This is an optimization exercise on Yosys and OpenROAD, whose aim is small area, not a production implementation. Only simulation tests tie the RTL to the original design; equivalence was not proved. The series may have gaps, and a smaller design here may also do less where the tests do not look.

**config.mk**
```make
export PLATFORM = sky130hd
export DESIGN_NAME = DigitalClock
export DESIGN_NICKNAME = DigitalClock
export VERILOG_FILES = /design/flow/design.v
export SDC_FILE = /design/flow/constraint.sdc
export NUM_CORES = 4
export LEC_CHECK = 0
export ABC_AREA = 1
export CAP_MARGIN = 20
export CORE_MARGIN = 2
export CORE_UTILIZATION = 40
export SLEW_MARGIN = 20
```
**constraint.sdc**
```tcl
create_clock -name core_clock -period 500.0 [get_ports {clk_1k}]
set_input_delay 100.0000 -clock core_clock [delete_from_list [all_inputs] [get_ports {clk_1k}]]
set_output_delay 100.0000 -clock core_clock [all_outputs]
set_load 0.01 [all_outputs]
```
**design.v**
```verilog
module oneshot_universal
#(
    parameter WIDTH = 1
)(
    input                   clk,
    input                   rst,
    input  [WIDTH-1:0]      btn,
    output reg [WIDTH-1:0]  btn_trig
);
    reg [WIDTH-1:0] btn_reg;
    always @(posedge clk) begin
        if (rst) begin
            btn_reg  <= {WIDTH{1'b0}};
            btn_trig <= {WIDTH{1'b0}};
        end
        else begin
            btn_reg  <= btn;
            btn_trig <= btn & ~btn_reg;
        end
    end
endmodule
module clock_divider_1k_to_1hz(
    input  clk,
    input  rst,
    output reg tick_1hz
);
    reg [9:0] cnt; 
    always @(posedge clk) begin
        if (rst) begin
            cnt      <= 10'd0;
            tick_1hz <= 1'b0;
        end
        else if (cnt == 10'd999) begin
            cnt      <= 10'd0;
            tick_1hz <= 1'b1;
        end
        else begin
            cnt      <= cnt + 10'd1;
            tick_1hz <= 1'b0;
        end
    end
endmodule
module time_counter_hms_bcd(
    input        clk,
    input        rst,
    input        clr_time,
    input        tick_1hz,
    input        inc_hour,
    input        inc_min,
    input        inc_sec,
    output reg [3:0] sec_ones,
    output reg [3:0] sec_tens,
    output reg [3:0] min_ones,
    output reg [3:0] min_tens,
    output reg [3:0] hour_ones,
    output reg [1:0] hour_tens
);
    wire sec_pulse  = tick_1hz | inc_sec;
    wire min_pulse  = inc_min;
    wire hour_pulse = inc_hour;
    always @(posedge clk) begin
        if (rst || clr_time) begin
            sec_ones  <= 4'd0;
            sec_tens  <= 4'd0;
            min_ones  <= 4'd0;
            min_tens  <= 4'd0;
            hour_ones <= 4'd0;
            hour_tens <= 2'd0;
        end
        else begin
            if (sec_pulse) begin
                if (sec_ones == 4'd9) begin
                    sec_ones <= 4'd0;
                    if (sec_tens == 4'd5) begin
                        sec_tens <= 4'd0;
                        if (min_ones == 4'd9) begin
                            min_ones <= 4'd0;
                            if (min_tens == 4'd5) begin
                                min_tens <= 4'd0;
                                if (hour_tens == 2'd2 && hour_ones == 4'd3) begin
                                    hour_tens <= 2'd0;
                                    hour_ones <= 4'd0;
                                end
                                else if (hour_ones == 4'd9) begin
                                    hour_ones <= 4'd0;
                                    hour_tens <= hour_tens + 2'd1;
                                end
                                else begin
                                    hour_ones <= hour_ones + 4'd1;
                                end
                            end
                            else begin
                                min_tens <= min_tens + 4'd1;
                            end
                        end
                        else begin
                            min_ones <= min_ones + 4'd1;
                        end
                    end
                    else begin
                        sec_tens <= sec_tens + 4'd1;
                    end
                end
                else begin
                    sec_ones <= sec_ones + 4'd1;
                end
            end
            if (min_pulse) begin
                if (min_ones == 4'd9) begin
                    min_ones <= 4'd0;
                    if (min_tens == 4'd5) begin
                        min_tens <= 4'd0;
                        if (hour_tens == 2'd2 && hour_ones == 4'd3) begin
                            hour_tens <= 2'd0;
                            hour_ones <= 4'd0;
                        end
                        else if (hour_ones == 4'd9) begin
                            hour_ones <= 4'd0;
                            hour_tens <= hour_tens + 2'd1;
                        end
                        else begin
                            hour_ones <= hour_ones + 4'd1;
                        end
                    end
                    else begin
                        min_tens <= min_tens + 4'd1;
                    end
                end
                else begin
                    min_ones <= min_ones + 4'd1;
                end
            end
            if (hour_pulse) begin
                if (hour_tens == 2'd2 && hour_ones == 4'd3) begin
                    hour_tens <= 2'd0;
                    hour_ones <= 4'd0;
                end
                else if (hour_ones == 4'd9) begin
                    hour_ones <= 4'd0;
                    hour_tens <= hour_tens + 2'd1;
                end
                else begin
                    hour_ones <= hour_ones + 4'd1;
                end
            end
        end
    end
endmodule
module AlarmController(
    input wire clk_1k,
    input wire rst,
    input wire tick_1hz,
    input wire alarm_sw,
    input wire btn_confirm,
    input wire btn_cancel,
    input wire btn_stop,
    input wire [2:0] alarm_btn_t,
    input wire [5:0] local_hour_val,
    input wire [5:0] cur_min_val,
    input wire [5:0] cur_sec_val,
    output reg alarm_enabled,
    output reg alarm_ringing,
    output reg [1:0] alarm_lcd_mode,
    output reg [5:0] alarm_hour_val,
    output reg [5:0] alarm_min_val,
    output reg [5:0] alarm_sec_val,
    output reg [3:0] alarm_h_tens,
    output reg [3:0] alarm_h_ones,
    output reg [3:0] alarm_m_tens,
    output reg [3:0] alarm_m_ones,
    output reg [3:0] alarm_s_tens,
    output reg [3:0] alarm_s_ones,
    output reg [7:0] alarm_leds
);
    reg [5:0] set_hour;
    reg [5:0] set_min;
    reg [5:0] set_sec;
    reg [5:0] mem_hour [0:7];
    reg [5:0] mem_min  [0:7];
    reg [5:0] mem_sec  [0:7];
    reg [3:0] alarm_count;
    reg [2:0] trigger_idx;
    reg [10:0] msg_timer;
    integer i;
    reg [2:0] next_alarm_idx;
    reg [16:0] min_diff;
    reg [16:0] diff;
    reg [16:0] cur_time_sec;
    reg [16:0] alarm_time_sec;
    always @(*) begin
        cur_time_sec = (local_hour_val * 3600) + (cur_min_val * 60) + cur_sec_val;
        min_diff = 17'd86401;
        next_alarm_idx = 3'd0;
        for (i = 0; i < 8; i = i + 1) begin
            if (i < alarm_count) begin
                alarm_time_sec = (mem_hour[i] * 3600) + (mem_min[i] * 60) + mem_sec[i];
                if (alarm_time_sec >= cur_time_sec) begin
                    diff = alarm_time_sec - cur_time_sec;
                end else begin
                    diff = (alarm_time_sec + 17'd86400) - cur_time_sec;
                end
                if (diff < min_diff) begin
                    min_diff = diff;
                    next_alarm_idx = i[2:0];
                end
            end
        end
    end
    always @(posedge clk_1k) begin
        if (rst) begin
            alarm_enabled <= 1'b0;
            alarm_ringing <= 1'b0;
            alarm_lcd_mode <= 2'b00;
            set_hour <= 0; set_min <= 0; set_sec <= 0;
            alarm_count <= 4'd0;
            trigger_idx <= 3'd0;
            msg_timer <= 11'd0;
        end else begin
        if (msg_timer > 0) msg_timer <= msg_timer - 1;
        if (alarm_ringing && btn_stop) begin
            alarm_ringing <= 1'b0;
            if (alarm_count > 0) begin
                if (trigger_idx != (alarm_count - 1)) begin
                    mem_hour[trigger_idx] <= mem_hour[alarm_count - 1];
                    mem_min[trigger_idx]  <= mem_min[alarm_count - 1];
                    mem_sec[trigger_idx]  <= mem_sec[alarm_count - 1];
                end
                alarm_count <= alarm_count - 1;
                if (alarm_count == 1) alarm_enabled <= 1'b0;
            end
            if (alarm_sw) alarm_lcd_mode <= 2'b01;
            else alarm_lcd_mode <= 2'b00;
            msg_timer <= 0;
        end
        else if (alarm_sw) begin
            if (alarm_btn_t[0]) begin
                if (set_hour >= 23) set_hour <= 0; else set_hour <= set_hour + 1;
            end
            if (alarm_btn_t[1]) begin
                if (set_min >= 59) set_min <= 0; else set_min <= set_min + 1;
            end
            if (alarm_btn_t[2]) begin
                if (set_sec >= 59) set_sec <= 0; else set_sec <= set_sec + 1;
            end
            if (btn_confirm) begin
                if (alarm_count < 4'd8) begin
                    mem_hour[alarm_count] <= set_hour;
                    mem_min[alarm_count]  <= set_min;
                    mem_sec[alarm_count]  <= set_sec;
                    alarm_count <= alarm_count + 1;
                    alarm_enabled <= 1'b1;
                end
                alarm_lcd_mode <= 2'b10;
                msg_timer <= 11'd2000;
            end
            else if (btn_cancel) begin
                alarm_count <= 4'd0;
                alarm_enabled <= 1'b0;
                alarm_ringing <= 1'b0;
                set_hour <= 0; set_min <= 0; set_sec <= 0;
                alarm_lcd_mode <= 2'b10;
                msg_timer <= 11'd2000;
            end
            else begin
                if (msg_timer == 0) begin
                    if (alarm_ringing) alarm_lcd_mode <= 2'b11;
                    else alarm_lcd_mode <= 2'b01;
                end
            end
        end
        else begin
            if (alarm_ringing) begin
                alarm_lcd_mode <= 2'b11;
            end
            else if (msg_timer == 0) begin
                alarm_lcd_mode <= 2'b00;
            end
        end
        if (alarm_enabled && !alarm_ringing) begin
            if (tick_1hz) begin
                for (i = 0; i < 8; i = i + 1) begin
                    if (i < alarm_count) begin
                        if ((local_hour_val == mem_hour[i]) && 
                            (cur_min_val == mem_min[i]) && 
                            (cur_sec_val == mem_sec[i])) begin
                            alarm_ringing <= 1'b1;
                            trigger_idx <= i[2:0];
                            alarm_lcd_mode <= 2'b11;
                        end
                    end
                end
            end
        end
        end
    end
    always @(*) begin
        case (alarm_count)
            4'd0: alarm_leds = 8'b0000_0000;
            4'd1: alarm_leds = 8'b0000_0001;
            4'd2: alarm_leds = 8'b0000_0011;
            4'd3: alarm_leds = 8'b0000_0111;
            4'd4: alarm_leds = 8'b0000_1111;
            4'd5: alarm_leds = 8'b0001_1111;
            4'd6: alarm_leds = 8'b0011_1111;
            4'd7: alarm_leds = 8'b0111_1111;
            4'd8: alarm_leds = 8'b1111_1111;
            default: alarm_leds = 8'b0000_0000;
        endcase
    end
    always @(*) begin
        if (alarm_sw) begin
            alarm_hour_val = set_hour;
            alarm_min_val  = set_min;
            alarm_sec_val  = set_sec;
        end 
        else if (alarm_count > 0) begin
            alarm_hour_val = mem_hour[next_alarm_idx];
            alarm_min_val  = mem_min[next_alarm_idx];
            alarm_sec_val  = mem_sec[next_alarm_idx];
        end 
        else begin
            alarm_hour_val = 6'd0;
            alarm_min_val  = 6'd0;
            alarm_sec_val  = 6'd0;
        end
        alarm_h_tens = alarm_hour_val / 10;
        alarm_h_ones = alarm_hour_val % 10;
        alarm_m_tens = alarm_min_val / 10;
        alarm_m_ones = alarm_min_val % 10;
        alarm_s_tens = alarm_sec_val / 10;
        alarm_s_ones = alarm_sec_val % 10;
    end
endmodule
module StopwatchController(
    input        clk_1k,
    input        rst,
    input        stopwatch_sw,
    input        btn_start,
    input        btn_lap,
    input        btn_clear,
    input        btn_view,
    output reg [3:0] cur_m_tens, cur_m_ones,
    output reg [3:0] cur_s_tens, cur_s_ones,
    output reg [3:0] cur_cs_tens, cur_cs_ones,
    output reg [3:0] lap_m_tens, lap_m_ones,
    output reg [3:0] lap_s_tens, lap_s_ones,
    output reg [3:0] lap_cs_tens, lap_cs_ones,
    output reg [3:0] int_m_tens, int_m_ones,
    output reg [3:0] int_s_tens, int_s_ones,
    output reg [3:0] int_cs_tens, int_cs_ones,
    output reg [3:0] best_m_tens, best_m_ones,
    output reg [3:0] best_s_tens, best_s_ones,
    output reg [3:0] best_cs_tens, best_cs_ones,
    output reg [3:0] avg_m_tens, avg_m_ones,
    output reg [3:0] avg_s_tens, avg_s_ones,
    output reg [3:0] avg_cs_tens, avg_cs_ones,
    output reg        lap_valid,
    output reg [1:0]  sw_lcd_mode,
    output reg        sw_update_toggle
);
    reg stopwatch_sw_d;
    wire sw_rise =  stopwatch_sw & ~stopwatch_sw_d;
    reg running;
    reg [3:0] cs_ones, cs_tens;
    reg [3:0] s_ones, s_tens;
    reg [3:0] m_ones, m_tens;
    reg [3:0] sub_10ms;
    reg [31:0] sw_ticks;
    reg [31:0] prev_lap_ticks;
    reg [31:0] interval_ticks;
    reg [31:0] lap_count;
    reg [31:0] sum_lap_ticks;
    reg [31:0] best_lap_ticks;
    reg [11:0] banner_cnt;
    task calc_bcd;
        input [31:0] ticks;
        output [3:0] mt, mo, st, so, cst, cso;
        reg [31:0] q;
        reg [12:0] t;
        reg [6:0] m, s, c;
        begin
            q = ticks / 6000;
            m = (q > 99) ? 7'd99 : q[6:0];
            t = ticks % 6000;
            s = t / 100;
            c = t % 100;
            mt = m / 10; mo = m % 10;
            st = s / 10; so = s % 10;
            cst = c / 10; cso = c % 10;
        end
    endtask
    always @(posedge clk_1k) begin
        if (rst) begin
            stopwatch_sw_d <= 0; running <= 0;
            cs_ones <= 0; cs_tens <= 0; s_ones <= 0; s_tens <= 0; m_ones <= 0; m_tens <= 0; sub_10ms <= 0;
            sw_ticks <= 0; prev_lap_ticks <= 0;
            lap_count <= 0; sum_lap_ticks <= 0;
            best_lap_ticks <= 32'hFFFF_FFFF;
            lap_valid <= 0; sw_lcd_mode <= 0; sw_update_toggle <= 0;
            banner_cnt <= 0;
            cur_m_tens<=0; cur_m_ones<=0; cur_s_tens<=0; cur_s_ones<=0; cur_cs_tens<=0; cur_cs_ones<=0;
            lap_m_tens<=0; lap_m_ones<=0; lap_s_tens<=0; lap_s_ones<=0; lap_cs_tens<=0; lap_cs_ones<=0;
            int_m_tens<=0; int_m_ones<=0; int_s_tens<=0; int_s_ones<=0; int_cs_tens<=0; int_cs_ones<=0;
            best_m_tens<=0; best_m_ones<=0; best_s_tens<=0; best_s_ones<=0; best_cs_tens<=0; best_cs_ones<=0;
            avg_m_tens<=0; avg_m_ones<=0; avg_s_tens<=0; avg_s_ones<=0; avg_cs_tens<=0; avg_cs_ones<=0;
        end
        else begin
        stopwatch_sw_d <= stopwatch_sw;
        if (sw_rise || (stopwatch_sw && btn_clear)) begin
            running <= 0;
            cs_ones <= 0; cs_tens <= 0; s_ones <= 0; s_tens <= 0; m_ones <= 0; m_tens <= 0; sub_10ms <= 0;
            sw_ticks <= 0;
            prev_lap_ticks <= 0;
            lap_count <= 0;
            sum_lap_ticks <= 0;
            best_lap_ticks <= 32'hFFFF_FFFF;
            lap_valid <= 0;
            cur_m_tens<=0; cur_m_ones<=0; cur_s_tens<=0; cur_s_ones<=0; cur_cs_tens<=0; cur_cs_ones<=0;
            lap_m_tens<=0; lap_m_ones<=0; lap_s_tens<=0; lap_s_ones<=0; lap_cs_tens<=0; lap_cs_ones<=0;
            int_m_tens<=0; int_m_ones<=0; int_s_tens<=0; int_s_ones<=0; int_cs_tens<=0; int_cs_ones<=0;
            best_m_tens<=0; best_m_ones<=0; best_s_tens<=0; best_s_ones<=0; best_cs_tens<=0; best_cs_ones<=0;
            avg_m_tens<=0; avg_m_ones<=0; avg_s_tens<=0; avg_s_ones<=0; avg_cs_tens<=0; avg_cs_ones<=0;
            if (sw_rise) begin
                sw_lcd_mode <= 2'b01;
                banner_cnt <= 0;
            end
            sw_update_toggle <= ~sw_update_toggle;
        end
        else if (!stopwatch_sw) begin
            running <= 0;
            sw_lcd_mode <= 2'b00;
        end
        else begin
            if (sw_lcd_mode == 2'b01) begin
                if (banner_cnt >= 3000) begin
                    sw_lcd_mode <= 2'b10;
                    sw_update_toggle <= ~sw_update_toggle;
                end else banner_cnt <= banner_cnt + 1;
            end
            if ((sw_lcd_mode != 2'b01) && btn_start) running <= ~running;
            if ((sw_lcd_mode != 2'b01) && btn_view) begin
                if (sw_lcd_mode == 2'b10) sw_lcd_mode <= 2'b11;
                else if (sw_lcd_mode == 2'b11) sw_lcd_mode <= 2'b10;
                sw_update_toggle <= ~sw_update_toggle;
            end
            if (running) begin
                if (sub_10ms == 9) begin
                    sub_10ms <= 0;
                    sw_ticks <= sw_ticks + 1;
                    if (cs_ones==9) begin cs_ones<=0;
                        if (cs_tens==9) begin cs_tens<=0;
                            if (s_ones==9) begin s_ones<=0;
                                if (s_tens==5) begin s_tens<=0;
                                    if (m_ones==9) begin m_ones<=0;
                                        if (m_tens==5) m_tens<=0; else m_tens<=m_tens+1;
                                    end else m_ones<=m_ones+1;
                                end else s_tens<=s_tens+1;
                            end else s_ones<=s_ones+1;
                        end else cs_tens<=cs_tens+1;
                    end else cs_ones<=cs_ones+1;
                end else sub_10ms <= sub_10ms + 1;
            end
            cur_m_tens <= m_tens; cur_m_ones <= m_ones;
            cur_s_tens <= s_tens; cur_s_ones <= s_ones;
            cur_cs_tens <= cs_tens; cur_cs_ones <= cs_ones;
            if ((sw_lcd_mode != 2'b01) && btn_lap) begin
                lap_m_tens <= m_tens; lap_m_ones <= m_ones;
                lap_s_tens <= s_tens; lap_s_ones <= s_ones;
                lap_cs_tens <= cs_tens; lap_cs_ones <= cs_ones;
                interval_ticks = sw_ticks - prev_lap_ticks;
                prev_lap_ticks <= sw_ticks;
                calc_bcd(interval_ticks, 
                         int_m_tens, int_m_ones, int_s_tens, int_s_ones, int_cs_tens, int_cs_ones);
                lap_valid <= 1;
                if (lap_count == 0 || sw_ticks < best_lap_ticks) begin
                    best_lap_ticks <= sw_ticks;
                    calc_bcd(sw_ticks, 
                             best_m_tens, best_m_ones, best_s_tens, best_s_ones, best_cs_tens, best_cs_ones);
                end
                sum_lap_ticks <= sum_lap_ticks + sw_ticks;
                lap_count <= lap_count + 1;
                calc_bcd((sum_lap_ticks + sw_ticks) / (lap_count + 1),
                         avg_m_tens, avg_m_ones, avg_s_tens, avg_s_ones, avg_cs_tens, avg_cs_ones);
                sw_update_toggle <= ~sw_update_toggle;
            end
        end
        end
    end
endmodule
module TimerController(
    input wire clk_1k,
    input wire rst,          
    input wire tick_1hz,        
    input wire timer_sw,        
    input wire btn_h_inc,       
    input wire btn_m_inc,       
    input wire btn_s_inc,       
    input wire btn_confirm,     
    input wire btn_start, 
    input wire btn_clear,
    input wire btn_add5,
    input wire btn_add10,
    input wire btn_add15,
    output reg [3:0] tm_h_tens,
    output reg [3:0] tm_h_ones,
    output reg [3:0] tm_m_tens,
    output reg [3:0] tm_m_ones,
    output reg [3:0] tm_s_tens,
    output reg [3:0] tm_s_ones,
    output reg [1:0] timer_state, 
    output wire led_1_blink,      
    output wire [2:0] rgb_pwm,    
    output wire piezo_out,
    output reg [3:0] sand_count
);
    reg [5:0] cnt_hour;
    reg [5:0] cnt_min;
    reg [5:0] cnt_sec;
    localparam S_IDLE_SET = 2'd0;
    localparam S_RUNNING  = 2'd1;
    localparam S_RINGING  = 2'd2;
    localparam S_CONFIRM  = 2'd3;
    reg [1:0] ring_cnt;
    reg [10:0] confirm_msg_cnt;
    reg [16:0] total_start_time;
    reg [16:0] current_remain;
    always @(posedge clk_1k) begin
        if (rst || btn_clear) begin
            timer_state <= S_IDLE_SET;
            cnt_hour <= 0; cnt_min <= 0; cnt_sec <= 0;
            ring_cnt <= 0; confirm_msg_cnt <= 0; total_start_time <= 0;
        end
        else begin
            case (timer_state)
                S_IDLE_SET: begin
                    ring_cnt <= 0;
                    if (timer_sw) begin
                        if (btn_h_inc) begin if (cnt_hour >= 23) cnt_hour <= 0; else cnt_hour <= cnt_hour + 1; end
                        if (btn_m_inc) begin if (cnt_min >= 59) cnt_min <= 0; else cnt_min <= cnt_min + 1; end
                        if (btn_s_inc) begin if (cnt_sec >= 59) cnt_sec <= 0; else cnt_sec <= cnt_sec + 1; end
                        if (btn_add5) begin
                            if (cnt_min + 5 >= 60) begin
                                cnt_min <= (cnt_min + 5) - 60;
                                if (cnt_hour < 23) cnt_hour <= cnt_hour + 1;
                            end else begin
                                cnt_min <= cnt_min + 5;
                            end
                        end
                        if (btn_add10) begin
                            if (cnt_min + 10 >= 60) begin
                                cnt_min <= (cnt_min + 10) - 60;
                                if (cnt_hour < 23) cnt_hour <= cnt_hour + 1;
                            end else begin
                                cnt_min <= cnt_min + 10;
                            end
                        end
                        if (btn_add15) begin
                            if (cnt_min + 15 >= 60) begin
                                cnt_min <= (cnt_min + 15) - 60;
                                if (cnt_hour < 23) cnt_hour <= cnt_hour + 1;
                            end else begin
                                cnt_min <= cnt_min + 15;
                            end
                        end
                        if (btn_confirm) begin
                            timer_state <= S_CONFIRM; confirm_msg_cnt <= 0;
                        end
                        if (btn_start) begin
                            if (cnt_hour != 0 || cnt_min != 0 || cnt_sec != 0) begin
                                timer_state <= S_RUNNING;
                                total_start_time <= (cnt_hour * 3600) + (cnt_min * 60) + cnt_sec;
                            end
                        end
                    end
                end
                S_CONFIRM: begin
                    if (confirm_msg_cnt >= 2000) timer_state <= S_IDLE_SET;
                    else confirm_msg_cnt <= confirm_msg_cnt + 1;
                end
                S_RUNNING: begin
                    if (tick_1hz) begin
                        if (cnt_sec > 0) cnt_sec <= cnt_sec - 1;
                        else begin 
                            if (cnt_min > 0) begin cnt_min <= cnt_min - 1; cnt_sec <= 59; end
                            else begin 
                                if (cnt_hour > 0) begin cnt_hour <= cnt_hour - 1; cnt_min <= 59; cnt_sec <= 59; end
                                else begin timer_state <= S_RINGING; ring_cnt <= 3; end
                            end
                        end
                    end
                end
                S_RINGING: begin
                    if (tick_1hz) begin
                        if (ring_cnt > 0) ring_cnt <= ring_cnt - 1;
                        else begin timer_state <= S_IDLE_SET; cnt_hour <= 0; cnt_min <= 0; cnt_sec <= 0; end
                    end
                end
            endcase
        end
    end
    always @(*) begin
        current_remain = (cnt_hour * 3600) + (cnt_min * 60) + cnt_sec;
        if (timer_state == S_RUNNING && total_start_time > 0) begin
            sand_count = (current_remain * 9 + (total_start_time/2)) / total_start_time;
            if (sand_count > 9) sand_count = 9;
            if (sand_count == 0 && current_remain > 0) sand_count = 1;
        end else if (timer_state == S_IDLE_SET || timer_state == S_CONFIRM) begin
            sand_count = 9;
        end else begin
            sand_count = 0;
        end
    end
    always @(*) begin
        tm_h_tens = cnt_hour / 10; tm_h_ones = cnt_hour % 10;
        tm_m_tens = cnt_min / 10; tm_m_ones = cnt_min % 10;
        tm_s_tens = cnt_sec / 10; tm_s_ones = cnt_sec % 10;
    end
    reg [9:0] blink_cnt;
    always @(posedge clk_1k) begin
        if (rst) blink_cnt <= 0;
        else if (timer_state == S_RUNNING) begin
            if (blink_cnt >= 999) blink_cnt <= 0; else blink_cnt <= blink_cnt + 1;
        end else blink_cnt <= 0;
    end
    assign led_1_blink = ((timer_state == S_RUNNING) && !timer_sw) ? (blink_cnt < 500) : 1'b0;
    reg piezo_reg;
    always @(posedge clk_1k) begin
        if (rst) piezo_reg <= 0; else if (timer_state == S_RINGING) piezo_reg <= ~piezo_reg; else piezo_reg <= 0;
    end
    assign piezo_out = (timer_state == S_RINGING) ? piezo_reg : 0;
    wire [11:0] total_sec = (cnt_hour * 3600) + (cnt_min * 60) + cnt_sec;
    reg r_on, g_on, b_on;
    always @(*) begin
        r_on = 0; g_on = 0; b_on = 0;
        if (timer_state == S_RUNNING && cnt_hour == 0) begin
            if (total_sec <= 15 && total_sec > 5) g_on = 1;
            else if (total_sec <= 5 && total_sec > 3) begin r_on = 1; g_on = 1; end
            else if (total_sec <= 3) r_on = 1;
        end
        else if (timer_state == S_RINGING) r_on = 1;
    end
    assign rgb_pwm[2] = r_on; assign rgb_pwm[1] = g_on; assign rgb_pwm[0] = b_on; 
endmodule
module seven_seg_driver_6digit(
    input        clk,
    input        rst,
    input  [3:0] d0,
    input  [3:0] d1,
    input  [3:0] d2,
    input  [3:0] d3,
    input  [3:0] d4,
    input  [3:0] d5,
    output [7:0] seg_data,
    output reg [7:0] seg_sel
);
    reg [2:0] scan_cnt;
    always @(posedge clk) begin
        if (rst)
            scan_cnt <= 3'd0;
        else if (scan_cnt == 3'd5)
            scan_cnt <= 3'd0;
        else
            scan_cnt <= scan_cnt + 3'd1;
    end
    reg [3:0] cur_digit;
    always @(*) begin
        case (scan_cnt)
            3'd0: cur_digit = d0;
            3'd1: cur_digit = d1;
            3'd2: cur_digit = d2;
            3'd3: cur_digit = d3;
            3'd4: cur_digit = d4;
            3'd5: cur_digit = d5;
            default: cur_digit = 4'd0;
        endcase
    end
    always @(*) begin
        seg_sel = 8'b1111_1111;
        case (scan_cnt)
            3'd0: seg_sel[0] = 1'b0;
            3'd1: seg_sel[1] = 1'b0;
            3'd2: seg_sel[2] = 1'b0;
            3'd3: seg_sel[3] = 1'b0;
            3'd4: seg_sel[4] = 1'b0;
            3'd5: seg_sel[5] = 1'b0;
            default: ;
        endcase
    end
    reg [7:0] seg_data_n;
    always @(*) begin
        case (cur_digit)
            4'd0: seg_data_n = 8'b1100_0000;
            4'd1: seg_data_n = 8'b1111_1001;
            4'd2: seg_data_n = 8'b1010_0100;
            4'd3: seg_data_n = 8'b1011_0000;
            4'd4: seg_data_n = 8'b1001_1001;
            4'd5: seg_data_n = 8'b1001_0010;
            4'd6: seg_data_n = 8'b1000_0010;
            4'd7: seg_data_n = 8'b1111_1000;
            4'd8: seg_data_n = 8'b1000_0000;
            4'd9: seg_data_n = 8'b1001_0000;
            default: seg_data_n = 8'b1111_1111;
        endcase
        case (scan_cnt)
            3'd0, 3'd2, 3'd4: seg_data_n[7] = 1'b0;
            default:           seg_data_n[7] = 1'b1;
        endcase
    end
    assign seg_data = ~seg_data_n;
endmodule
module LCD_WorldTime_Controller(
    input        clk,
    input        rst,
    input        is_pm,
    input  [2:0] world_mode,
    input        mode_12,
    input        alarm_enabled,
    input  [1:0] alarm_lcd_mode,
    input  [3:0] alarm_h_tens, alarm_h_ones,
    input  [3:0] alarm_m_tens, alarm_m_ones,
    input  [3:0] alarm_s_tens, alarm_s_ones,
    input  [1:0] sw_lcd_mode,
    input        sw_update_toggle,
    input        sw_lap_valid,
    input  [3:0] sw_lap_m_tens, sw_lap_m_ones, sw_lap_s_tens, sw_lap_s_ones, sw_lap_cs_tens, sw_lap_cs_ones,
    input  [3:0] sw_int_m_tens, sw_int_m_ones, sw_int_s_tens, sw_int_s_ones, sw_int_cs_tens, sw_int_cs_ones,
    input  [3:0] sw_best_m_tens, sw_best_m_ones, sw_best_s_tens, sw_best_s_ones, sw_best_cs_tens, sw_best_cs_ones,
    input  [3:0] sw_avg_m_tens, sw_avg_m_ones, sw_avg_s_tens, sw_avg_s_ones, sw_avg_cs_tens, sw_avg_cs_ones,
    input        timer_sw,
    input  [1:0] timer_state,
    input  [3:0] tm_h_tens, tm_h_ones,
    input  [3:0] tm_m_tens, tm_m_ones,
    input  [3:0] tm_s_tens, tm_s_ones,
    input  [3:0] timer_sand_count,
    output reg       lcd_rs,
    output reg       lcd_rw,
    output reg       lcd_e,
    output reg [7:0] lcd_data
);
    reg [7:0] city_rom [0:7];
    reg [3:0] city_len;
    integer j;
    always @(*) begin
        for (j=0; j<8; j=j+1) city_rom[j] = " ";
        case (world_mode)
            3'd0: begin city_rom[0]="S"; city_rom[1]="E"; city_rom[2]="O"; city_rom[3]="U"; city_rom[4]="L"; city_len=5; end
            3'd1: begin city_rom[0]="N"; city_rom[1]="Y"; city_rom[2]="C"; city_len=3; end
            3'd2: begin city_rom[0]="L"; city_rom[1]="O"; city_rom[2]="N"; city_rom[3]="D"; city_rom[4]="O"; city_rom[5]="N"; city_len=6; end
            3'd3: begin city_rom[0]="P"; city_rom[1]="A"; city_rom[2]="R"; city_rom[3]="I"; city_rom[4]="S"; city_len=5; end
            3'd4: begin city_rom[0]="R"; city_rom[1]="O"; city_rom[2]="M"; city_rom[3]="E"; city_len=4; end
            3'd5: begin city_rom[0]="T"; city_rom[1]="O"; city_rom[2]="K"; city_rom[3]="Y"; city_rom[4]="O"; city_len=5; end
            default: begin city_rom[0]="?"; city_len=1; end
        endcase
    end
    reg [7:0] row1_buf [0:15];
    reg [7:0] row2_buf [0:15];
    integer i, start;
    integer k; 
    reg        mode_banner;
    reg [11:0] mode_cnt;
    reg [2:0] prev_mode;
    reg       prev_pm;
    reg       prev_mode12;
    reg       prev_banner;
    reg       prev_alarm_enabled;
    reg [1:0] prev_alarm_lcd_mode;
    reg [3:0] prev_alarm_h_ones;
    reg [3:0] prev_alarm_m_ones;
    reg [3:0] prev_alarm_s_ones;
    reg [1:0] prev_sw_lcd_mode;
    reg       prev_sw_update_toggle;
    reg       prev_timer_sw;
    reg [1:0] prev_timer_state;
    reg [3:0] prev_tm_h_ones;
    reg [3:0] prev_tm_m_ones;
    reg [3:0] prev_tm_m_tens;
    reg [3:0] prev_tm_s_ones; 
    reg [3:0] prev_sand_count;
    always @(*) begin
        for (k=0; k<16; k=k+1) begin 
            row1_buf[k] = " "; 
            row2_buf[k] = " "; 
        end
        if (timer_state == 2'd2) begin
            row1_buf[3]="T"; row1_buf[4]="I"; row1_buf[5]="M"; row1_buf[6]="E"; row1_buf[7]="R";
            row1_buf[9]="E"; row1_buf[10]="N"; row1_buf[11]="D"; row1_buf[12]="!";
            row2_buf[4]="0"+tm_h_tens; row2_buf[5]="0"+tm_h_ones; row2_buf[6]=":";
            row2_buf[7]="0"+tm_m_tens; row2_buf[8]="0"+tm_m_ones; row2_buf[9]=":";
            row2_buf[10]="0"+tm_s_tens; row2_buf[11]="0"+tm_s_ones;
        end
        else if (timer_state == 2'd3) begin
            row1_buf[3]="T"; row1_buf[4]="I"; row1_buf[5]="M"; row1_buf[6]="E"; row1_buf[7]="R";
            row1_buf[9]="S"; row1_buf[10]="E"; row1_buf[11]="T"; row1_buf[12]="!";
            row2_buf[4]="0"+tm_h_tens; row2_buf[5]="0"+tm_h_ones; row2_buf[6]=":";
            row2_buf[7]="0"+tm_m_tens; row2_buf[8]="0"+tm_m_ones; row2_buf[9]=":";
            row2_buf[10]="0"+tm_s_tens; row2_buf[11]="0"+tm_s_ones;
        end
        else if (timer_sw) begin
            row1_buf[3]="T"; row1_buf[4]="I"; row1_buf[5]="M"; row1_buf[6]="E"; row1_buf[7]="R";
            row1_buf[9]="M"; row1_buf[10]="O"; row1_buf[11]="D"; row1_buf[12]="E";
            row2_buf[4]="0"+tm_h_tens; row2_buf[5]="0"+tm_h_ones; row2_buf[6]=":";
            row2_buf[7]="0"+tm_m_tens; row2_buf[8]="0"+tm_m_ones; row2_buf[9]=":";
            row2_buf[10]="0"+tm_s_tens; row2_buf[11]="0"+tm_s_ones;
        end
        else if (alarm_lcd_mode != 2'b00) begin
            row1_buf[5]="*"; row1_buf[6]="A"; row1_buf[7]="L"; row1_buf[8]="A"; row1_buf[9]="R"; row1_buf[10]="M";
            case (alarm_lcd_mode)
                2'b01: begin row2_buf[6]="M"; row2_buf[7]="O"; row2_buf[8]="D"; row2_buf[9]="E"; end
                2'b10: begin if (alarm_enabled) begin row2_buf[6]="S"; row2_buf[7]="E"; row2_buf[8]="T"; row2_buf[9]="!"; end
                             else begin row2_buf[5]="C"; row2_buf[6]="A"; row2_buf[7]="N"; row2_buf[8]="C"; row2_buf[9]="E"; row2_buf[10]="L"; end end
                2'b11: begin row2_buf[6]="E"; row2_buf[7]="N"; row2_buf[8]="D"; row2_buf[9]="!"; end
            endcase
        end
        else if (sw_lcd_mode != 2'b00) begin
            case (sw_lcd_mode)
                2'b01: begin
                    row1_buf[3]="S"; row1_buf[4]="T"; row1_buf[5]="O"; row1_buf[6]="P"; row1_buf[7]="W"; row1_buf[8]="A"; row1_buf[9]="T"; row1_buf[10]="C"; row1_buf[11]="H";
                    row2_buf[6]="M"; row2_buf[7]="O"; row2_buf[8]="D"; row2_buf[9]="E";
                end
                2'b10: begin
                    row1_buf[0]="L"; row1_buf[1]="A"; row1_buf[2]="P"; row1_buf[3]=":";
                    if (sw_lap_valid) begin
                        row1_buf[5]="0"+sw_lap_m_tens; row1_buf[6]="0"+sw_lap_m_ones; row1_buf[7]=".";
                        row1_buf[8]="0"+sw_lap_s_tens; row1_buf[9]="0"+sw_lap_s_ones; row1_buf[10]=".";
                        row1_buf[11]="0"+sw_lap_cs_tens; row1_buf[12]="0"+sw_lap_cs_ones;
                    end
                    row2_buf[0]="I"; row2_buf[1]="N"; row2_buf[2]="T"; row2_buf[3]=":";
                    if (sw_lap_valid) begin
                        row2_buf[5]="0"+sw_int_m_tens; row2_buf[6]="0"+sw_int_m_ones; row2_buf[7]=".";
                        row2_buf[8]="0"+sw_int_s_tens; row2_buf[9]="0"+sw_int_s_ones; row2_buf[10]=".";
                        row2_buf[11]="0"+sw_int_cs_tens; row2_buf[12]="0"+sw_int_cs_ones;
                    end
                end
                2'b11: begin
                    row1_buf[0]="B"; row1_buf[1]="E"; row1_buf[2]="S"; row1_buf[3]="T"; row1_buf[4]=":";
                    if (sw_lap_valid) begin
                        row1_buf[6]="0"+sw_best_m_tens; row1_buf[7]="0"+sw_best_m_ones; row1_buf[8]=".";
                        row1_buf[9]="0"+sw_best_s_tens; row1_buf[10]="0"+sw_best_s_ones; row1_buf[11]=".";
                        row1_buf[12]="0"+sw_best_cs_tens; row1_buf[13]="0"+sw_best_cs_ones;
                    end
                    row2_buf[0]="A"; row2_buf[1]="V"; row2_buf[2]="G"; row2_buf[3]=":";
                    if (sw_lap_valid) begin
                        row2_buf[5]="0"+sw_avg_m_tens; row2_buf[6]="0"+sw_avg_m_ones; row2_buf[7]=".";
                        row2_buf[8]="0"+sw_avg_s_tens; row2_buf[9]="0"+sw_avg_s_ones; row2_buf[10]=".";
                        row2_buf[11]="0"+sw_avg_cs_tens; row2_buf[12]="0"+sw_avg_cs_ones;
                    end
                end
            endcase
        end
        else begin
            if (mode_12) begin row1_buf[0]="1"; row1_buf[1]="2"; end else begin row1_buf[0]="2"; row1_buf[1]="4"; end
            if (alarm_enabled) begin
                row1_buf[8]="0"+alarm_h_tens; row1_buf[9]="0"+alarm_h_ones; row1_buf[10]=":";
                row1_buf[11]="0"+alarm_m_tens; row1_buf[12]="0"+alarm_m_ones; row1_buf[13]=":";
                row1_buf[14]="0"+alarm_s_tens; row1_buf[15]="0"+alarm_s_ones;
            end 
            else if (timer_state == 2'd1) begin 
                for (k = 0; k < 9; k = k + 1) begin
                    if (k < timer_sand_count) row1_buf[7 + k] = 8'h00;
                    else row1_buf[7 + k] = " ";
                end
            end 
            else if (mode_banner) begin
                row1_buf[3]="H"; row1_buf[4]="O"; row1_buf[5]="U"; row1_buf[6]="R";
                row1_buf[8]="M"; row1_buf[9]="O"; row1_buf[10]="D"; row1_buf[11]="E";
            end
            if (mode_12) begin row2_buf[0] = (is_pm ? "P" : "A"); row2_buf[1] = "M"; end
            for (k=0; k<8; k=k+1) if (k<city_len) row2_buf[16 - city_len + k] = city_rom[k];
        end
    end
    localparam S_POWERON_DELAY = 4'd0,
               S_FUNC_SET      = 4'd1,
               S_DISP_ON       = 4'd2,
               S_CLEAR         = 4'd3,
               S_ENTRY_MODE    = 4'd4,
               S_CGRAM_ADDR    = 4'd5,
               S_CGRAM_WRITE   = 4'd6,
               S_IDLE          = 4'd7,
               S_SETADDR_ROW1  = 4'd8,
               S_WRITE_ROW1    = 4'd9,
               S_SETADDR_ROW2  = 4'd10,
               S_WRITE_ROW2    = 4'd11;
    reg [3:0] state;
    reg [15:0] delay_cnt;
    reg [4:0]  idx;
    reg [7:0] bell_pattern;
    always @(*) begin
        case (idx[2:0])
            3'd0: bell_pattern = 8'b00100;
            3'd1: bell_pattern = 8'b01110;
            3'd2: bell_pattern = 8'b01110;
            3'd3: bell_pattern = 8'b01110;
            3'd4: bell_pattern = 8'b01110;
            3'd5: bell_pattern = 8'b11111;
            3'd6: bell_pattern = 8'b00100;
            default: bell_pattern = 8'b00000;
        endcase
    end
    wire [7:0] row1_char = idx[4] ? 8'h20 : row1_buf[idx[3:0]];
    wire [7:0] row2_char = idx[4] ? 8'h20 : row2_buf[idx[3:0]];
    always @(posedge clk) begin
        if (rst) begin
            state <= S_POWERON_DELAY;
            lcd_rs <= 0; lcd_rw <= 0; lcd_e <= 0; lcd_data <= 0;
            delay_cnt <= 0; idx <= 0;
            mode_banner <= 0; mode_cnt <= 0;
            prev_mode <= 3'd7; prev_pm <= 1; prev_mode12 <= 1; prev_banner <= 1;
            prev_alarm_enabled <= 1; prev_alarm_lcd_mode <= 3;
            prev_alarm_h_ones <= 15; prev_alarm_m_ones <= 15; prev_alarm_s_ones <= 15;
            prev_sw_lcd_mode <= 3; prev_sw_update_toggle <= 1;
            prev_timer_sw <= 1; prev_timer_state <= 3;
            prev_tm_h_ones <= 15; prev_tm_m_ones <= 15; prev_tm_m_tens <= 15;
            prev_tm_s_ones <= 15;
            prev_sand_count <= 15;
        end
        else case (state)
            S_POWERON_DELAY: begin
                if (delay_cnt >= 16'd500) begin delay_cnt <= 0; state <= S_FUNC_SET; end
                else delay_cnt <= delay_cnt + 1;
                lcd_e <= 0;
            end
            S_FUNC_SET: begin
                lcd_rs<=0; lcd_rw<=0; lcd_data<=8'h38; lcd_e<=1;
                if (delay_cnt == 5) begin lcd_e<=0; delay_cnt<=0; state<=S_DISP_ON; end
                else delay_cnt<=delay_cnt+1;
            end
            S_DISP_ON: begin
                lcd_rs<=0; lcd_rw<=0; lcd_data<=8'h0C; lcd_e<=1;
                if (delay_cnt == 5) begin lcd_e<=0; delay_cnt<=0; state<=S_CLEAR; end
                else delay_cnt<=delay_cnt+1;
            end
            S_CLEAR: begin
                lcd_rs<=0; lcd_rw<=0; lcd_data<=8'h01; lcd_e<=1;
                if (delay_cnt == 20) begin lcd_e<=0; delay_cnt<=0; state<=S_ENTRY_MODE; end
                else delay_cnt<=delay_cnt+1;
            end
            S_ENTRY_MODE: begin
                lcd_rs<=0; lcd_rw<=0; lcd_data<=8'h06; lcd_e<=1;
                if (delay_cnt == 5) begin lcd_e<=0; delay_cnt<=0; state<=S_CGRAM_ADDR; end 
                else delay_cnt<=delay_cnt+1;
            end
            S_CGRAM_ADDR: begin
                lcd_rs<=0; lcd_rw<=0; lcd_data<=8'h40; lcd_e<=1;
                if (delay_cnt == 5) begin 
                    lcd_e<=0; delay_cnt<=0; idx<=0; state<=S_CGRAM_WRITE; 
                end else delay_cnt<=delay_cnt+1;
            end
            S_CGRAM_WRITE: begin
                lcd_rs<=1; lcd_rw<=0; lcd_data<=bell_pattern; lcd_e<=1;
                if (delay_cnt == 5) begin
                    lcd_e<=0; delay_cnt<=0; idx<=idx+1;
                    if (idx == 7) state <= S_SETADDR_ROW1; 
                end else delay_cnt<=delay_cnt+1;
            end
            S_IDLE: begin
                lcd_e <= 0;
                if (mode_banner) begin
                    if (mode_cnt >= 12'd3000) mode_banner <= 0; else mode_cnt <= mode_cnt + 1;
                end
                if (prev_mode12 != mode_12) begin mode_banner <= 1; mode_cnt <= 0; end
                if ( (prev_mode != world_mode) || (prev_pm != is_pm) || (prev_mode12 != mode_12) ||
                     (prev_banner != mode_banner) || (prev_alarm_enabled != alarm_enabled) ||
                     (prev_alarm_lcd_mode != alarm_lcd_mode) || (prev_alarm_h_ones != alarm_h_ones) ||
                     (prev_alarm_m_ones != alarm_m_ones) || (prev_alarm_s_ones != alarm_s_ones) ||
                     (prev_sw_lcd_mode != sw_lcd_mode) || (prev_sw_update_toggle != sw_update_toggle) ||
                     (prev_timer_sw != timer_sw) || (prev_timer_state != timer_state) ||
                     (prev_tm_h_ones != tm_h_ones) || (prev_tm_m_tens != tm_m_tens) || (prev_tm_m_ones != tm_m_ones) ||
                     (prev_tm_s_ones != tm_s_ones) || (prev_sand_count != timer_sand_count) ) begin
                    state <= S_SETADDR_ROW1;
                end
            end
            S_SETADDR_ROW1: begin
                lcd_rs<=0; lcd_rw<=0; lcd_data<=8'h80; lcd_e<=1;
                if (delay_cnt == 3) begin lcd_e<=0; delay_cnt<=0; idx<=0; state<=S_WRITE_ROW1; end
                else delay_cnt<=delay_cnt+1;
            end
            S_WRITE_ROW1: begin
                lcd_rs<=1; lcd_rw<=0; lcd_data<=row1_char; lcd_e<=1;
                if (delay_cnt == 3) begin
                    lcd_e<=0; delay_cnt<=0; idx<=idx+1;
                    if (idx == 16) state <= S_SETADDR_ROW2;
                end else delay_cnt<=delay_cnt+1;
            end
            S_SETADDR_ROW2: begin
                lcd_rs<=0; lcd_rw<=0; lcd_data<=8'hC0; lcd_e<=1;
                if (delay_cnt == 3) begin lcd_e<=0; delay_cnt<=0; idx<=0; state<=S_WRITE_ROW2; end
                else delay_cnt<=delay_cnt+1;
            end
            S_WRITE_ROW2: begin
                lcd_rs<=1; lcd_rw<=0; lcd_data<=row2_char; lcd_e<=1;
                if (delay_cnt == 3) begin
                    lcd_e<=0; delay_cnt<=0; idx<=idx+1;
                    if (idx == 16) begin
                        prev_mode <= world_mode; prev_pm <= is_pm; prev_mode12 <= mode_12;
                        prev_banner <= mode_banner; prev_alarm_enabled <= alarm_enabled;
                        prev_alarm_lcd_mode <= alarm_lcd_mode; prev_alarm_h_ones <= alarm_h_ones;
                        prev_alarm_m_ones <= alarm_m_ones; prev_alarm_s_ones <= alarm_s_ones;
                        prev_sw_lcd_mode <= sw_lcd_mode; prev_sw_update_toggle <= sw_update_toggle;
                        prev_timer_sw <= timer_sw; prev_timer_state <= timer_state;
                        prev_tm_h_ones <= tm_h_ones; prev_tm_m_tens <= tm_m_tens; prev_tm_m_ones <= tm_m_ones;
                        prev_tm_s_ones <= tm_s_ones; prev_sand_count <= timer_sand_count;
                        state <= S_IDLE;
                    end
                end else delay_cnt<=delay_cnt+1;
            end
            default: state <= S_POWERON_DELAY;
        endcase
    end
endmodule
module DigitalClock(
    input        clk_1k,
    input        rst,
    input        clr_sw_n,
    input        alarm_sw,
    input        stopwatch_sw,
    input        timer_sw,
    input  [8:0] btn,          
    output [7:0] seg_data,
    output [7:0] seg_sel,
    output       lcd_rs,
    output       lcd_rw,
    output       lcd_e,
    output [7:0] lcd_data,
    output       piezo,
    output [7:0] led_1,        
    output [3:0] led_r,        
    output [3:0] led_g,        
    output [3:0] led_b         
);
    wire [8:0] btn_t;
    oneshot_universal #(.WIDTH(9)) u_btn_oneshot (
        .clk      (clk_1k),
        .rst      (rst),
        .btn      (btn),
        .btn_trig (btn_t)
    );
    wire clr_sw = ~clr_sw_n;
    wire clr_time;
    oneshot_universal #(.WIDTH(1)) u_clr_oneshot (
        .clk      (clk_1k),
        .rst      (rst),
        .btn      (clr_sw),
        .btn_trig (clr_time)
    );
    wire tick_1hz;
    clock_divider_1k_to_1hz u_div (
        .clk      (clk_1k),
        .rst      (rst),
        .tick_1hz (tick_1hz)
    );
    wire clock_adjust_enable = ~alarm_sw & ~stopwatch_sw & ~timer_sw;
    wire inc_hour_main = btn_t[0] & clock_adjust_enable;
    wire inc_min_main  = btn_t[1] & clock_adjust_enable;
    wire inc_sec_main  = btn_t[2] & clock_adjust_enable;
    wire [3:0] sec_ones, sec_tens;
    wire [3:0] min_ones, min_tens;
    wire [3:0] hour_ones;
    wire [1:0] hour_tens;
    time_counter_hms_bcd u_time (
        .clk       (clk_1k),
        .rst       (rst),
        .clr_time  (clr_time),
        .tick_1hz  (tick_1hz),
        .inc_hour  (inc_hour_main),
        .inc_min   (inc_min_main),
        .inc_sec   (inc_sec_main),
        .sec_ones  (sec_ones), .sec_tens  (sec_tens),
        .min_ones  (min_ones), .min_tens  (min_tens),
        .hour_ones (hour_ones), .hour_tens (hour_tens)
    );
    reg mode_12;
    always @(posedge clk_1k) begin
        if (rst) begin
            mode_12 <= 1'b0;
        end
        else if (btn_t[3] && clock_adjust_enable) begin
            mode_12 <= ~mode_12;
        end
    end
    reg [2:0] world_mode;
    always @(posedge clk_1k) begin
        if (rst) begin
            world_mode <= 3'd0;
        end
        else if (btn_t[4] && clock_adjust_enable) begin
            if (world_mode == 3'd5) world_mode <= 3'd0;
            else world_mode <= world_mode + 3'd1;
        end
    end
    reg [5:0] local_hour_val;
    reg [5:0] cur_min_val, cur_sec_val;
    always @(*) begin
        case (hour_tens)
            2'd0: local_hour_val = {2'b00, hour_ones};
            2'd1: local_hour_val = 6'd10 + hour_ones;
            2'd2: local_hour_val = 6'd20 + hour_ones;
            default: local_hour_val = 6'd0;
        endcase
        cur_min_val = {2'b00, min_tens} * 6'd10 + {2'b00, min_ones};
        cur_sec_val = {2'b00, sec_tens} * 6'd10 + {2'b00, sec_ones};
    end
    reg [5:0] world_hour_val, disp_hour_val;
    reg [1:0] disp_hour_tens;
    reg [3:0] disp_hour_ones;
    reg [5:0] temp_hour;
    reg       is_pm;
    always @(*) begin
        case (world_mode)
            3'd0: temp_hour = local_hour_val;
            3'd1: temp_hour = local_hour_val + 6'd10; 
            3'd2: temp_hour = local_hour_val + 6'd15; 
            3'd3: temp_hour = local_hour_val + 6'd16; 
            3'd4: temp_hour = local_hour_val + 6'd16; 
            3'd5: temp_hour = local_hour_val;
            default: temp_hour = local_hour_val;
        endcase
        if (temp_hour >= 6'd24) world_hour_val = temp_hour - 6'd24;
        else world_hour_val = temp_hour;
        is_pm = (world_hour_val >= 6'd12);
        if (!mode_12) disp_hour_val = world_hour_val;
        else begin
            if (world_hour_val == 6'd0) disp_hour_val = 6'd12;
            else if (world_hour_val <= 6'd12) disp_hour_val = world_hour_val;
            else disp_hour_val = world_hour_val - 6'd12;
        end
        if (disp_hour_val >= 6'd20) begin
            disp_hour_tens = 2'd2; disp_hour_ones = disp_hour_val - 6'd20;
        end else if (disp_hour_val >= 6'd10) begin
            disp_hour_tens = 2'd1; disp_hour_ones = disp_hour_val - 6'd10;
        end else begin
            disp_hour_tens = 2'd0; disp_hour_ones = disp_hour_val[3:0];
        end
    end
    wire alarm_ringing, alarm_enabled;
    wire [1:0] alarm_lcd_mode;
    wire [3:0] alarm_h_tens, alarm_h_ones, alarm_m_tens, alarm_m_ones, alarm_s_tens, alarm_s_ones;
    wire [5:0] ah_val, am_val, as_val; 
    wire [7:0] alarm_leds; 
    AlarmController u_alarm (
        .clk_1k         (clk_1k),
        .rst            (rst),
        .tick_1hz       (tick_1hz),
        .alarm_sw       (alarm_sw),
        .btn_confirm    (btn_t[3]),
        .btn_cancel     (btn_t[4]),
        .btn_stop       (btn_t[5]),
        .alarm_btn_t    (btn_t[2:0]),
        .local_hour_val (local_hour_val),
        .cur_min_val    (cur_min_val),
        .cur_sec_val    (cur_sec_val),
        .alarm_enabled  (alarm_enabled),
        .alarm_ringing  (alarm_ringing),
        .alarm_lcd_mode (alarm_lcd_mode),
        .alarm_hour_val (ah_val), .alarm_min_val (am_val), .alarm_sec_val (as_val),
        .alarm_h_tens   (alarm_h_tens), .alarm_h_ones   (alarm_h_ones),
        .alarm_m_tens   (alarm_m_tens), .alarm_m_ones   (alarm_m_ones),
        .alarm_s_tens   (alarm_s_tens), .alarm_s_ones   (alarm_s_ones),
        .alarm_leds     (alarm_leds) 
    );
    wire [3:0] sw_m_t, sw_m_o, sw_s_t, sw_s_o, sw_cs_t, sw_cs_o;
    wire [3:0] sw_lap_m_tens, sw_lap_m_ones, sw_lap_s_tens, sw_lap_s_ones, sw_lap_cs_tens, sw_lap_cs_ones;
    wire [3:0] sw_best_m_tens, sw_best_m_ones, sw_best_s_tens, sw_best_s_ones, sw_best_cs_tens, sw_best_cs_ones;
    wire [3:0] sw_avg_m_tens, sw_avg_m_ones, sw_avg_s_tens, sw_avg_s_ones, sw_avg_cs_tens, sw_avg_cs_ones;
    wire [3:0] sw_int_m_tens, sw_int_m_ones, sw_int_s_tens, sw_int_s_ones, sw_int_cs_tens, sw_int_cs_ones;
    wire sw_lap_valid, sw_update_toggle;
    wire [1:0] sw_lcd_mode;
    StopwatchController u_stopwatch (
        .clk_1k           (clk_1k),
        .rst              (rst),
        .stopwatch_sw     (stopwatch_sw),
        .btn_start        (btn_t[0]),
        .btn_lap          (btn_t[1]),
        .btn_clear        (btn_t[2]),
        .btn_view         (btn_t[3]),
        .cur_m_tens       (sw_m_t), .cur_m_ones (sw_m_o),
        .cur_s_tens       (sw_s_t), .cur_s_ones (sw_s_o),
        .cur_cs_tens      (sw_cs_t), .cur_cs_ones (sw_cs_o),
        .lap_m_tens       (sw_lap_m_tens), .lap_m_ones(sw_lap_m_ones),
        .lap_s_tens       (sw_lap_s_tens), .lap_s_ones(sw_lap_s_ones),
        .lap_cs_tens      (sw_lap_cs_tens), .lap_cs_ones(sw_lap_cs_ones),
        .int_m_tens(sw_int_m_tens), .int_m_ones(sw_int_m_ones),
        .int_s_tens(sw_int_s_tens), .int_s_ones(sw_int_s_ones),
        .int_cs_tens(sw_int_cs_tens), .int_cs_ones(sw_int_cs_ones),
        .best_m_tens      (sw_best_m_tens), .best_m_ones(sw_best_m_ones),
        .best_s_tens      (sw_best_s_tens), .best_s_ones(sw_best_s_ones),
        .best_cs_tens     (sw_best_cs_tens), .best_cs_ones(sw_best_cs_ones),
        .avg_m_tens       (sw_avg_m_tens), .avg_m_ones(sw_avg_m_ones),
        .avg_s_tens       (sw_avg_s_tens), .avg_s_ones(sw_avg_s_ones),
        .avg_cs_tens      (sw_avg_cs_tens), .avg_cs_ones(sw_avg_cs_ones),
        .lap_valid        (sw_lap_valid),
        .sw_lcd_mode      (sw_lcd_mode),
        .sw_update_toggle (sw_update_toggle)
    );
    wire [3:0] tm_h_tens, tm_h_ones;
    wire [3:0] tm_m_tens, tm_m_ones;
    wire [3:0] tm_s_tens, tm_s_ones;
    wire [1:0] timer_state;
    wire       timer_piezo;
    wire [2:0] timer_rgb_sig; 
    wire       timer_led_blink; 
    wire [3:0] timer_sand_count; 
    TimerController u_timer (
        .clk_1k      (clk_1k),
        .rst         (rst),
        .tick_1hz    (tick_1hz),
        .timer_sw    (timer_sw),
        .btn_h_inc   (btn_t[0]), 
        .btn_m_inc   (btn_t[1]), 
        .btn_s_inc   (btn_t[2]), 
        .btn_confirm (btn_t[3]), 
        .btn_start   (btn_t[4]), 
        .btn_clear   (btn_t[5]), 
        .btn_add5    (btn_t[6]), 
        .btn_add10   (btn_t[7]), 
        .btn_add15   (btn_t[8]), 
        .tm_h_tens   (tm_h_tens), .tm_h_ones(tm_h_ones),
        .tm_m_tens   (tm_m_tens), .tm_m_ones(tm_m_ones),
        .tm_s_tens   (tm_s_tens), .tm_s_ones(tm_s_ones),
        .timer_state (timer_state),
        .led_1_blink (timer_led_blink), 
        .rgb_pwm     (timer_rgb_sig),
        .piezo_out   (timer_piezo),
        .sand_count  (timer_sand_count) 
    );
    assign led_r = {4{timer_rgb_sig[2]}};
    assign led_g = {4{timer_rgb_sig[1]}};
    assign led_b = {4{timer_rgb_sig[0]}};
    wire timer_run_bg = (timer_state == 2'd1) && (!timer_sw);
    assign led_1[0]   = timer_run_bg ? timer_led_blink : alarm_leds[0];
    assign led_1[7:1] = alarm_leds[7:1];
    wire disp_timer = timer_sw;
    wire disp_sw    = stopwatch_sw && !disp_timer;
    wire disp_alarm = alarm_sw && !disp_sw && !disp_timer;
    wire [3:0] seg_d0, seg_d1, seg_d2, seg_d3, seg_d4, seg_d5;
    assign seg_d0 = disp_timer ? tm_s_ones :
                    disp_sw    ? sw_cs_o :
                    disp_alarm ? alarm_s_ones : sec_ones;
    assign seg_d1 = disp_timer ? tm_s_tens :
                    disp_sw    ? sw_cs_t :
                    disp_alarm ? alarm_s_tens : sec_tens;
    assign seg_d2 = disp_timer ? tm_m_ones :
                    disp_sw    ? sw_s_o :
                    disp_alarm ? alarm_m_ones : min_ones;
    assign seg_d3 = disp_timer ? tm_m_tens :
                    disp_sw    ? sw_s_t :
                    disp_alarm ? alarm_m_tens : min_tens;
    assign seg_d4 = disp_timer ? tm_h_ones :
                    disp_sw    ? sw_m_o :
                    disp_alarm ? alarm_h_ones : disp_hour_ones;
    assign seg_d5 = disp_timer ? tm_h_tens :
                    disp_sw    ? sw_m_t :
                    disp_alarm ? {2'b00, alarm_h_tens[1:0]} : {2'b00, disp_hour_tens};
    seven_seg_driver_6digit u_7seg (
        .clk      (clk_1k),
        .rst      (rst),
        .d0(seg_d0), .d1(seg_d1), .d2(seg_d2),
        .d3(seg_d3), .d4(seg_d4), .d5(seg_d5),
        .seg_data (seg_data),
        .seg_sel  (seg_sel)
    );
    LCD_WorldTime_Controller u_lcd (
        .clk             (clk_1k),
        .rst             (rst),
        .is_pm           (is_pm),
        .world_mode      (world_mode),
        .mode_12         (mode_12),
        .alarm_enabled   (alarm_enabled),
        .alarm_lcd_mode  (alarm_lcd_mode),
        .alarm_h_tens(alarm_h_tens), .alarm_h_ones(alarm_h_ones),
        .alarm_m_tens(alarm_m_tens), .alarm_m_ones(alarm_m_ones),
        .alarm_s_tens(alarm_s_tens), .alarm_s_ones(alarm_s_ones),
        .sw_lcd_mode       (sw_lcd_mode),
        .sw_update_toggle  (sw_update_toggle),
        .sw_lap_valid      (sw_lap_valid),
        .sw_lap_m_tens(sw_lap_m_tens), .sw_lap_m_ones(sw_lap_m_ones),
        .sw_lap_s_tens(sw_lap_s_tens), .sw_lap_s_ones(sw_lap_s_ones),
        .sw_lap_cs_tens(sw_lap_cs_tens), .sw_lap_cs_ones(sw_lap_cs_ones),
        .sw_int_m_tens(sw_int_m_tens), .sw_int_m_ones(sw_int_m_ones),
        .sw_int_s_tens(sw_int_s_tens), .sw_int_s_ones(sw_int_s_ones),
        .sw_int_cs_tens(sw_int_cs_tens), .sw_int_cs_ones(sw_int_cs_ones),
        .sw_best_m_tens(sw_best_m_tens), .sw_best_m_ones(sw_best_m_ones),
        .sw_best_s_tens(sw_best_s_tens), .sw_best_s_ones(sw_best_s_ones),
        .sw_best_cs_tens(sw_best_cs_tens), .sw_best_cs_ones(sw_best_cs_ones),
        .sw_avg_m_tens(sw_avg_m_tens), .sw_avg_m_ones(sw_avg_m_ones),
        .sw_avg_s_tens(sw_avg_s_tens), .sw_avg_s_ones(sw_avg_s_ones),
        .sw_avg_cs_tens(sw_avg_cs_tens), .sw_avg_cs_ones(sw_avg_cs_ones),
        .timer_sw        (timer_sw),
        .timer_state     (timer_state),
        .tm_h_tens(tm_h_tens), .tm_h_ones(tm_h_ones),
        .tm_m_tens(tm_m_tens), .tm_m_ones(tm_m_ones),
        .tm_s_tens(tm_s_tens), .tm_s_ones(tm_s_ones),
        .timer_sand_count(timer_sand_count), 
        .lcd_rs          (lcd_rs),
        .lcd_rw          (lcd_rw),
        .lcd_e           (lcd_e),
        .lcd_data        (lcd_data)
    );
    localparam MELODY_LEN = 5'd25;
    localparam HALF_SEC_CNT = 10'd500;
    localparam NOTE_REST = 2'd0;
    localparam NOTE_DO   = 2'd1;
    localparam NOTE_RE   = 2'd2;
    localparam NOTE_MI   = 2'd3;
    reg [1:0] cur_note;
    reg [4:0] note_idx;
    reg       play_phase;
    reg [9:0] half_cnt;
    reg [9:0] tone_cnt_melody;
    reg       piezo_melody;
    wire [9:0] tone_limit = (cur_note == NOTE_MI) ? 10'd1 :
                            (cur_note == NOTE_RE) ? 10'd2 :
                            (cur_note == NOTE_DO) ? 10'd3 : 10'd0;
    always @(posedge clk_1k) begin
        if (rst || !alarm_ringing) begin
            note_idx <= 0; play_phase <= 1; half_cnt <= 0; tone_cnt_melody <= 0;
            cur_note <= 0; piezo_melody <= 0;
        end else begin
            if (half_cnt >= HALF_SEC_CNT-1) begin
                half_cnt <= 0; play_phase <= ~play_phase;
                if (!play_phase) begin
                    if (note_idx == MELODY_LEN-1) note_idx <= 0;
                    else note_idx <= note_idx + 1;
                end
            end else half_cnt <= half_cnt + 1;
            if (play_phase) begin
                case (note_idx) 
                    5'd0,5'd4,5'd5,5'd6,5'd10,5'd11,5'd12,5'd13,5'd17,5'd18,5'd19,5'd22: cur_note <= NOTE_MI;
                    5'd1,5'd3,5'd7,5'd8,5'd9,5'd14,5'd16,5'd20,5'd21,5'd23: cur_note <= NOTE_RE;
                    5'd2,5'd15,5'd24: cur_note <= NOTE_DO;
                    default: cur_note <= NOTE_REST;
                endcase
            end else cur_note <= NOTE_REST;
            if (tone_limit == 0) begin
                piezo_melody <= 0; tone_cnt_melody <= 0;
            end else begin
                if (tone_cnt_melody >= tone_limit) begin
                    tone_cnt_melody <= 0; piezo_melody <= ~piezo_melody;
                end else tone_cnt_melody <= tone_cnt_melody + 1;
            end
        end
    end
    assign piezo = piezo_melody | timer_piezo;
endmodule
```
**run.sh**
```bash
#!/bin/bash
# synth_recipe.tcl (not shown) runs the flow's synth.tcl, then flattens the netlist and writes it again
# the make line also repeats each setting of config.mk as NAME=value (left out here)
make -C /OpenROAD-flow-scripts/flow DESIGN_CONFIG=/design/flow/config.mk WORK_HOME=/design/flow/orfs CLKGATE_MAP_FILE= SYNTH_SCRIPT=/design/flow/synth_recipe.tcl finish
```
==> flow_metrics.py, run 1 <==
metrics = {
    "min_path": {
        "hold_path.class": "reg -> reg",
    },
    "critical_path": {
        "crit_chain": "clkdlybuf4s50_1, inv_1, o21ai_0, inv_1, ha_1, inv_1, ha_1, o21ai_0, nand2_1, nor3_1, or2_2, xor2_1, inv_1, o21ai_0, o2111ai_1, xor2_1, o21ai_0, o21bai_1, nand4_1, ha_1, nand2_1, nand2_1, o21ai_0, clkdlybuf4s50_1",
        "cp_slowest_cell": "nand4_1",
        "crit_fanout": 23,
        "path_class": "in -> out",
    },
    "placed_design": {
        "gp_congestion": 1.01,
        "port_buffers": 55,
    },
    "grt": {
        "grtUsageTotal": 0.262,
        "overflow": 0,
        "grt_pass1_vias": 146000,
        "grt_pass1_wl_um": 822000,
    },
    "timing": {
        "rsz0062_at_grt": "no",
        "post-route-min-period_ps": 206800,
        "finClkSkew_ps": 76.5,
        "max_freq_ghz": 0.00484,
        "hold_viol_final": 0,
    },
    "clock_tree": {
        "cts_buffer_depth": 3,
        "clkTransAtPathRegs_ps": 50,
        "cts_tree": "done",
        "cts-root-buf": "clkbuf_16",
        "numCtsBuffers": 92,
        "post-cts-setup-buffers": 0,
        "clkSinkCount": 763,
        "htreeDepth": 3,
    },
    "routing": {
        "drt-initial-drc-count": 11700,
        "drtPass1Iterations": 7,
        "ant_nets": 0,
        "viasPerCell": 5.33,
    },
    "outcome": {
        "outcome": "timing/DRC/antenna clean",
    },
    "yosys": {
        "synthXorXnorAreaFrac": 0.0834,
        "synth_top_family_by_area": "simple AND/OR/NAND/NOR gates",
        "synth_compound_area_frac": 0.198,
        "synth-simple-area-share": 0.286,
        "syn_avg_cell_area_um2": 6.29,
        "synth-main-ff-cell": "dfxtp_1",
        "yosys.cell_types.count": 102,
        "yosys.area_share.adder": 0.211,
        "ys_seq_area_frac": 0.108,
    },
    "layout": {
        "syn_to_final_growth_pct": 6.59,
        "drive_above_1_share": 0.0613,
    },
    "die": {
        "die_area_mm2": 0.393,
        "start_util": 0.402,
        "rows": 228,
    },
    "job": {
        "max_cap_violations": 0,
    },
}
==> run 1: cell usage in the layout, fill, tap and decap left out, types with 67 or more instances in the layout <==
cell | netlist | routed
nand2_4 | 75 | 76
nor2_2 | 85 | 94
fa_1 | 280 | 280
a21o_1 | 140 | 140
nand3_2 | 67 | 67
nor4_1 | 106 | 104
clkbuf_16 | 0 | 95
o21bai_1 | 161 | 161
nand3_1 | 1175 | 1175
nand2_2 | 382 | 383
inv_2 | 96 | 98
xor2_1 | 914 | 904
nand4_1 | 294 | 294
xnor2_1 | 554 | 553
edfxtp_1 | 144 | 144
inv_1 | 3751 | 3748
o31ai_1 | 86 | 85
o22ai_1 | 75 | 75
or2_2 | 207 | 207
o21ai_0 | 1889 | 1875
ha_1 | 2172 | 2172
buf_4 | 43 | 237
o211ai_1 | 249 | 249
nor2_1 | 2073 | 2061
nand2_1 | 5111 | 5109
o21ai_1 | 70 | 79
a31oi_1 | 101 | 101
a21oi_1 | 2085 | 2084
dfxtp_1 | 619 | 617
nor3_1 | 342 | 339
a211oi_1 | 116 | 116
==> run 1: layout make-up <==
type | count | area [um2]
diodes | 6 | 15.0
multi-input cells | 19500 | 122000
inverters | 3914 | 14700
clock buffers | 119 | 2600
fillers | 41200 | 221000
flip-flops and latches | 763 | 16700
clock inverters | 53 | 816
repair buffers | 293 | 2350
well taps | 5175 | 6470
==> run 1: kinds of logic (layout without fill, tap and decap cells) <==
| group | count (synthesis) | in the layout |
|---|---|---|
| muxes | 46 | 46 |
| xor gates and xnor gates | 1473 | 1473 |
| buffers and inverters | 4417 | 4379 |
| and+or+nand+nor | 10100 | 10100 |
| other | 2 | 32 |
| DFF | 763 | 763 |
| adders and majority gates | 2452 | 2452 |
| AOI/OAI and AO/OA | 5395 | 5395 |
==> run 1: Yosys cell counts, types with 48 or more instances <==
master / number / area (um2)
nand2_1: 5111 / 19200
inv_1: 3751 / 14100
ha_1: 2172 / 27200
a21oi_1: 2085 / 10400
nor2_1: 2073 / 7780
o21ai_0: 1889 / 9450
nand3_1: 1175 / 5880
xor2_1: 914 / 8010
dfxtp_1: 619 / 12400
xnor2_1: 554 / 4850
nand2_2: 382 / 2390
clkbuf_1: 361 / 1360
nor3_1: 342 / 1710
nand4_1: 294 / 1840
fa_1: 280 / 5610
o211ai_1: 249 / 1870
or2_2: 207 / 1290
o21bai_1: 161 / 1210
edfxtp_1: 144 / 4320
a21o_1: 140 / 1050
a211oi_1: 116 / 871
nor4_1: 106 / 663
a31oi_1: 101 / 632
inv_2: 96 / 360
o31ai_1: 86 / 646
nor2_2: 85 / 532
nand2_4: 75 / 845
o22ai_1: 75 / 469
o21ai_1: 70 / 350
nand3_2: 67 / 671
a221oi_1: 60 / 526
nand3b_1: 49 / 368
o221ai_1: 48 / 420
==> run 1: through the flow <==
step                instance area, um2  hold WS (ps)   util  instances
floorplan                       155000           367      -      24700
global placement                162000           370  0.419      29600
detailed placement              162000           377  0.420      29600
CTS                             165000           386  0.428      29800
global route                    165000           396  0.428      29800
finish                          165000           385  0.428      29800
==> run 1: path summary, 6_finish.rpt <==
path / startpoint / to / slack, ps
setup / recovery: alarm_sw / seg_data[5] / 293200
hold / removal: u_btn_oneshot.btn_reg[2]$_SDFF_PP0_ / u_btn_oneshot.btn_trig[2]$_SDFF_PP0_ / 380
setup reg to reg: u_timer.cnt_min[0]$_SDFFE_PP0P_ / u_lcd.state[1]$_SDFFE_PP0P_ / 389480
hold reg to reg: u_btn_oneshot.btn_reg[2]$_SDFF_PP0_ / u_btn_oneshot.btn_trig[2]$_SDFF_PP0_ / 380
==> run 1: routing by layer <==
layer | routed length, um | GRT usage | vias to the layer above
met4 | 25400 | 0.107 | 8
li1 | - | - | 81400
met3 | 28900 | 0.0269 | 883
met2 | 245000 | 0.445 | 3887
met1 | 235000 | 0.336 | 72800
met5 | 50 | 0 | -
==> run 1: critical path: cells and delay by family <==
kind,cells,cell delay [ps]
buf+inv,6,1810
simple gates,6,1660
xor+xnor,2,560
compound gates,7,1840
fa+ha+maj,3,910
Fig. 1: run 1, cells coloured by class
(1 px per um) Fill, decap, tap and diode cells in grey.
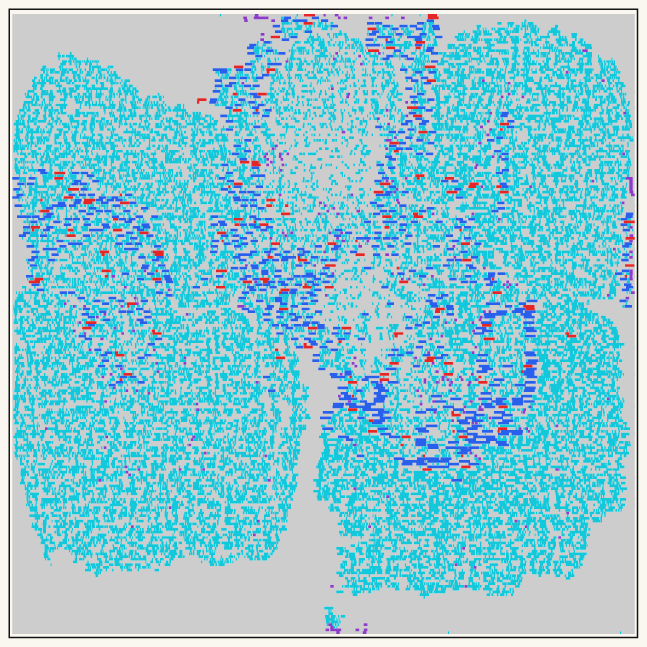
| colour | class | cells | share of their area |
|---|---|---|---|
| cyan | remaining logic cells | 23416 | 86% |
| red | clock drivers and dummy loads | 172 | 2.1% |
| blue | registers | 763 | 11% |
| purple | remaining buffers and delay cells | 293 | 1.5% |
Layout Utilization: 0.428
Core Box Area: 0.386 mm2
Design Area, Final: 0.165 mm2

Fig. 2: run 1, hierarchy map of the flops
(1 px per um) Other sequential cells in the stronger grey, the rest of the logic in the fainter grey.
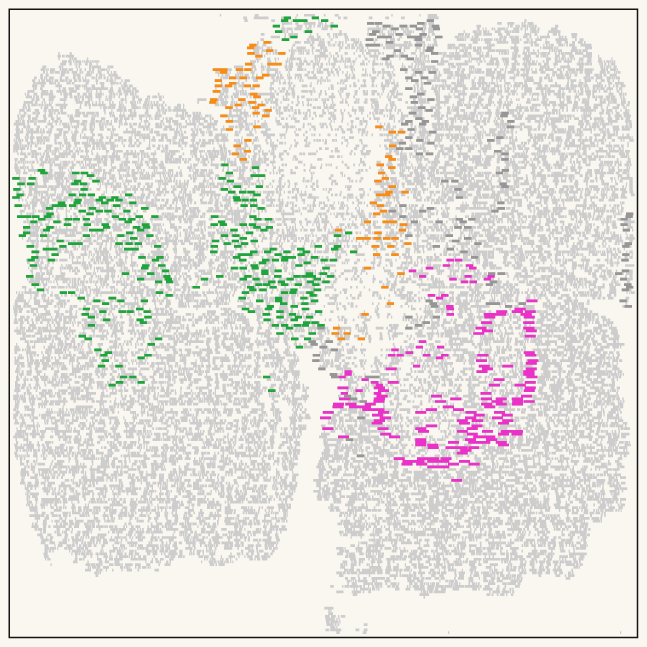
| colour | scope | placed flops |
|---|---|---|
| green | `u_stopwatch` | 326 |
| orange | `u_lcd` | 95 |
| magenta | `u_alarm` | 184 |

Fig. 3: run 1, signal wires on met4
(1 px per um) Cells faint in the background.
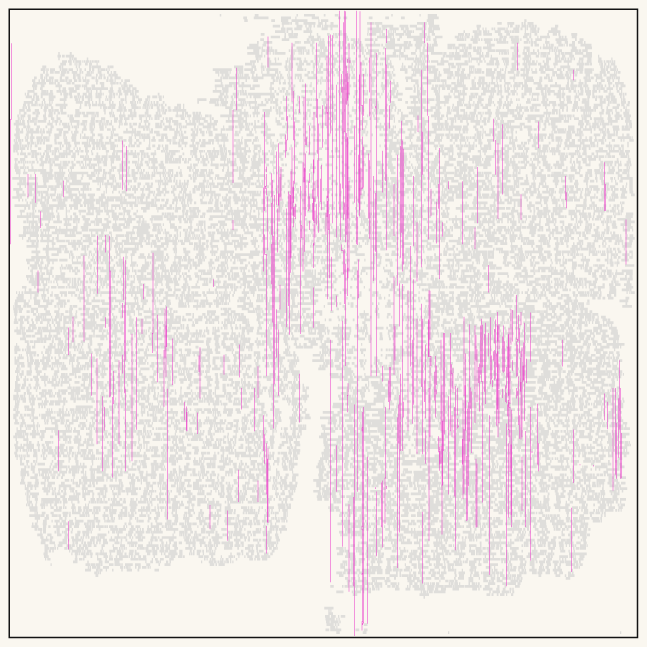
share of all routed wire: 4.8%
nets with wire on the layer: 313
main direction: vertical
longest straight run: 354 um
total number of vias: 159000
WL final: 534000 um

Fig. 4: run 1, placed standard cells
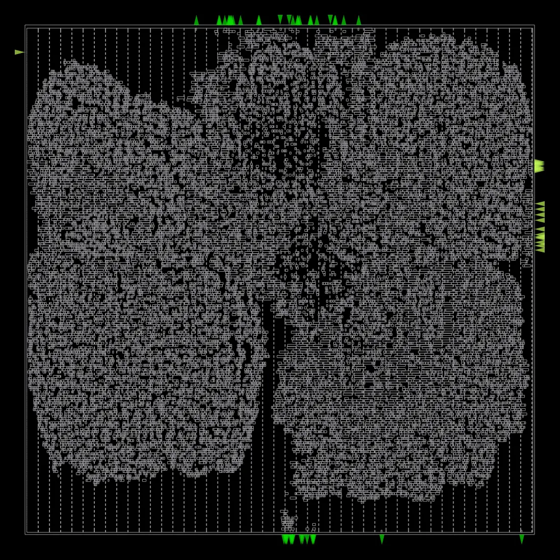

==> run 2: too many edits to list; what changed since run 1 <==
design.v: 1343 -> 1298 lines; modules unchanged: 3
  time_counter_hms_bcd: edited, 106 -> 59 lines
  AlarmController: edited, 185 -> 149 lines
  bin6_to_bcd: new, 8 lines
  StopwatchController: edited, 156 -> 137 lines
  bcd_mmsscc_inc: new, 22 lines
  calc_bcd_track: new, 30 lines
  calc_bcd32: new, 20 lines
  TimerController: edited, 154 -> 142 lines
  LCD_WorldTime_Controller: edited, 299 -> 299 lines
  DigitalClock: edited, 334 -> 323 lines
==> module time_counter_hms_bcd as of run 2 <==
module time_counter_hms_bcd(
    input        clk,
    input        rst,
    input        clr_time,
    input        tick_1hz,
    input        inc_hour,
    input        inc_min,
    input        inc_sec,
    output [3:0] sec_ones,
    output [3:0] sec_tens,
    output [3:0] min_ones,
    output [3:0] min_tens,
    output reg [3:0] hour_ones,
    output reg [1:0] hour_tens
);
    reg [3:0] s_o, m_o;
    reg [2:0] s_t, m_t;
    assign sec_ones = s_o;
    assign sec_tens = {1'b0, s_t};
    assign min_ones = m_o;
    assign min_tens = {1'b0, m_t};
    wire sec_pulse = tick_1hz | inc_sec;
    wire sec_wrap  = sec_pulse & (s_o == 4'd9) & (s_t == 3'd5);
    wire min_step  = sec_wrap | inc_min;
    wire min_wrap  = min_step & (m_o == 4'd9) & (m_t == 3'd5);
    wire hour_step = min_wrap | inc_hour;
    always @(posedge clk) begin
        if (rst || clr_time) begin
            s_o <= 4'd0; s_t <= 3'd0;
            m_o <= 4'd0; m_t <= 3'd0;
            hour_ones <= 4'd0; hour_tens <= 2'd0;
        end
        else begin
            if (sec_pulse) begin
                if (s_o == 4'd9) begin
                    s_o <= 4'd0;
                    s_t <= (s_t == 3'd5) ? 3'd0 : s_t + 3'd1;
                end
                else s_o <= s_o + 4'd1;
            end
            if (min_step) begin
                if (m_o == 4'd9) begin
                    m_o <= 4'd0;
                    m_t <= (m_t == 3'd5) ? 3'd0 : m_t + 3'd1;
                end
                else m_o <= m_o + 4'd1;
            end
            if (hour_step) begin
                if (hour_tens == 2'd2 && hour_ones == 4'd3) begin
                    hour_tens <= 2'd0; hour_ones <= 4'd0;
                end
                else if (hour_ones == 4'd9) begin
                    hour_ones <= 4'd0; hour_tens <= hour_tens + 2'd1;
                end
                else hour_ones <= hour_ones + 4'd1;
            end
        end
    end
endmodule
==> module calc_bcd32 as of run 2 <==
module calc_bcd32(
    input  [31:0] ticks,
    output [23:0] o
);
    reg [31:0] q;
    reg [12:0] t;
    reg [6:0] m, s, c;
    reg [3:0] mt, mo, st, so, cst, cso;
    always @(*) begin
        q = ticks / 6000;
        m = (q > 99) ? 7'd99 : q[6:0];
        t = ticks % 6000;
        s = t / 100;
        c = t % 100;
        mt = m / 10; mo = m % 10;
        st = s / 10; so = s % 10;
        cst = c / 10; cso = c % 10;
    end
    assign o = {mt, mo, st, so, cst, cso};
endmodule
==> module bcd_mmsscc_inc as of run 2 <==
module bcd_mmsscc_inc(
    input  [21:0] v,
    output [21:0] o
);
    wire [2:0] mt = v[21:19];
    wire [3:0] mo = v[18:15];
    wire [2:0] st = v[14:12];
    wire [3:0] so = v[11:8];
    wire [3:0] ct = v[7:4];
    wire [3:0] co = v[3:0];
    wire c0 = (co == 4'd9);
    wire c1 = c0 & (ct == 4'd9);
    wire c2 = c1 & (so == 4'd9);
    wire c3 = c2 & (st == 3'd5);
    wire c4 = c3 & (mo == 4'd9);
    assign o[3:0]   = c0 ? 4'd0 : co + 4'd1;
    assign o[7:4]   = c0 ? (c1 ? 4'd0 : ct + 4'd1) : ct;
    assign o[11:8]  = c1 ? (c2 ? 4'd0 : so + 4'd1) : so;
    assign o[14:12] = c2 ? (c3 ? 3'd0 : st + 3'd1) : st;
    assign o[18:15] = c3 ? (c4 ? 4'd0 : mo + 4'd1) : mo;
    assign o[21:19] = c4 ? ((mt == 3'd5) ? 3'd0 : mt + 3'd1) : mt;
endmodule
==> module calc_bcd_track as of run 2 <==
module calc_bcd_track(
    input clk,
    input clr,
    input inc,
    input set1,
    output [23:0] v
);
    reg [3:0] mt, mo, so, ct, co;
    reg [2:0] st;
    assign v = {mt, mo, 1'b0, st, so, ct, co};
    wire c0 = (co == 4'd9);
    wire c1 = c0 & (ct == 4'd9);
    wire c2 = c1 & (so == 4'd9);
    wire c3 = c2 & (st == 3'd5);
    wire sat = (mt == 4'd9) & (mo == 4'd9);
    always @(posedge clk) begin
        if (clr) begin
            mt <= 0; mo <= 0; st <= 0; so <= 0; ct <= 0; co <= {3'd0, set1};
        end else if (inc) begin
            co <= c0 ? 4'd0 : co + 4'd1;
            if (c0) ct <= c1 ? 4'd0 : ct + 4'd1;
            if (c1) so <= c2 ? 4'd0 : so + 4'd1;
            if (c2) st <= c3 ? 3'd0 : st + 3'd1;
            if (c3 & ~sat) begin
                if (mo == 4'd9) begin mo <= 0; mt <= mt + 4'd1; end
                else mo <= mo + 4'd1;
            end
        end
    end
endmodule
==> module TimerController as of run 2 <==
module TimerController(
    input wire clk_1k,
    input wire rst,
    input wire tick_1hz,
    input wire timer_sw,
    input wire btn_h_inc,
    input wire btn_m_inc,
    input wire btn_s_inc,
    input wire btn_confirm,
    input wire btn_start,
    input wire btn_clear,
    input wire btn_add5,
    input wire btn_add10,
    input wire btn_add15,
    output wire [3:0] tm_h_tens,
    output wire [3:0] tm_h_ones,
    output wire [3:0] tm_m_tens,
    output wire [3:0] tm_m_ones,
    output wire [3:0] tm_s_tens,
    output wire [3:0] tm_s_ones,
    output reg [1:0] timer_state,
    output wire led_1_blink,
    output wire [2:0] rgb_pwm,
    output wire piezo_out,
    output reg [3:0] sand_count
);
    reg [4:0] cnt_hour;
    reg [5:0] cnt_min;
    reg [5:0] cnt_sec;
    localparam S_IDLE_SET = 2'd0;
    localparam S_RUNNING  = 2'd1;
    localparam S_RINGING  = 2'd2;
    localparam S_CONFIRM  = 2'd3;
    reg [1:0] ring_cnt;
    reg [10:0] confirm_msg_cnt;
    reg [16:0] total_start_time;
    wire [16:0] current_remain = (cnt_hour * 17'd3600) + (cnt_min * 17'd60) + cnt_sec;
    wire any_set = (cnt_hour != 0) | (cnt_min != 0) | (cnt_sec != 0);
    wire [6:0] m5  = cnt_min + 7'd5;
    wire [6:0] m10 = cnt_min + 7'd10;
    wire [6:0] m15 = cnt_min + 7'd15;
    always @(posedge clk_1k) begin
        if (rst || btn_clear) begin
            timer_state <= S_IDLE_SET;
            cnt_hour <= 0; cnt_min <= 0; cnt_sec <= 0;
            ring_cnt <= 0; confirm_msg_cnt <= 0; total_start_time <= 0;
        end
        else begin
            case (timer_state)
                S_IDLE_SET: begin
                    ring_cnt <= 0;
                    if (timer_sw) begin
                        if (btn_h_inc) cnt_hour <= (cnt_hour >= 5'd23) ? 5'd0 : cnt_hour + 5'd1;
                        if (btn_m_inc) cnt_min <= (cnt_min >= 6'd59) ? 6'd0 : cnt_min + 6'd1;
                        if (btn_s_inc) cnt_sec <= (cnt_sec >= 6'd59) ? 6'd0 : cnt_sec + 6'd1;
                        if (btn_add5) begin
                            if (m5 >= 7'd60) begin cnt_min <= m5 - 7'd60; if (cnt_hour < 5'd23) cnt_hour <= cnt_hour + 5'd1; end
                            else cnt_min <= m5[5:0];
                        end
                        if (btn_add10) begin
                            if (m10 >= 7'd60) begin cnt_min <= m10 - 7'd60; if (cnt_hour < 5'd23) cnt_hour <= cnt_hour + 5'd1; end
                            else cnt_min <= m10[5:0];
                        end
                        if (btn_add15) begin
                            if (m15 >= 7'd60) begin cnt_min <= m15 - 7'd60; if (cnt_hour < 5'd23) cnt_hour <= cnt_hour + 5'd1; end
                            else cnt_min <= m15[5:0];
                        end
                        if (btn_confirm) begin
                            timer_state <= S_CONFIRM; confirm_msg_cnt <= 0;
                        end
                        if (btn_start && any_set) begin
                            timer_state <= S_RUNNING;
                            total_start_time <= current_remain;
                        end
                    end
                end
                S_CONFIRM: begin
                    if (confirm_msg_cnt >= 11'd2000) timer_state <= S_IDLE_SET;
                    else confirm_msg_cnt <= confirm_msg_cnt + 11'd1;
                end
                S_RUNNING: begin
                    if (tick_1hz) begin
                        if (cnt_sec != 0) cnt_sec <= cnt_sec - 6'd1;
                        else if (cnt_min != 0) begin cnt_min <= cnt_min - 6'd1; cnt_sec <= 6'd59; end
                        else if (cnt_hour != 0) begin cnt_hour <= cnt_hour - 5'd1; cnt_min <= 6'd59; cnt_sec <= 6'd59; end
                        else begin timer_state <= S_RINGING; ring_cnt <= 2'd3; end
                    end
                end
                S_RINGING: begin
                    if (tick_1hz) begin
                        if (ring_cnt != 0) ring_cnt <= ring_cnt - 2'd1;
                        else begin timer_state <= S_IDLE_SET; cnt_hour <= 0; cnt_min <= 0; cnt_sec <= 0; end
                    end
                end
            endcase
        end
    end
    wire [19:0] sand_num = current_remain * 20'd9 + {4'd0, total_start_time[16:1]};
    wire [19:0] sand_q = sand_num / {3'd0, total_start_time};
    always @(*) begin
        if (timer_state == S_RUNNING && total_start_time != 0) begin
            sand_count = sand_q[3:0];
            if (sand_count > 9) sand_count = 9;
            if (sand_count == 0 && current_remain != 0) sand_count = 1;
        end else if (timer_state == S_IDLE_SET || timer_state == S_CONFIRM) begin
            sand_count = 9;
        end else begin
            sand_count = 0;
        end
    end
    bin6_to_bcd u_th (.v({1'b0, cnt_hour}), .tens(tm_h_tens), .ones(tm_h_ones));
    bin6_to_bcd u_tm (.v(cnt_min), .tens(tm_m_tens), .ones(tm_m_ones));
    bin6_to_bcd u_ts (.v(cnt_sec), .tens(tm_s_tens), .ones(tm_s_ones));
    reg [9:0] blink_cnt;
    always @(posedge clk_1k) begin
        if (rst) blink_cnt <= 0;
        else if (timer_state == S_RUNNING) begin
            if (blink_cnt >= 10'd999) blink_cnt <= 0; else blink_cnt <= blink_cnt + 10'd1;
        end else blink_cnt <= 0;
    end
    assign led_1_blink = ((timer_state == S_RUNNING) && !timer_sw) ? (blink_cnt < 10'd500) : 1'b0;
    reg piezo_reg;
    always @(posedge clk_1k) begin
        if (rst) piezo_reg <= 0;
        else if (timer_state == S_RINGING) piezo_reg <= ~piezo_reg;
        else piezo_reg <= 0;
    end
    assign piezo_out = (timer_state == S_RINGING) ? piezo_reg : 1'b0;
    wire hour0 = (cnt_hour == 0);
    wire [11:0] total_sec = current_remain[11:0];
    reg r_on, g_on;
    always @(*) begin
        r_on = 0; g_on = 0;
        if (timer_state == S_RUNNING && hour0) begin
            if (total_sec <= 12'd15 && total_sec > 12'd5) g_on = 1;
            else if (total_sec <= 12'd5 && total_sec > 12'd3) begin r_on = 1; g_on = 1; end
            else if (total_sec <= 12'd3) r_on = 1;
        end
        else if (timer_state == S_RINGING) r_on = 1;
    end
    assign rgb_pwm = {r_on, g_on, 1'b0};
endmodule
==> module bin6_to_bcd as of run 2 <==
module bin6_to_bcd(
    input  [5:0] v,
    output [3:0] tens,
    output [3:0] ones
);
    assign tens = v / 10;
    assign ones = v % 10;
endmodule
Fig. 5: run 2, placed standard cells
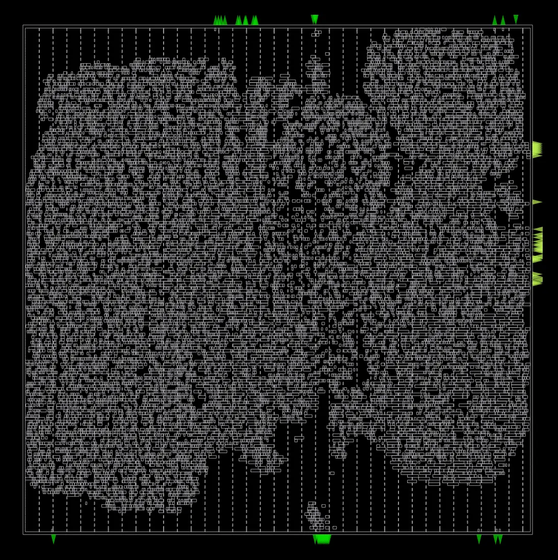
Core Box Area: 0.254 mm2
Seq/total area: 0.150
# Taps: 3366
row cnt: 185
Fillers: 27000

Fig. 6: run 2, hierarchy map of the flops
(1 px per um) Other sequential cells in the stronger grey, the rest of the logic in the fainter grey.
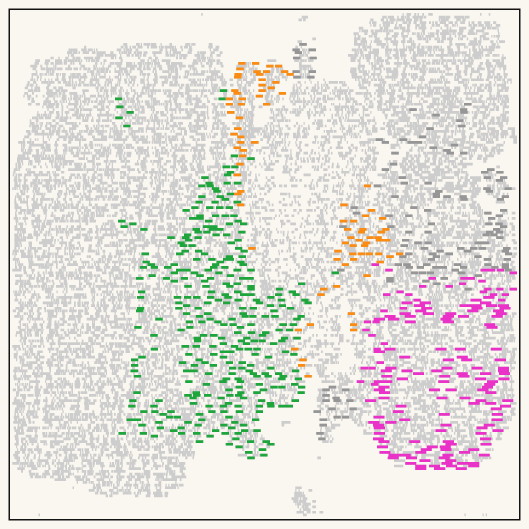
| colour | scope | placed flops |
|---|---|---|
| magenta | `u_alarm` | 174 |
| green | `u_stopwatch` | 343 |
| orange | `u_lcd` | 88 |
not coloured: 146

Fig. 7: run 2, register map, names as in the netlist
(1 px per um) Other sequential cells in the stronger grey, the rest of the logic in the fainter grey.
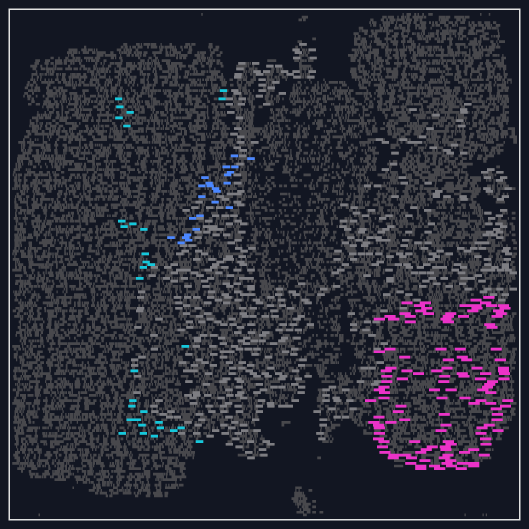
| colour | signal | placed flops |
|---|---|---|
| cyan | `u_stopwatch.lap_n` | 32 |
| blue | `u_stopwatch.avgr` | 24 |
| magenta | `u_alarm.mem` | 136 |
Layout Utilization: 0.432
FF+latch area: 0.0164 mm2

Fig. 8: run 2, signal wires on met4
(1 px per um) Cells faint in the background.
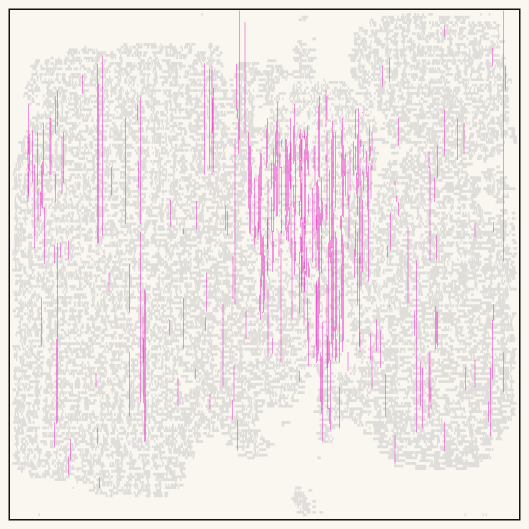
wire length on this layer: 15300 um
nets with wire on the layer: 240
share of all routed wire: 4.3%
longest straight run: 251 um

==> run 2 against run 1 <==
Compared with the run above: first-iteration DRC count fell by 29%; area after synthesis fell by 34%; non-clock buffer count fell by 72; highest routed layer unchanged.
==> flow_metrics.py, run 2 <==
metrics = {
    "critical_path": {
        "cp_slowest_cell": "nor4_2",
        "crit_chain": "clkdlybuf4s50_1, buf_4, inv_1, o21ai_0, inv_1, ha_1, inv_1, ha_1, o21ai_0, nand3_1, nand2_1, xor2_1, inv_1, o21ai_0, nand4_1, inv_1, nor2_1, xor2_1, a221oi_1, nor4_2, o21ai_0, o21ai_0, clkdlybuf4s50_1",
        "r2r_start": "u_stopwatch.sw_ticks[16]$_SDFFE_PP0P_",
    },
    "yosys": {
        "synth_area_leaders": "ha_1, dfxtp_1, nand2_1",
        "synth-main-ff-cell": "dfxtp_1",
        "netlist.area_leader.share": 0.163,
        "yosys.cell_types.count": 110,
        "synthTopCellsByCount": "nand2_1, inv_1, nor2_1",
        "syn_avg_cell_area_um2": 6.40,
        "yosys.area.top_type": "ha_1",
        "yosysMostFrequentCell": "nand2_1",
    },
    "grt": {
        "overflow": 0,
        "grt_pass1_vias": 97900,
        "grtUsageTotal": 0.264,
        "grt_pass1_wl_um": 550000,
    },
    "layout": {
        "layout_common_cells": "nand2_1, inv_1, nor2_1, a21oi_1, o21ai_0",
        "drive_above_1_share": 0.0612,
        "syn_to_final_growth_pct": 7.43,
        "stdcell_count": 19300,
        "layout_commonest_cell": "nand2_1",
    },
    "placed_design": {
        "port_buffers": 55,
        "gp_congestion": 1.05,
        "dp.cells": 19200,
    },
    "min_path": {
        "hold_path.class": "reg -> reg",
        "holdPathEnd": "u_clr_oneshot.btn_trig$_SDFF_PP0_",
        "hp-start": "u_clr_oneshot.btn_reg$_SDFF_PP0_",
    },
    "routing": {
        "viasPerCell": 5.46,
        "ant_nets": 0,
        "drtPass1Iterations": 10,
        "vias": 105000,
    },
    "clock_tree": {
        "numCtsBuffers": 93,
        "htreeDepth": 3,
        "cts_tree": "done",
        "cts_buffer_depth": 3,
        "cts-root-buf": "clkbuf_16",
        "post-cts-setup-buffers": 0,
        "clkTransAtPathRegs_ps": 50,
        "clkSinkCount": 751,
    },
    "die": {
        "start_util": 0.402,
    },
    "timing": {
        "post-route-min-period_ps": 206150,
        "finClkSkew_ps": 86.3,
        "whs_ps": 377,
        "hold_viol_final": 0,
        "max_freq_ghz": 0.00485,
    },
    "outcome": {
        "outcome": "timing/DRC/antenna clean",
    },
}
-- run 2: changes by cell type in the layout (fill, tap and decap cells not counted), sizes merged, moves of 86 or more --
cell    before   now
a21oi     2112  1486
fa         280    31
ha        2172  1330
inv       3867  2382
nand2     5568  3236
nand3     1246   662
nor2      2189  1582
o211ai     250   150
o21ai     1981  1427
o21bai     164    78
or2        216   100
xnor2      554   279
xor2       919   438
-- run 2: worst max-delay path by stage --
stage / from / to / slack (ps)
6_report: alarm_sw / seg_data[4] / 293850
4_1_cts: alarm_sw / seg_data[4] / 293810
3_5_place_dp: alarm_sw / seg_data[4] / 293840
3_3_place_gp: alarm_sw / seg_data[4] / 293920
5_1_grt: alarm_sw / seg_data[4] / 293190
2_1_floorplan: alarm_sw / seg_data[4] / 296220
-- run 2: logic make-up after synthesis --
family                   count (synthesis)  synth area share
AO/OA/AOI/OAI                         3967             0.223
XOR/XNOR                               717            0.0620
adder cells (fa/ha/maj)               1361             0.169
buffers and inverters                 2790             0.107
flip-flops                             751             0.161
multiplexers                            22           0.00216
other                                    2         0.0000736
AND/OR/NAND/NOR                       6321             0.275
-- run 2: routing by layer --
layer	share of wire	vias up	global-route usage
li1	-	53800	-
met1	0.44	48200	0.338
met2	0.46	2788	0.450
met3	0.055	666	0.0285
met4	0.043	4	0.105
met5	0.000076	-	0
-- run 2: cell type report --
class,count,area [um2]
flip-flops and latches,751,16400
diodes,1,2.50
well taps,3366,4210
fillers,27000,144000
inverters,2425,9170
repair buffers,221,1790
clock inverters,43,569
multi-input cells,12400,74800
clock buffers,127,2620
-- run 2: worst max-delay path, delay by kind of cell --
| family | cells | cell delay [ps] |
|---|---|---|
| adder cells (fa/ha/maj) | 2 | 410 |
| AND/OR/NAND/NOR | 5 | 1440 |
| XOR/XNOR | 2 | 620 |
| buffers and inverters | 8 | 2020 |
| AO/OA/AOI/OAI | 6 | 1630 |
-- run 2: metrics by stage --
step | area [um2] | utilization | setup WS (ps)
finish | 110000 | 0.432 | 293850
global route | 110000 | 0.432 | 293190
CTS | 110000 | 0.432 | 293810
detailed placement | 106000 | 0.419 | 293840
global placement | 106000 | 0.419 | 293920
floorplan | 102000 | - | 296220
==> run 3: changes to the inputs <==
--- a/design.v
+++ b/design.v
@@ -230,15 +230,6 @@
     end
+    integer li;
     always @(*) begin
-        case (alarm_count)
-            4'd0: alarm_leds = 8'b0000_0000;
-            4'd1: alarm_leds = 8'b0000_0001;
-            4'd2: alarm_leds = 8'b0000_0011;
-            4'd3: alarm_leds = 8'b0000_0111;
-            4'd4: alarm_leds = 8'b0000_1111;
-            4'd5: alarm_leds = 8'b0001_1111;
-            4'd6: alarm_leds = 8'b0011_1111;
-            4'd7: alarm_leds = 8'b0111_1111;
-            4'd8: alarm_leds = 8'b1111_1111;
-            default: alarm_leds = 8'b0000_0000;
-        endcase
+        for (li = 0; li < 8; li = li + 1)
+            alarm_leds[li] = (alarm_count > li) && (alarm_count <= 4'd8);
     end
@@ -281,2 +272,7 @@
     output [3:0] avg_cs_tens, avg_cs_ones,
+    input        tmr_job,
+    input [19:0] tmr_a,
+    input [16:0] tmr_b,
+    output [3:0] tmr_q,
+    output [16:0] tmr_r,
     output reg        lap_valid,
@@ -319,6 +315,21 @@
     assign {avg_m_tens, avg_m_ones, avg_s_tens, avg_s_ones, avg_cs_tens, avg_cs_ones} = avgr;
-    wire [31:0] sum_new = sum_lap_ticks + sw_ticks;
-    wire [31:0] avg_q = sum_new / lap_n;
+    reg        stage_ok;
+    reg [23:0] avg_stage;
+    wire lap_now  = lap & ~stage_ok;
+    wire mode_tmr = tmr_job;
+    wire mode_la  = ~tmr_job & ~lap_now;
+    wire zero_nxt = rst | clear;
+    wire [31:0] sum_new = sum_lap_ticks + sw_ticks + {31'd0, mode_la & tick & ~lap};
+    wire [31:0] div_a = mode_tmr ? {12'd0, tmr_a} : (mode_la & zero_nxt) ? 32'd0 : sum_new;
+    wire [31:0] div_b = mode_tmr ? {15'd0, tmr_b} : (mode_la & zero_nxt) ? 32'd1 : lap_n;
+    wire [31:0] div_q, div_r;
+    udiv #(.W(32), .DW(32)) u_div (.a(div_a), .d(div_b), .q(div_q), .r(div_r));
+    assign tmr_q = div_q[3:0];
+    assign tmr_r = div_r[16:0];
     wire [23:0] avg_bcd;
-    calc_bcd32 u_avg (.ticks(avg_q), .o(avg_bcd));
+    calc_bcd32 u_avg (.ticks(div_q), .o(avg_bcd));
+    always @(posedge clk_1k) begin
+        stage_ok <= mode_la;
+        if (mode_la) avg_stage <= avg_bcd;
+    end
     wire best_upd = (lap_n == 32'd1) || (sw_ticks < best_lap_ticks);
@@ -388,3 +399,3 @@
                     lap_n <= lap_n + 32'd1;
-                    avgr <= avg_bcd;
+                    avgr <= stage_ok ? avg_stage : avg_bcd;
                     sw_update_toggle <= ~sw_update_toggle;
@@ -467,2 +478,45 @@
 endmodule
+module udiv #(parameter W = 32, parameter DW = 32) (
+    input  [W-1:0]  a,
+    input  [DW-1:0] d,
+    output [W-1:0]  q,
+    output [DW-1:0] r
+);
+    wire [DW:0] rem [0:W];
+    assign rem[W] = {(DW+1){1'b0}};
+    genvar k;
+    generate
+        for (k = W - 1; k >= 0; k = k - 1) begin : row
+            localparam integer N  = (W - k < DW + 1) ? (W - k) : (DW + 1);
+            wire [N-1:0] p;
+            if (N > 1) begin : g_p
+                assign p = {rem[k+1][N-2:0], a[k]};
+            end else begin : g_p1
+                assign p = a[k];
+            end
+            wire hi_zero;
+            if (W - k >= DW) begin : g_hz
+                assign hi_zero = 1'b1;
+            end else begin : g_hz2
+                assign hi_zero = ~|d[DW-1:W-k];
+            end
+            wire [N-1:0] dd;
+            if (N <= DW) begin : g_dd
+                assign dd = d[N-1:0];
+            end else begin : g_dd2
+                assign dd = {1'b0, d};
+            end
+            wire [N:0] diff = {1'b0, p} - {1'b0, dd};
+            wire ge = hi_zero & ~diff[N];
+            assign q[k] = ge;
+            wire [N-1:0] nr = ge ? diff[N-1:0] : p;
+            if (N < DW + 1) begin : g_r
+                assign rem[k] = {{(DW+1-N){1'b0}}, nr};
+            end else begin : g_r2
+                assign rem[k] = nr;
+            end
+        end
+    endgenerate
+    assign r = rem[0][DW-1:0];
+endmodule
 module TimerController(
@@ -481,2 +535,7 @@
     input wire btn_add15,
+    output wire        div_job,
+    output wire [19:0] div_a,
+    output wire [16:0] div_b,
+    input  wire [3:0]  div_q,
+    input  wire [16:0] div_r,
     output wire [3:0] tm_h_tens,
@@ -501,6 +560,8 @@
     reg [1:0] ring_cnt;
-    reg [10:0] confirm_msg_cnt;
+    reg [10:0] cnt2;               
     reg [16:0] total_start_time;
-    wire [16:0] current_remain = (cnt_hour * 17'd3600) + (cnt_min * 17'd60) + cnt_sec;
+    reg [16:0] sand_x;             
+    reg [3:0]  sand_q;             
     wire any_set = (cnt_hour != 0) | (cnt_min != 0) | (cnt_sec != 0);
+    wire [16:0] remain = (cnt_hour * 17'd3600) + (cnt_min * 17'd60) + cnt_sec;
     wire [6:0] m5  = cnt_min + 7'd5;
@@ -508,2 +569,45 @@
     wire [6:0] m15 = cnt_min + 7'd15;
+    reg [4:0] set_h;
+    reg [5:0] set_m, set_s;
+    always @(*) begin
+        set_h = cnt_hour; set_m = cnt_min; set_s = cnt_sec;
+        if (btn_h_inc) set_h = (cnt_hour >= 5'd23) ? 5'd0 : cnt_hour + 5'd1;
+        if (btn_m_inc) set_m = (cnt_min >= 6'd59) ? 6'd0 : cnt_min + 6'd1;
+        if (btn_s_inc) set_s = (cnt_sec >= 6'd59) ? 6'd0 : cnt_sec + 6'd1;
+        if (btn_add5) begin
+            if (m5 >= 7'd60) begin set_m = m5 - 7'd60; if (cnt_hour < 5'd23) set_h = cnt_hour + 5'd1; end
+            else set_m = m5[5:0];
+        end
+        if (btn_add10) begin
+            if (m10 >= 7'd60) begin set_m = m10 - 7'd60; if (cnt_hour < 5'd23) set_h = cnt_hour + 5'd1; end
+            else set_m = m10[5:0];
+        end
+        if (btn_add15) begin
+            if (m15 >= 7'd60) begin set_m = m15 - 7'd60; if (cnt_hour < 5'd23) set_h = cnt_hour + 5'd1; end
+            else set_m = m15[5:0];
+        end
+    end
+    wire [16:0] remain_set = (set_h * 17'd3600) + (set_m * 17'd60) + set_s;
+    wire in_idle = (timer_state == S_IDLE_SET);
+    wire start = in_idle & timer_sw & btn_start & any_set;
+    assign div_job = ~rst & ~btn_clear & start;
+    assign div_a = remain_set * 20'd9 + {4'd0, remain[16:1]};
+    assign div_b = remain;
+    wire running = (timer_state == S_RUNNING);
+    wire count_down = running & tick_1hz & any_set;
+    reg [16:0] nx;
+    reg [3:0]  nj;
+    integer jj;
+    always @(*) begin
+        if (sand_x >= 17'd9) begin
+            nx = sand_x - 17'd9; nj = 4'd0;
+        end else if (total_start_time >= 17'd9) begin
+            nx = sand_x + total_start_time - 17'd9; nj = 4'd1;
+        end else begin
+            nj = 4'd9;
+            for (jj = 9; jj >= 1; jj = jj - 1)
+                if ({4'd0, sand_x[3:0]} + jj * total_start_time[3:0] >= 9) nj = jj;
+            nx = {13'd0, sand_x[3:0]} + nj * total_start_time[3:0] - 17'd9;
+        end
+    end
     always @(posedge clk_1k) begin
@@ -512,3 +616,3 @@
             cnt_hour <= 0; cnt_min <= 0; cnt_sec <= 0;
-            ring_cnt <= 0; confirm_msg_cnt <= 0; total_start_time <= 0;
+            ring_cnt <= 0; cnt2 <= 0; total_start_time <= 0;
         end
@@ -518,24 +622,11 @@
                     ring_cnt <= 0;
+                    cnt2 <= 0;
                     if (timer_sw) begin
-                        if (btn_h_inc) cnt_hour <= (cnt_hour >= 5'd23) ? 5'd0 : cnt_hour + 5'd1;
-                        if (btn_m_inc) cnt_min <= (cnt_min >= 6'd59) ? 6'd0 : cnt_min + 6'd1;
-                        if (btn_s_inc) cnt_sec <= (cnt_sec >= 6'd59) ? 6'd0 : cnt_sec + 6'd1;
-                        if (btn_add5) begin
-                            if (m5 >= 7'd60) begin cnt_min <= m5 - 7'd60; if (cnt_hour < 5'd23) cnt_hour <= cnt_hour + 5'd1; end
-                            else cnt_min <= m5[5:0];
-                        end
-                        if (btn_add10) begin
-                            if (m10 >= 7'd60) begin cnt_min <= m10 - 7'd60; if (cnt_hour < 5'd23) cnt_hour <= cnt_hour + 5'd1; end
-                            else cnt_min <= m10[5:0];
-                        end
-                        if (btn_add15) begin
-                            if (m15 >= 7'd60) begin cnt_min <= m15 - 7'd60; if (cnt_hour < 5'd23) cnt_hour <= cnt_hour + 5'd1; end
-                            else cnt_min <= m15[5:0];
-                        end
-                        if (btn_confirm) begin
-                            timer_state <= S_CONFIRM; confirm_msg_cnt <= 0;
-                        end
-                        if (btn_start && any_set) begin
+                        cnt_hour <= set_h; cnt_min <= set_m; cnt_sec <= set_s;
+                        if (btn_confirm) timer_state <= S_CONFIRM;
+                        if (start) begin
                             timer_state <= S_RUNNING;
-                            total_start_time <= current_remain;
+                            total_start_time <= remain;
+                            sand_x <= div_r;
+                            sand_q <= div_q;
                         end
@@ -544,6 +635,7 @@
                 S_CONFIRM: begin
-                    if (confirm_msg_cnt >= 11'd2000) timer_state <= S_IDLE_SET;
-                    else confirm_msg_cnt <= confirm_msg_cnt + 11'd1;
+                    if (cnt2 >= 11'd2000) begin timer_state <= S_IDLE_SET; cnt2 <= 0; end
+                    else cnt2 <= cnt2 + 11'd1;
                 end
                 S_RUNNING: begin
+                    cnt2 <= (cnt2 >= 11'd999) ? 11'd0 : cnt2 + 11'd1;
                     if (tick_1hz) begin
@@ -554,4 +646,9 @@
                     end
+                    if (count_down) begin
+                        sand_x <= nx;
+                        sand_q <= sand_q - nj;
+                    end
                 end
                 S_RINGING: begin
+                    cnt2 <= 0;
                     if (tick_1hz) begin
@@ -564,9 +661,6 @@
     end
-    wire [19:0] sand_num = current_remain * 20'd9 + {4'd0, total_start_time[16:1]};
-    wire [19:0] sand_q = sand_num / {3'd0, total_start_time};
     always @(*) begin
-        if (timer_state == S_RUNNING && total_start_time != 0) begin
-            sand_count = sand_q[3:0];
-            if (sand_count > 9) sand_count = 9;
-            if (sand_count == 0 && current_remain != 0) sand_count = 1;
+        if (running && total_start_time != 0) begin
+            sand_count = (sand_q > 4'd9) ? 4'd9 : sand_q;
+            if (sand_count == 0 && any_set) sand_count = 1;
         end else if (timer_state == S_IDLE_SET || timer_state == S_CONFIRM) begin
@@ -580,10 +674,3 @@
     bin6_to_bcd u_ts (.v(cnt_sec), .tens(tm_s_tens), .ones(tm_s_ones));
-    reg [9:0] blink_cnt;
-    always @(posedge clk_1k) begin
-        if (rst) blink_cnt <= 0;
-        else if (timer_state == S_RUNNING) begin
-            if (blink_cnt >= 10'd999) blink_cnt <= 0; else blink_cnt <= blink_cnt + 10'd1;
-        end else blink_cnt <= 0;
-    end
-    assign led_1_blink = ((timer_state == S_RUNNING) && !timer_sw) ? (blink_cnt < 10'd500) : 1'b0;
+    assign led_1_blink = (running && !timer_sw) ? (cnt2 < 11'd500) : 1'b0;
     reg piezo_reg;
@@ -596,3 +683,3 @@
     wire hour0 = (cnt_hour == 0);
-    wire [11:0] total_sec = current_remain[11:0];
+    wire [11:0] total_sec = remain[11:0];
     reg r_on, g_on;
@@ -600,3 +687,3 @@
         r_on = 0; g_on = 0;
-        if (timer_state == S_RUNNING && hour0) begin
+        if (running && hour0) begin
             if (total_sec <= 12'd15 && total_sec > 12'd5) g_on = 1;
@@ -1121,3 +1208,9 @@
     wire [1:0] sw_lcd_mode;
+    wire        tmr_job;
+    wire [19:0] tmr_a;
+    wire [16:0] tmr_b;
+    wire [3:0]  tmr_q;
+    wire [16:0] tmr_r;
     StopwatchController u_stopwatch (
+        .tmr_job (tmr_job), .tmr_a (tmr_a), .tmr_b (tmr_b), .tmr_q (tmr_q), .tmr_r (tmr_r),
         .clk_1k           (clk_1k),
@@ -1157,2 +1250,3 @@
     TimerController u_timer (
+        .div_job (tmr_job), .div_a (tmr_a), .div_b (tmr_b), .div_q (tmr_q), .div_r (tmr_r),
         .clk_1k      (clk_1k),
==> flow/run.sh (new file) <==
#!/bin/bash
# Standard ORFS synthesis, then the combinational logic between the (unchanged) registers is
# re-mapped by ABC for area, then the standard ORFS layout continues from that netlist.
set -euo pipefail
W=$(pwd)
YOSYS=${FLOW_HOME}/../tools/install/yosys/bin/yosys
[ -x "$YOSYS" ] || YOSYS=yosys
R=$W/orfs/results/${FLOW_PLATFORM}/DigitalClock/base
LIB=${FLOW_HOME}/platforms/${FLOW_PLATFORM}/lib/sky130_fd_sc_hd__tt_025C_1v80.lib

bash standard.sh synth > $W/synth_std.log 2>&1
cp $R/1_2_yosys.v $W/std_synth.v

DU=$(sed -n '/export DONT_USE_CELLS/,/^$/p' ${FLOW_HOME}/platforms/${FLOW_PLATFORM}/config.mk \
     | grep -o "sky130_fd_sc_hd__[a-z0-9_]*" | sed 's/^/-dont_use /' | tr '\n' ' ')
sed -e "s#@LIB@#$LIB#g" -e "s#@IN@#$W/std_synth.v#" -e "s#@OUT@#$W/resyn.v#" \
    -e "s#@ABC@#$W/flow/area.abc#" -e "s#@DU@#$DU#" -e "s#@TOP@#${FLOW_TOP}#" \
    $W/flow/resyn.ys > $W/resyn_run.ys
$YOSYS -l $W/resyn.log -s $W/resyn_run.ys > /dev/null 2>&1

cp $W/resyn.v $R/1_2_yosys.v
rm -f $R/1_synth.odb $R/1_synth.sdc
bash standard.sh > $W/layout.log 2>&1
==> flow/area.abc (new file) <==
strash
&get -n
&deepsyn -T 120
&put
dch -f
amap
topo
==> flow/resyn.ys (new file) <==
read_liberty -ignore_miss_func @LIB@
blackbox sky130_fd_sc_hd__*df* sky130_fd_sc_hd__*dl* sky130_fd_sc_hd__*sdf*
read_verilog @IN@
hierarchy -top @TOP@
flatten
opt -purge
stat
abc -script @ABC@ -liberty @LIB@ @DU@ -D 500
opt_clean -purge
hilomap -singleton -hicell sky130_fd_sc_hd__conb_1 HI -locell sky130_fd_sc_hd__conb_1 LO
insbuf -buf sky130_fd_sc_hd__buf_4 A X
stat -liberty @LIB@
write_verilog -noattr -noexpr -nohex -nodec @OUT@
==> standard.sh (new file) <==
#!/bin/bash
# synth_recipe.tcl (not shown) runs the flow's synth.tcl, then flattens the netlist and writes it again
# the make line also repeats each setting of config.mk as NAME=value (left out here)
make -C /OpenROAD-flow-scripts/flow DESIGN_CONFIG=/design/flow/config.mk WORK_HOME=/design/flow/orfs CLKGATE_MAP_FILE= SYNTH_SCRIPT=/design/flow/synth_recipe.tcl "${@:-finish}"
--- a/config.mk
+++ b/config.mk
@@ -10,3 +10,6 @@
 export CORE_MARGIN = 2
-export CORE_UTILIZATION = 40
+export CORE_UTILIZATION = 60
+export CTS_CLUSTER_DIAMETER = 60
+export CTS_CLUSTER_SIZE = 30
+export GPL_TIMING_DRIVEN = 0
 export SLEW_MARGIN = 20
removed: run.sh
Fig. 9: run 3, drive-strength map
(1.5 px per um)
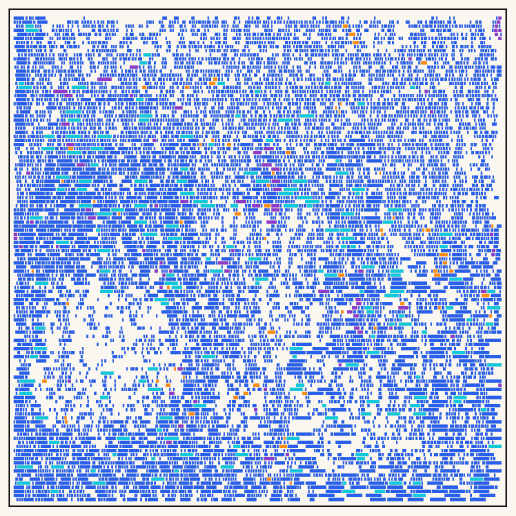
| colour | size | cells |
|---|---|---|
| cyan | x6 and larger | 175 |
| orange | x2 | 64 |
| purple | x3 and x4 | 78 |
| blue | x1 and smaller | 10067 |
number of non-clock buffers: 143
Design Area, Final: 0.0707 mm2
Area growth, synth to finish: 10.6%
setup ws final: 175680 ps

Fig. 10: run 3, cells coloured by class
(1 px per um) Fill, decap, tap and diode cells in grey.
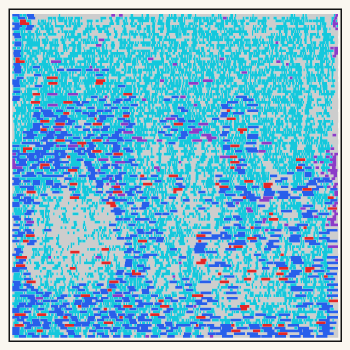
| colour | class | cells | share of their area |
|---|---|---|---|
| blue | registers | 779 | 25% |
| red | clock drivers and dummy loads | 130 | 3.8% |
| purple | remaining buffers and delay cells | 143 | 2.8% |
| cyan | remaining logic cells | 9332 | 68% |
Layout Utilization: 0.671
Core Box Area: 0.105 mm2
Seq/total area: 0.246
row cnt: 119

Fig. 11: run 3, placed standard cells
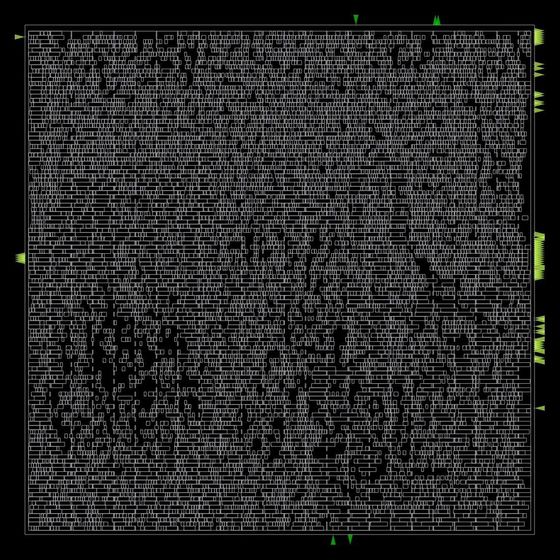
num sequential: 779
Finished Layout Cells: 11800
Fillers: 9314
# Taps: 1391

Fig. 12: run 3, hierarchy map of the flops
(1 px per um) Other sequential cells in the stronger grey, the rest of the logic in the fainter grey.
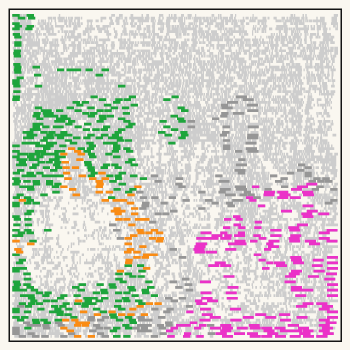
| colour | scope | placed flops |
|---|---|---|
| orange | `u_lcd` | 88 |
| magenta | `u_alarm` | 174 |
| green | `u_stopwatch` | 368 |
not coloured: 149

==> run 3 against run 2 <==
Compared with the run above: global-route usage up 19 points; critical path depth up 826; die area down 58%; critical endpoint is now u_timer.sand_x[14]$_DFFE_PP_; via count down 24%; highest routed layer unchanged; utilization up 24 points; area after synthesis down 37%.
==> flow_metrics.py, run 3 <==
metrics = {
    "critical_path": {
        "r2r_start": "u_stopwatch.sw_lcd_mode[0]$_SDFFE_PP0P_",
        "worst-path-buf-inv": 29,
        "cp_slowest_cell": "clkinv_1",
        "crit_fanout": 31,
        "crit_family": "compound AO/OA/AOI/OAI gates",
        "startpoint": "stopwatch_sw",
        "timing.rr.end": "u_timer.sand_x[14]$_DFFE_PP_",
        "path_class": "in -> reg",
    },
    "routing": {
        "wl_um": 259000,
        "viasPerCell": 6.80,
        "drt-initial-drc-count": 10700,
        "vias": 80100,
        "ant_nets": 0,
    },
    "grt": {
        "grt_pass1_vias": 70400,
        "grt_pass1_wl_um": 389000,
        "grtUsageTotal": 0.452,
        "overflow": 0,
    },
    "layout": {
        "layout_commonest_cell": "nor2_1",
        "layout_common_cells": "nor2_1, o21ai_0, nand2_1, clkinv_1, a21oi_1",
    },
    "job": {
        "max_cap_violations": 0,
    },
    "placed_design": {
        "port_buffers": 55,
        "gp_congestion": 1.04,
        "dp.cells": 11600,
    },
    "clock_tree": {
        "post-cts-setup-buffers": 0,
        "htreeDepth": 3,
        "clkTransAtPathRegs_ps": 70,
        "cts-root-buf": "clkbuf_16",
        "clkSinkCount": 779,
    },
    "die": {
        "die_area_mm2": 0.109,
    },
    "min_path": {
        "hp-start": "u_clr_oneshot.btn_reg$_SDFF_PP0_",
        "holdPathEnd": "u_clr_oneshot.btn_trig$_SDFF_PP0_",
    },
    "timing": {
        "hold_viol_final": 0,
        "max_freq_ghz": 0.00308,
        "finClkSkew_ps": 35.7,
        "rsz0062_at_grt": "no",
    },
    "outcome": {
        "outcome": "timing/DRC/antenna clean",
    },
    "yosys": {
        "syn_avg_cell_area_um2": 6.31,
    },
}
## run 3: cell types whose count changed in the layout (fill, tap and decap cells not counted), moves of 276 or more
cell / before / now
xor2_1: 433 / 10
ha_1: 1329 / 0
nand3_1: 603 / 70
a211oi_1: 100 / 405
o22ai_1: 125 / 492
xnor2_1: 279 / 3
clkinv_1: 41 / 1083
a21oi_1: 1467 / 742
nand2_1: 2961 / 1205
nor2_1: 1520 / 2216
inv_1: 2302 / 0
## run 3: layout make-up
class	instances	area, um2	area share
Inverter	1097	4130	0.0585
Clock buffer	74	1820	0.0257
Timing Repair Buffer	120	1740	0.0246
Clock inverter	56	772	0.0109
Tap cell	1391	1740	0.0246
Antenna cell	13	32.5	0.000460
Buffer	23	176	0.00250
Multi-Input combinational cell	8235	42900	0.606
Sequential cell	779	17400	0.246
## run 3: per-layer routing
metal	part of all wire	vias to the layer above	global-route usage
met3	0.15	1130	0.165
met5	0.00049	-	0
li1	-	37400	-
met1	0.38	36300	0.572
met4	0.059	16	0.230
met2	0.41	5232	0.673
## run 3: through the flow
stage / utilization / cell area (um2) / worst slack [ps] / hold slack (ps)
3_3_place_gp: 0.628 / 66200 / 135420 / 375
2_1_floorplan: - / 64000 / 201630 / 367
5_1_grt: 0.670 / 70700 / 151970 / 396
4_1_cts: 0.669 / 70600 / 183860 / 388
3_5_place_dp: 0.645 / 68000 / 185160 / 376
6_report: 0.671 / 70700 / 175680 / 387
Fig. 13: run 3, signal wires on met4
(1.5 px per um) Cells faint in the background.
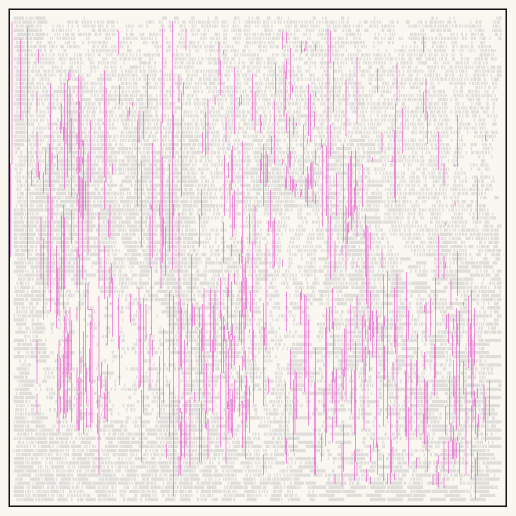

==> run 4: changes to the inputs <==
--- a/flow/run.sh
+++ b/flow/run.sh
@@ -18,2 +18,9 @@
     $W/flow/resyn.ys > $W/resyn_run.ys
+# keep the divider's logic (the input cone of the registers it feeds) as the standard
+# synthesis made it; re-map the rest
+sed -e "s#@LIB@#$LIB#g" -e "s#@IN@#$W/std_synth.v#" -e "s#@JSON@#$W/std_synth.json#" \
+    -e "s#@TOP@#${FLOW_TOP}#" $W/flow/resyn1.ys > $W/resyn1_run.ys
+$YOSYS -l $W/resyn1.log -s $W/resyn1_run.ys > /dev/null 2>&1
+python3 $W/flow/cone.py $W/std_synth.json $W/cone.txt '*avgr*' '*avg_stage*' '*sand_x*' '*sand_q*' > $W/cone.log 2>&1
+sed -i "s#@CONE@#$W/cone.txt#" $W/resyn_run.ys
 $YOSYS -l $W/resyn.log -s $W/resyn_run.ys > /dev/null 2>&1
@@ -21,2 +28,6 @@
 cp $W/resyn.v $R/1_2_yosys.v
+# clock tree options (ORFS's cts.tcl takes CTS_ARGS in place of its own)
+if [ -f $W/flow/cts_args.txt ]; then
+  export CTS_ARGS="$(cat $W/flow/cts_args.txt)"
+fi
 rm -f $R/1_synth.odb $R/1_synth.sdc
==> flow/cone.py (new file) <==
#!/usr/bin/env python3
"""Lists the combinational cells in the input cone of the registers whose names match the
given patterns (the cone stops at registers and ports). Usage: cone.py netlist.json out.txt pat..."""
import json, sys, fnmatch
net = json.load(open(sys.argv[1]))
out = sys.argv[2]
pats = sys.argv[3:]
top = [m for m, d in net['modules'].items() if d.get('attributes', {}).get('top')]
mod = net['modules'][top[0]]
cells = mod['cells']
def is_seq(t):
    return any(k in t for k in ('__df', '__edf', '__sdf', '__dl'))
driver = {}
for name, c in cells.items():
    dirs = c.get('port_directions', {})
    for p, bits in c['connections'].items():
        if dirs.get(p) == 'output':
            for b in bits:
                if isinstance(b, int):
                    driver[b] = name
todo = []
for name, c in cells.items():
    if is_seq(c['type']) and any(fnmatch.fnmatchcase(name, p) for p in pats):
        dirs = c.get('port_directions', {})
        for p, bits in c['connections'].items():
            if dirs.get(p) == 'input' and p != 'CLK':
                todo += [b for b in bits if isinstance(b, int)]
cone = set()
seen = set()
while todo:
    b = todo.pop()
    if b in seen:
        continue
    seen.add(b)
    d = driver.get(b)
    if d is None or d in cone or is_seq(cells[d]['type']):
        continue
    cone.add(d)
    c = cells[d]
    dirs = c.get('port_directions', {})
    for p, bits in c['connections'].items():
        if dirs.get(p) == 'input':
            todo += [x for x in bits if isinstance(x, int)]
with open(out, 'w') as f:
    for n in sorted(cone):
        f.write(top[0] + '/' + n + '\n')
print(len(cone), 'cells kept of', len(cells))
--- a/flow/resyn.ys
+++ b/flow/resyn.ys
@@ -4,2 +4,5 @@
 hierarchy -top @TOP@
+select -read @CONE@
+setattr -set keep_hierarchy 1
+select -clear
 flatten
@@ -7,4 +10,5 @@
 stat
-abc -script @ABC@ -liberty @LIB@ @DU@ -D 500
+abc -script @ABC@ -liberty @LIB@ @DU@ -D 500 @TOP@
 opt_clean -purge
+blackbox sky130_fd_sc_hd__*
 hilomap -singleton -hicell sky130_fd_sc_hd__conb_1 HI -locell sky130_fd_sc_hd__conb_1 LO
==> flow/resyn1.ys (new file) <==
read_liberty -ignore_miss_func @LIB@
blackbox sky130_fd_sc_hd__*df* sky130_fd_sc_hd__*dl* sky130_fd_sc_hd__*sdf*
read_verilog @IN@
hierarchy -top @TOP@
write_json @JSON@
Fig. 14: run 4, signal wires on met4
(1 px per um) Cells faint in the background.
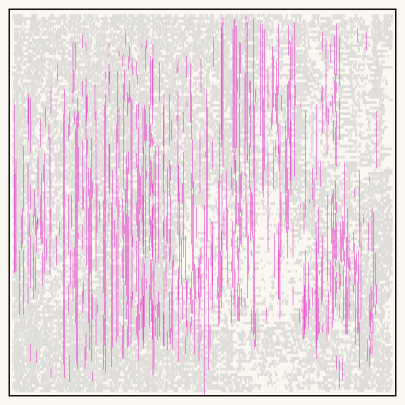
nets with wire on the layer: 389
share of all routed wire: 7.8%
wire length on this layer: 25.8 mm
main direction: vertical
total number of vias: 94300
WL final: 332000 um

Fig. 15: run 4, placed standard cells
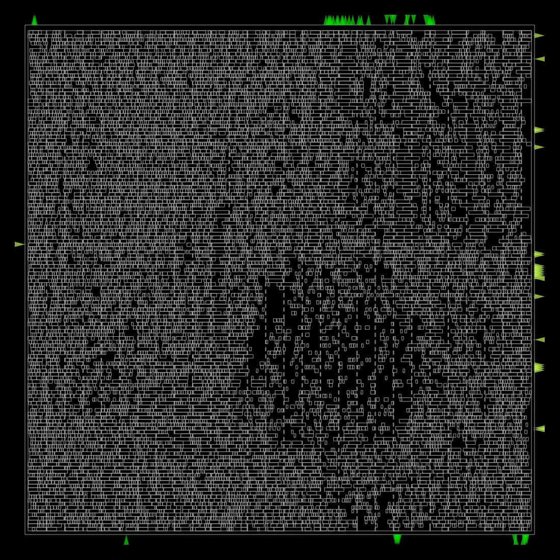
# Taps: 1903
Layout Utilization: 0.654
Fillers: 12600
Core Box Area: 0.144 mm2

Fig. 16: run 4, drive-strength map
(1.5 px per um)
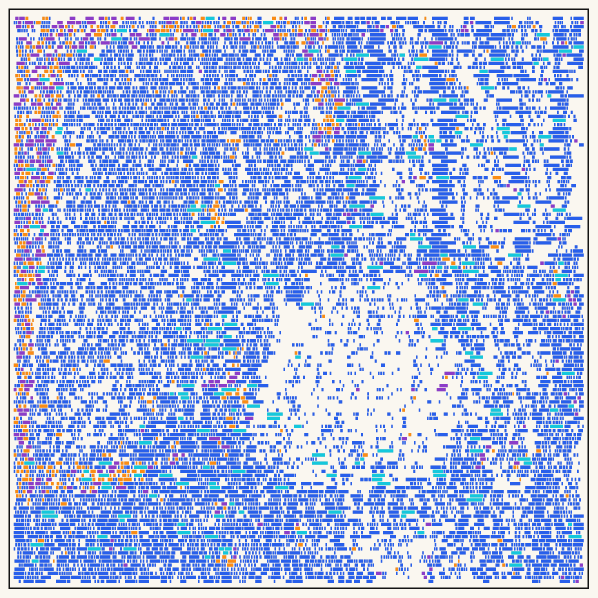
| colour | size | cells |
|---|---|---|
| blue | x1 and smaller | 11799 |
| purple | x3 and x4 | 314 |
| orange | x2 | 537 |
| cyan | x6 and larger | 215 |
Design Area, Final: 0.0941 mm2
number of non-clock buffers: 297
Area growth, synth to finish: 7.99%
setup ws final: 288120 ps

Fig. 17: run 4, cells coloured by class
(1 px per um) Fill, decap, tap and diode cells in grey.
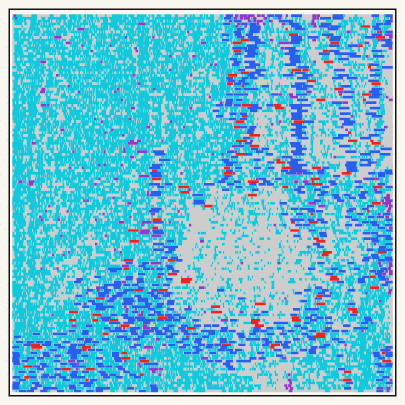
| colour | class | cells | share of their area |
|---|---|---|---|
| purple | remaining buffers and delay cells | 297 | 2.8% |
| red | clock drivers and dummy loads | 138 | 3.1% |
| cyan | remaining logic cells | 11651 | 75% |
| blue | registers | 779 | 19% |
row cnt: 139
Seq/total area: 0.185

==> run 4 against run 3 <==
Compared with the run above: wire length grew 28%; setup slack gained 110000 ps; non-clock buffer count grew 154; first-iteration DRC count shrank 4.8%; via count grew 18%; final cell count grew 25%; still clean; sequential cell count is the same; critical endpoint is now u_stopwatch.avgr[3]$_SDFFE_PP0P_; utilization shrank 1.6 points.
==> flow_metrics.py, run 4 <==
metrics = {
    "placed_design": {
        "placed_area_mm2": 0.0911,
    },
    "critical_path": {
        "crit_family": "simple AND/OR/NAND/NOR gates",
        "r2r_slack_ps": 386150,
        "crit_fanout": 14,
        "worst-path-buf-inv": 108,
        "startpoint": "timer_sw",
        "cp_slowest_cell": "buf_1",
        "timing.rr.end": "u_stopwatch.avgr[3]$_SDFFE_PP0P_",
        "cp-endpoint": "u_stopwatch.avgr[3]$_SDFFE_PP0P_",
    },
    "grt": {
        "grt_pass1_wl_um": 501000,
        "grt_pass1_vias": 88500,
    },
    "clock_tree": {
        "clkSinkCount": 779,
        "post-cts-setup-buffers": 0,
        "clkTransAtPathRegs_ps": 90,
        "numCtsBuffers": 74,
        "htreeDepth": 3,
        "cts-root-buf": "clkbuf_16",
    },
    "die": {
        "start_util": 0.606,
        "die_area_mm2": 0.148,
    },
    "timing": {
        "max_freq_ghz": 0.00472,
        "rsz0062_at_grt": "no",
        "hold_viol_final": 0,
        "finClkSkew_ps": 83.9,
    },
    "job": {
        "max_cap_violations": 0,
    },
    "outcome": {
        "outcome": "timing/DRC/antenna clean",
    },
    "layout": {
        "layout_common_cells": "nand2_1, nor2_1, a21oi_1, inv_1, ha_1",
        "layout_commonest_cell": "nand2_1",
    },
    "routing": {
        "viasPerCell": 6.38,
        "drt-initial-drc-count": 10200,
        "drtPass1Iterations": 8,
    },
    "min_path": {
        "hold_path.class": "reg -> reg",
        "holdPathEnd": "u_btn_oneshot.btn_trig[3]$_SDFF_PP0_",
    },
    "yosys": {
        "syn_avg_cell_area_um2": 6.91,
    },
}
run 4: cell type report:
type | count | area [um2]
fillers | 12600 | 49700
well taps | 1903 | 2380
repair buffers | 115 | 1360
multi-input cells | 9918 | 62300
clock inverters | 63 | 995
flip-flops and latches | 779 | 17400
plain buffers | 182 | 1160
inverters | 1733 | 6640
clock buffers | 75 | 1870
diodes | 8 | 20.0
run 4: routing by layer:
layer,up-vias,track usage,routed length (um)
met5,-,0,84
met4,10,0.296,25800
met3,1132,0.100,34400
met2,4800,0.671,143000
met1,44100,0.532,130000
li1,44200,-,-
run 4: stage by stage:
stage / util / std cells
6_report: 0.654 / 14800
5_1_grt: 0.654 / 14800
4_1_cts: 0.654 / 14800
3_5_place_dp: 0.634 / 14600
3_3_place_gp: 0.626 / 14600
2_1_floorplan: - / 12600

## separate check: timing with driven ports
The results above use ideal ports. As a check the final layouts listed here were re-extracted and re-timed, cells and wires unchanged.
Step 1, drivers: a clkbuf_16 drives clk_1k and a buf_2 each remaining input, both assumed.
Step 2 times the ports against the registers' clock, not the clock port: input delays grow and output delays shrink by t, the midpoint of the rising clock arrivals with the driver on.
Slacks: no drivers / after step 1 / after step 2; pairs: no drivers / after step 1.
run | t, ns | slack for setup (ns) | worst setup path at the end
run 1 | 0.831 | 293.197 / 292.961 / 292.961 | input to output
run 2 | 0.835 | 293.850 / 293.805 / 293.805 | input to output
run 3 | 0.740 | 175.681 / 175.579 / 174.839 | input to register
run 4 | 0.789 | 288.121 / 288.174 / 287.385 | input to register
After both steps every run listed still meets setup and hold. The setup slack of run 3, which loses most, moves by -0.102 ns with the drivers and by -0.842 ns with both steps.
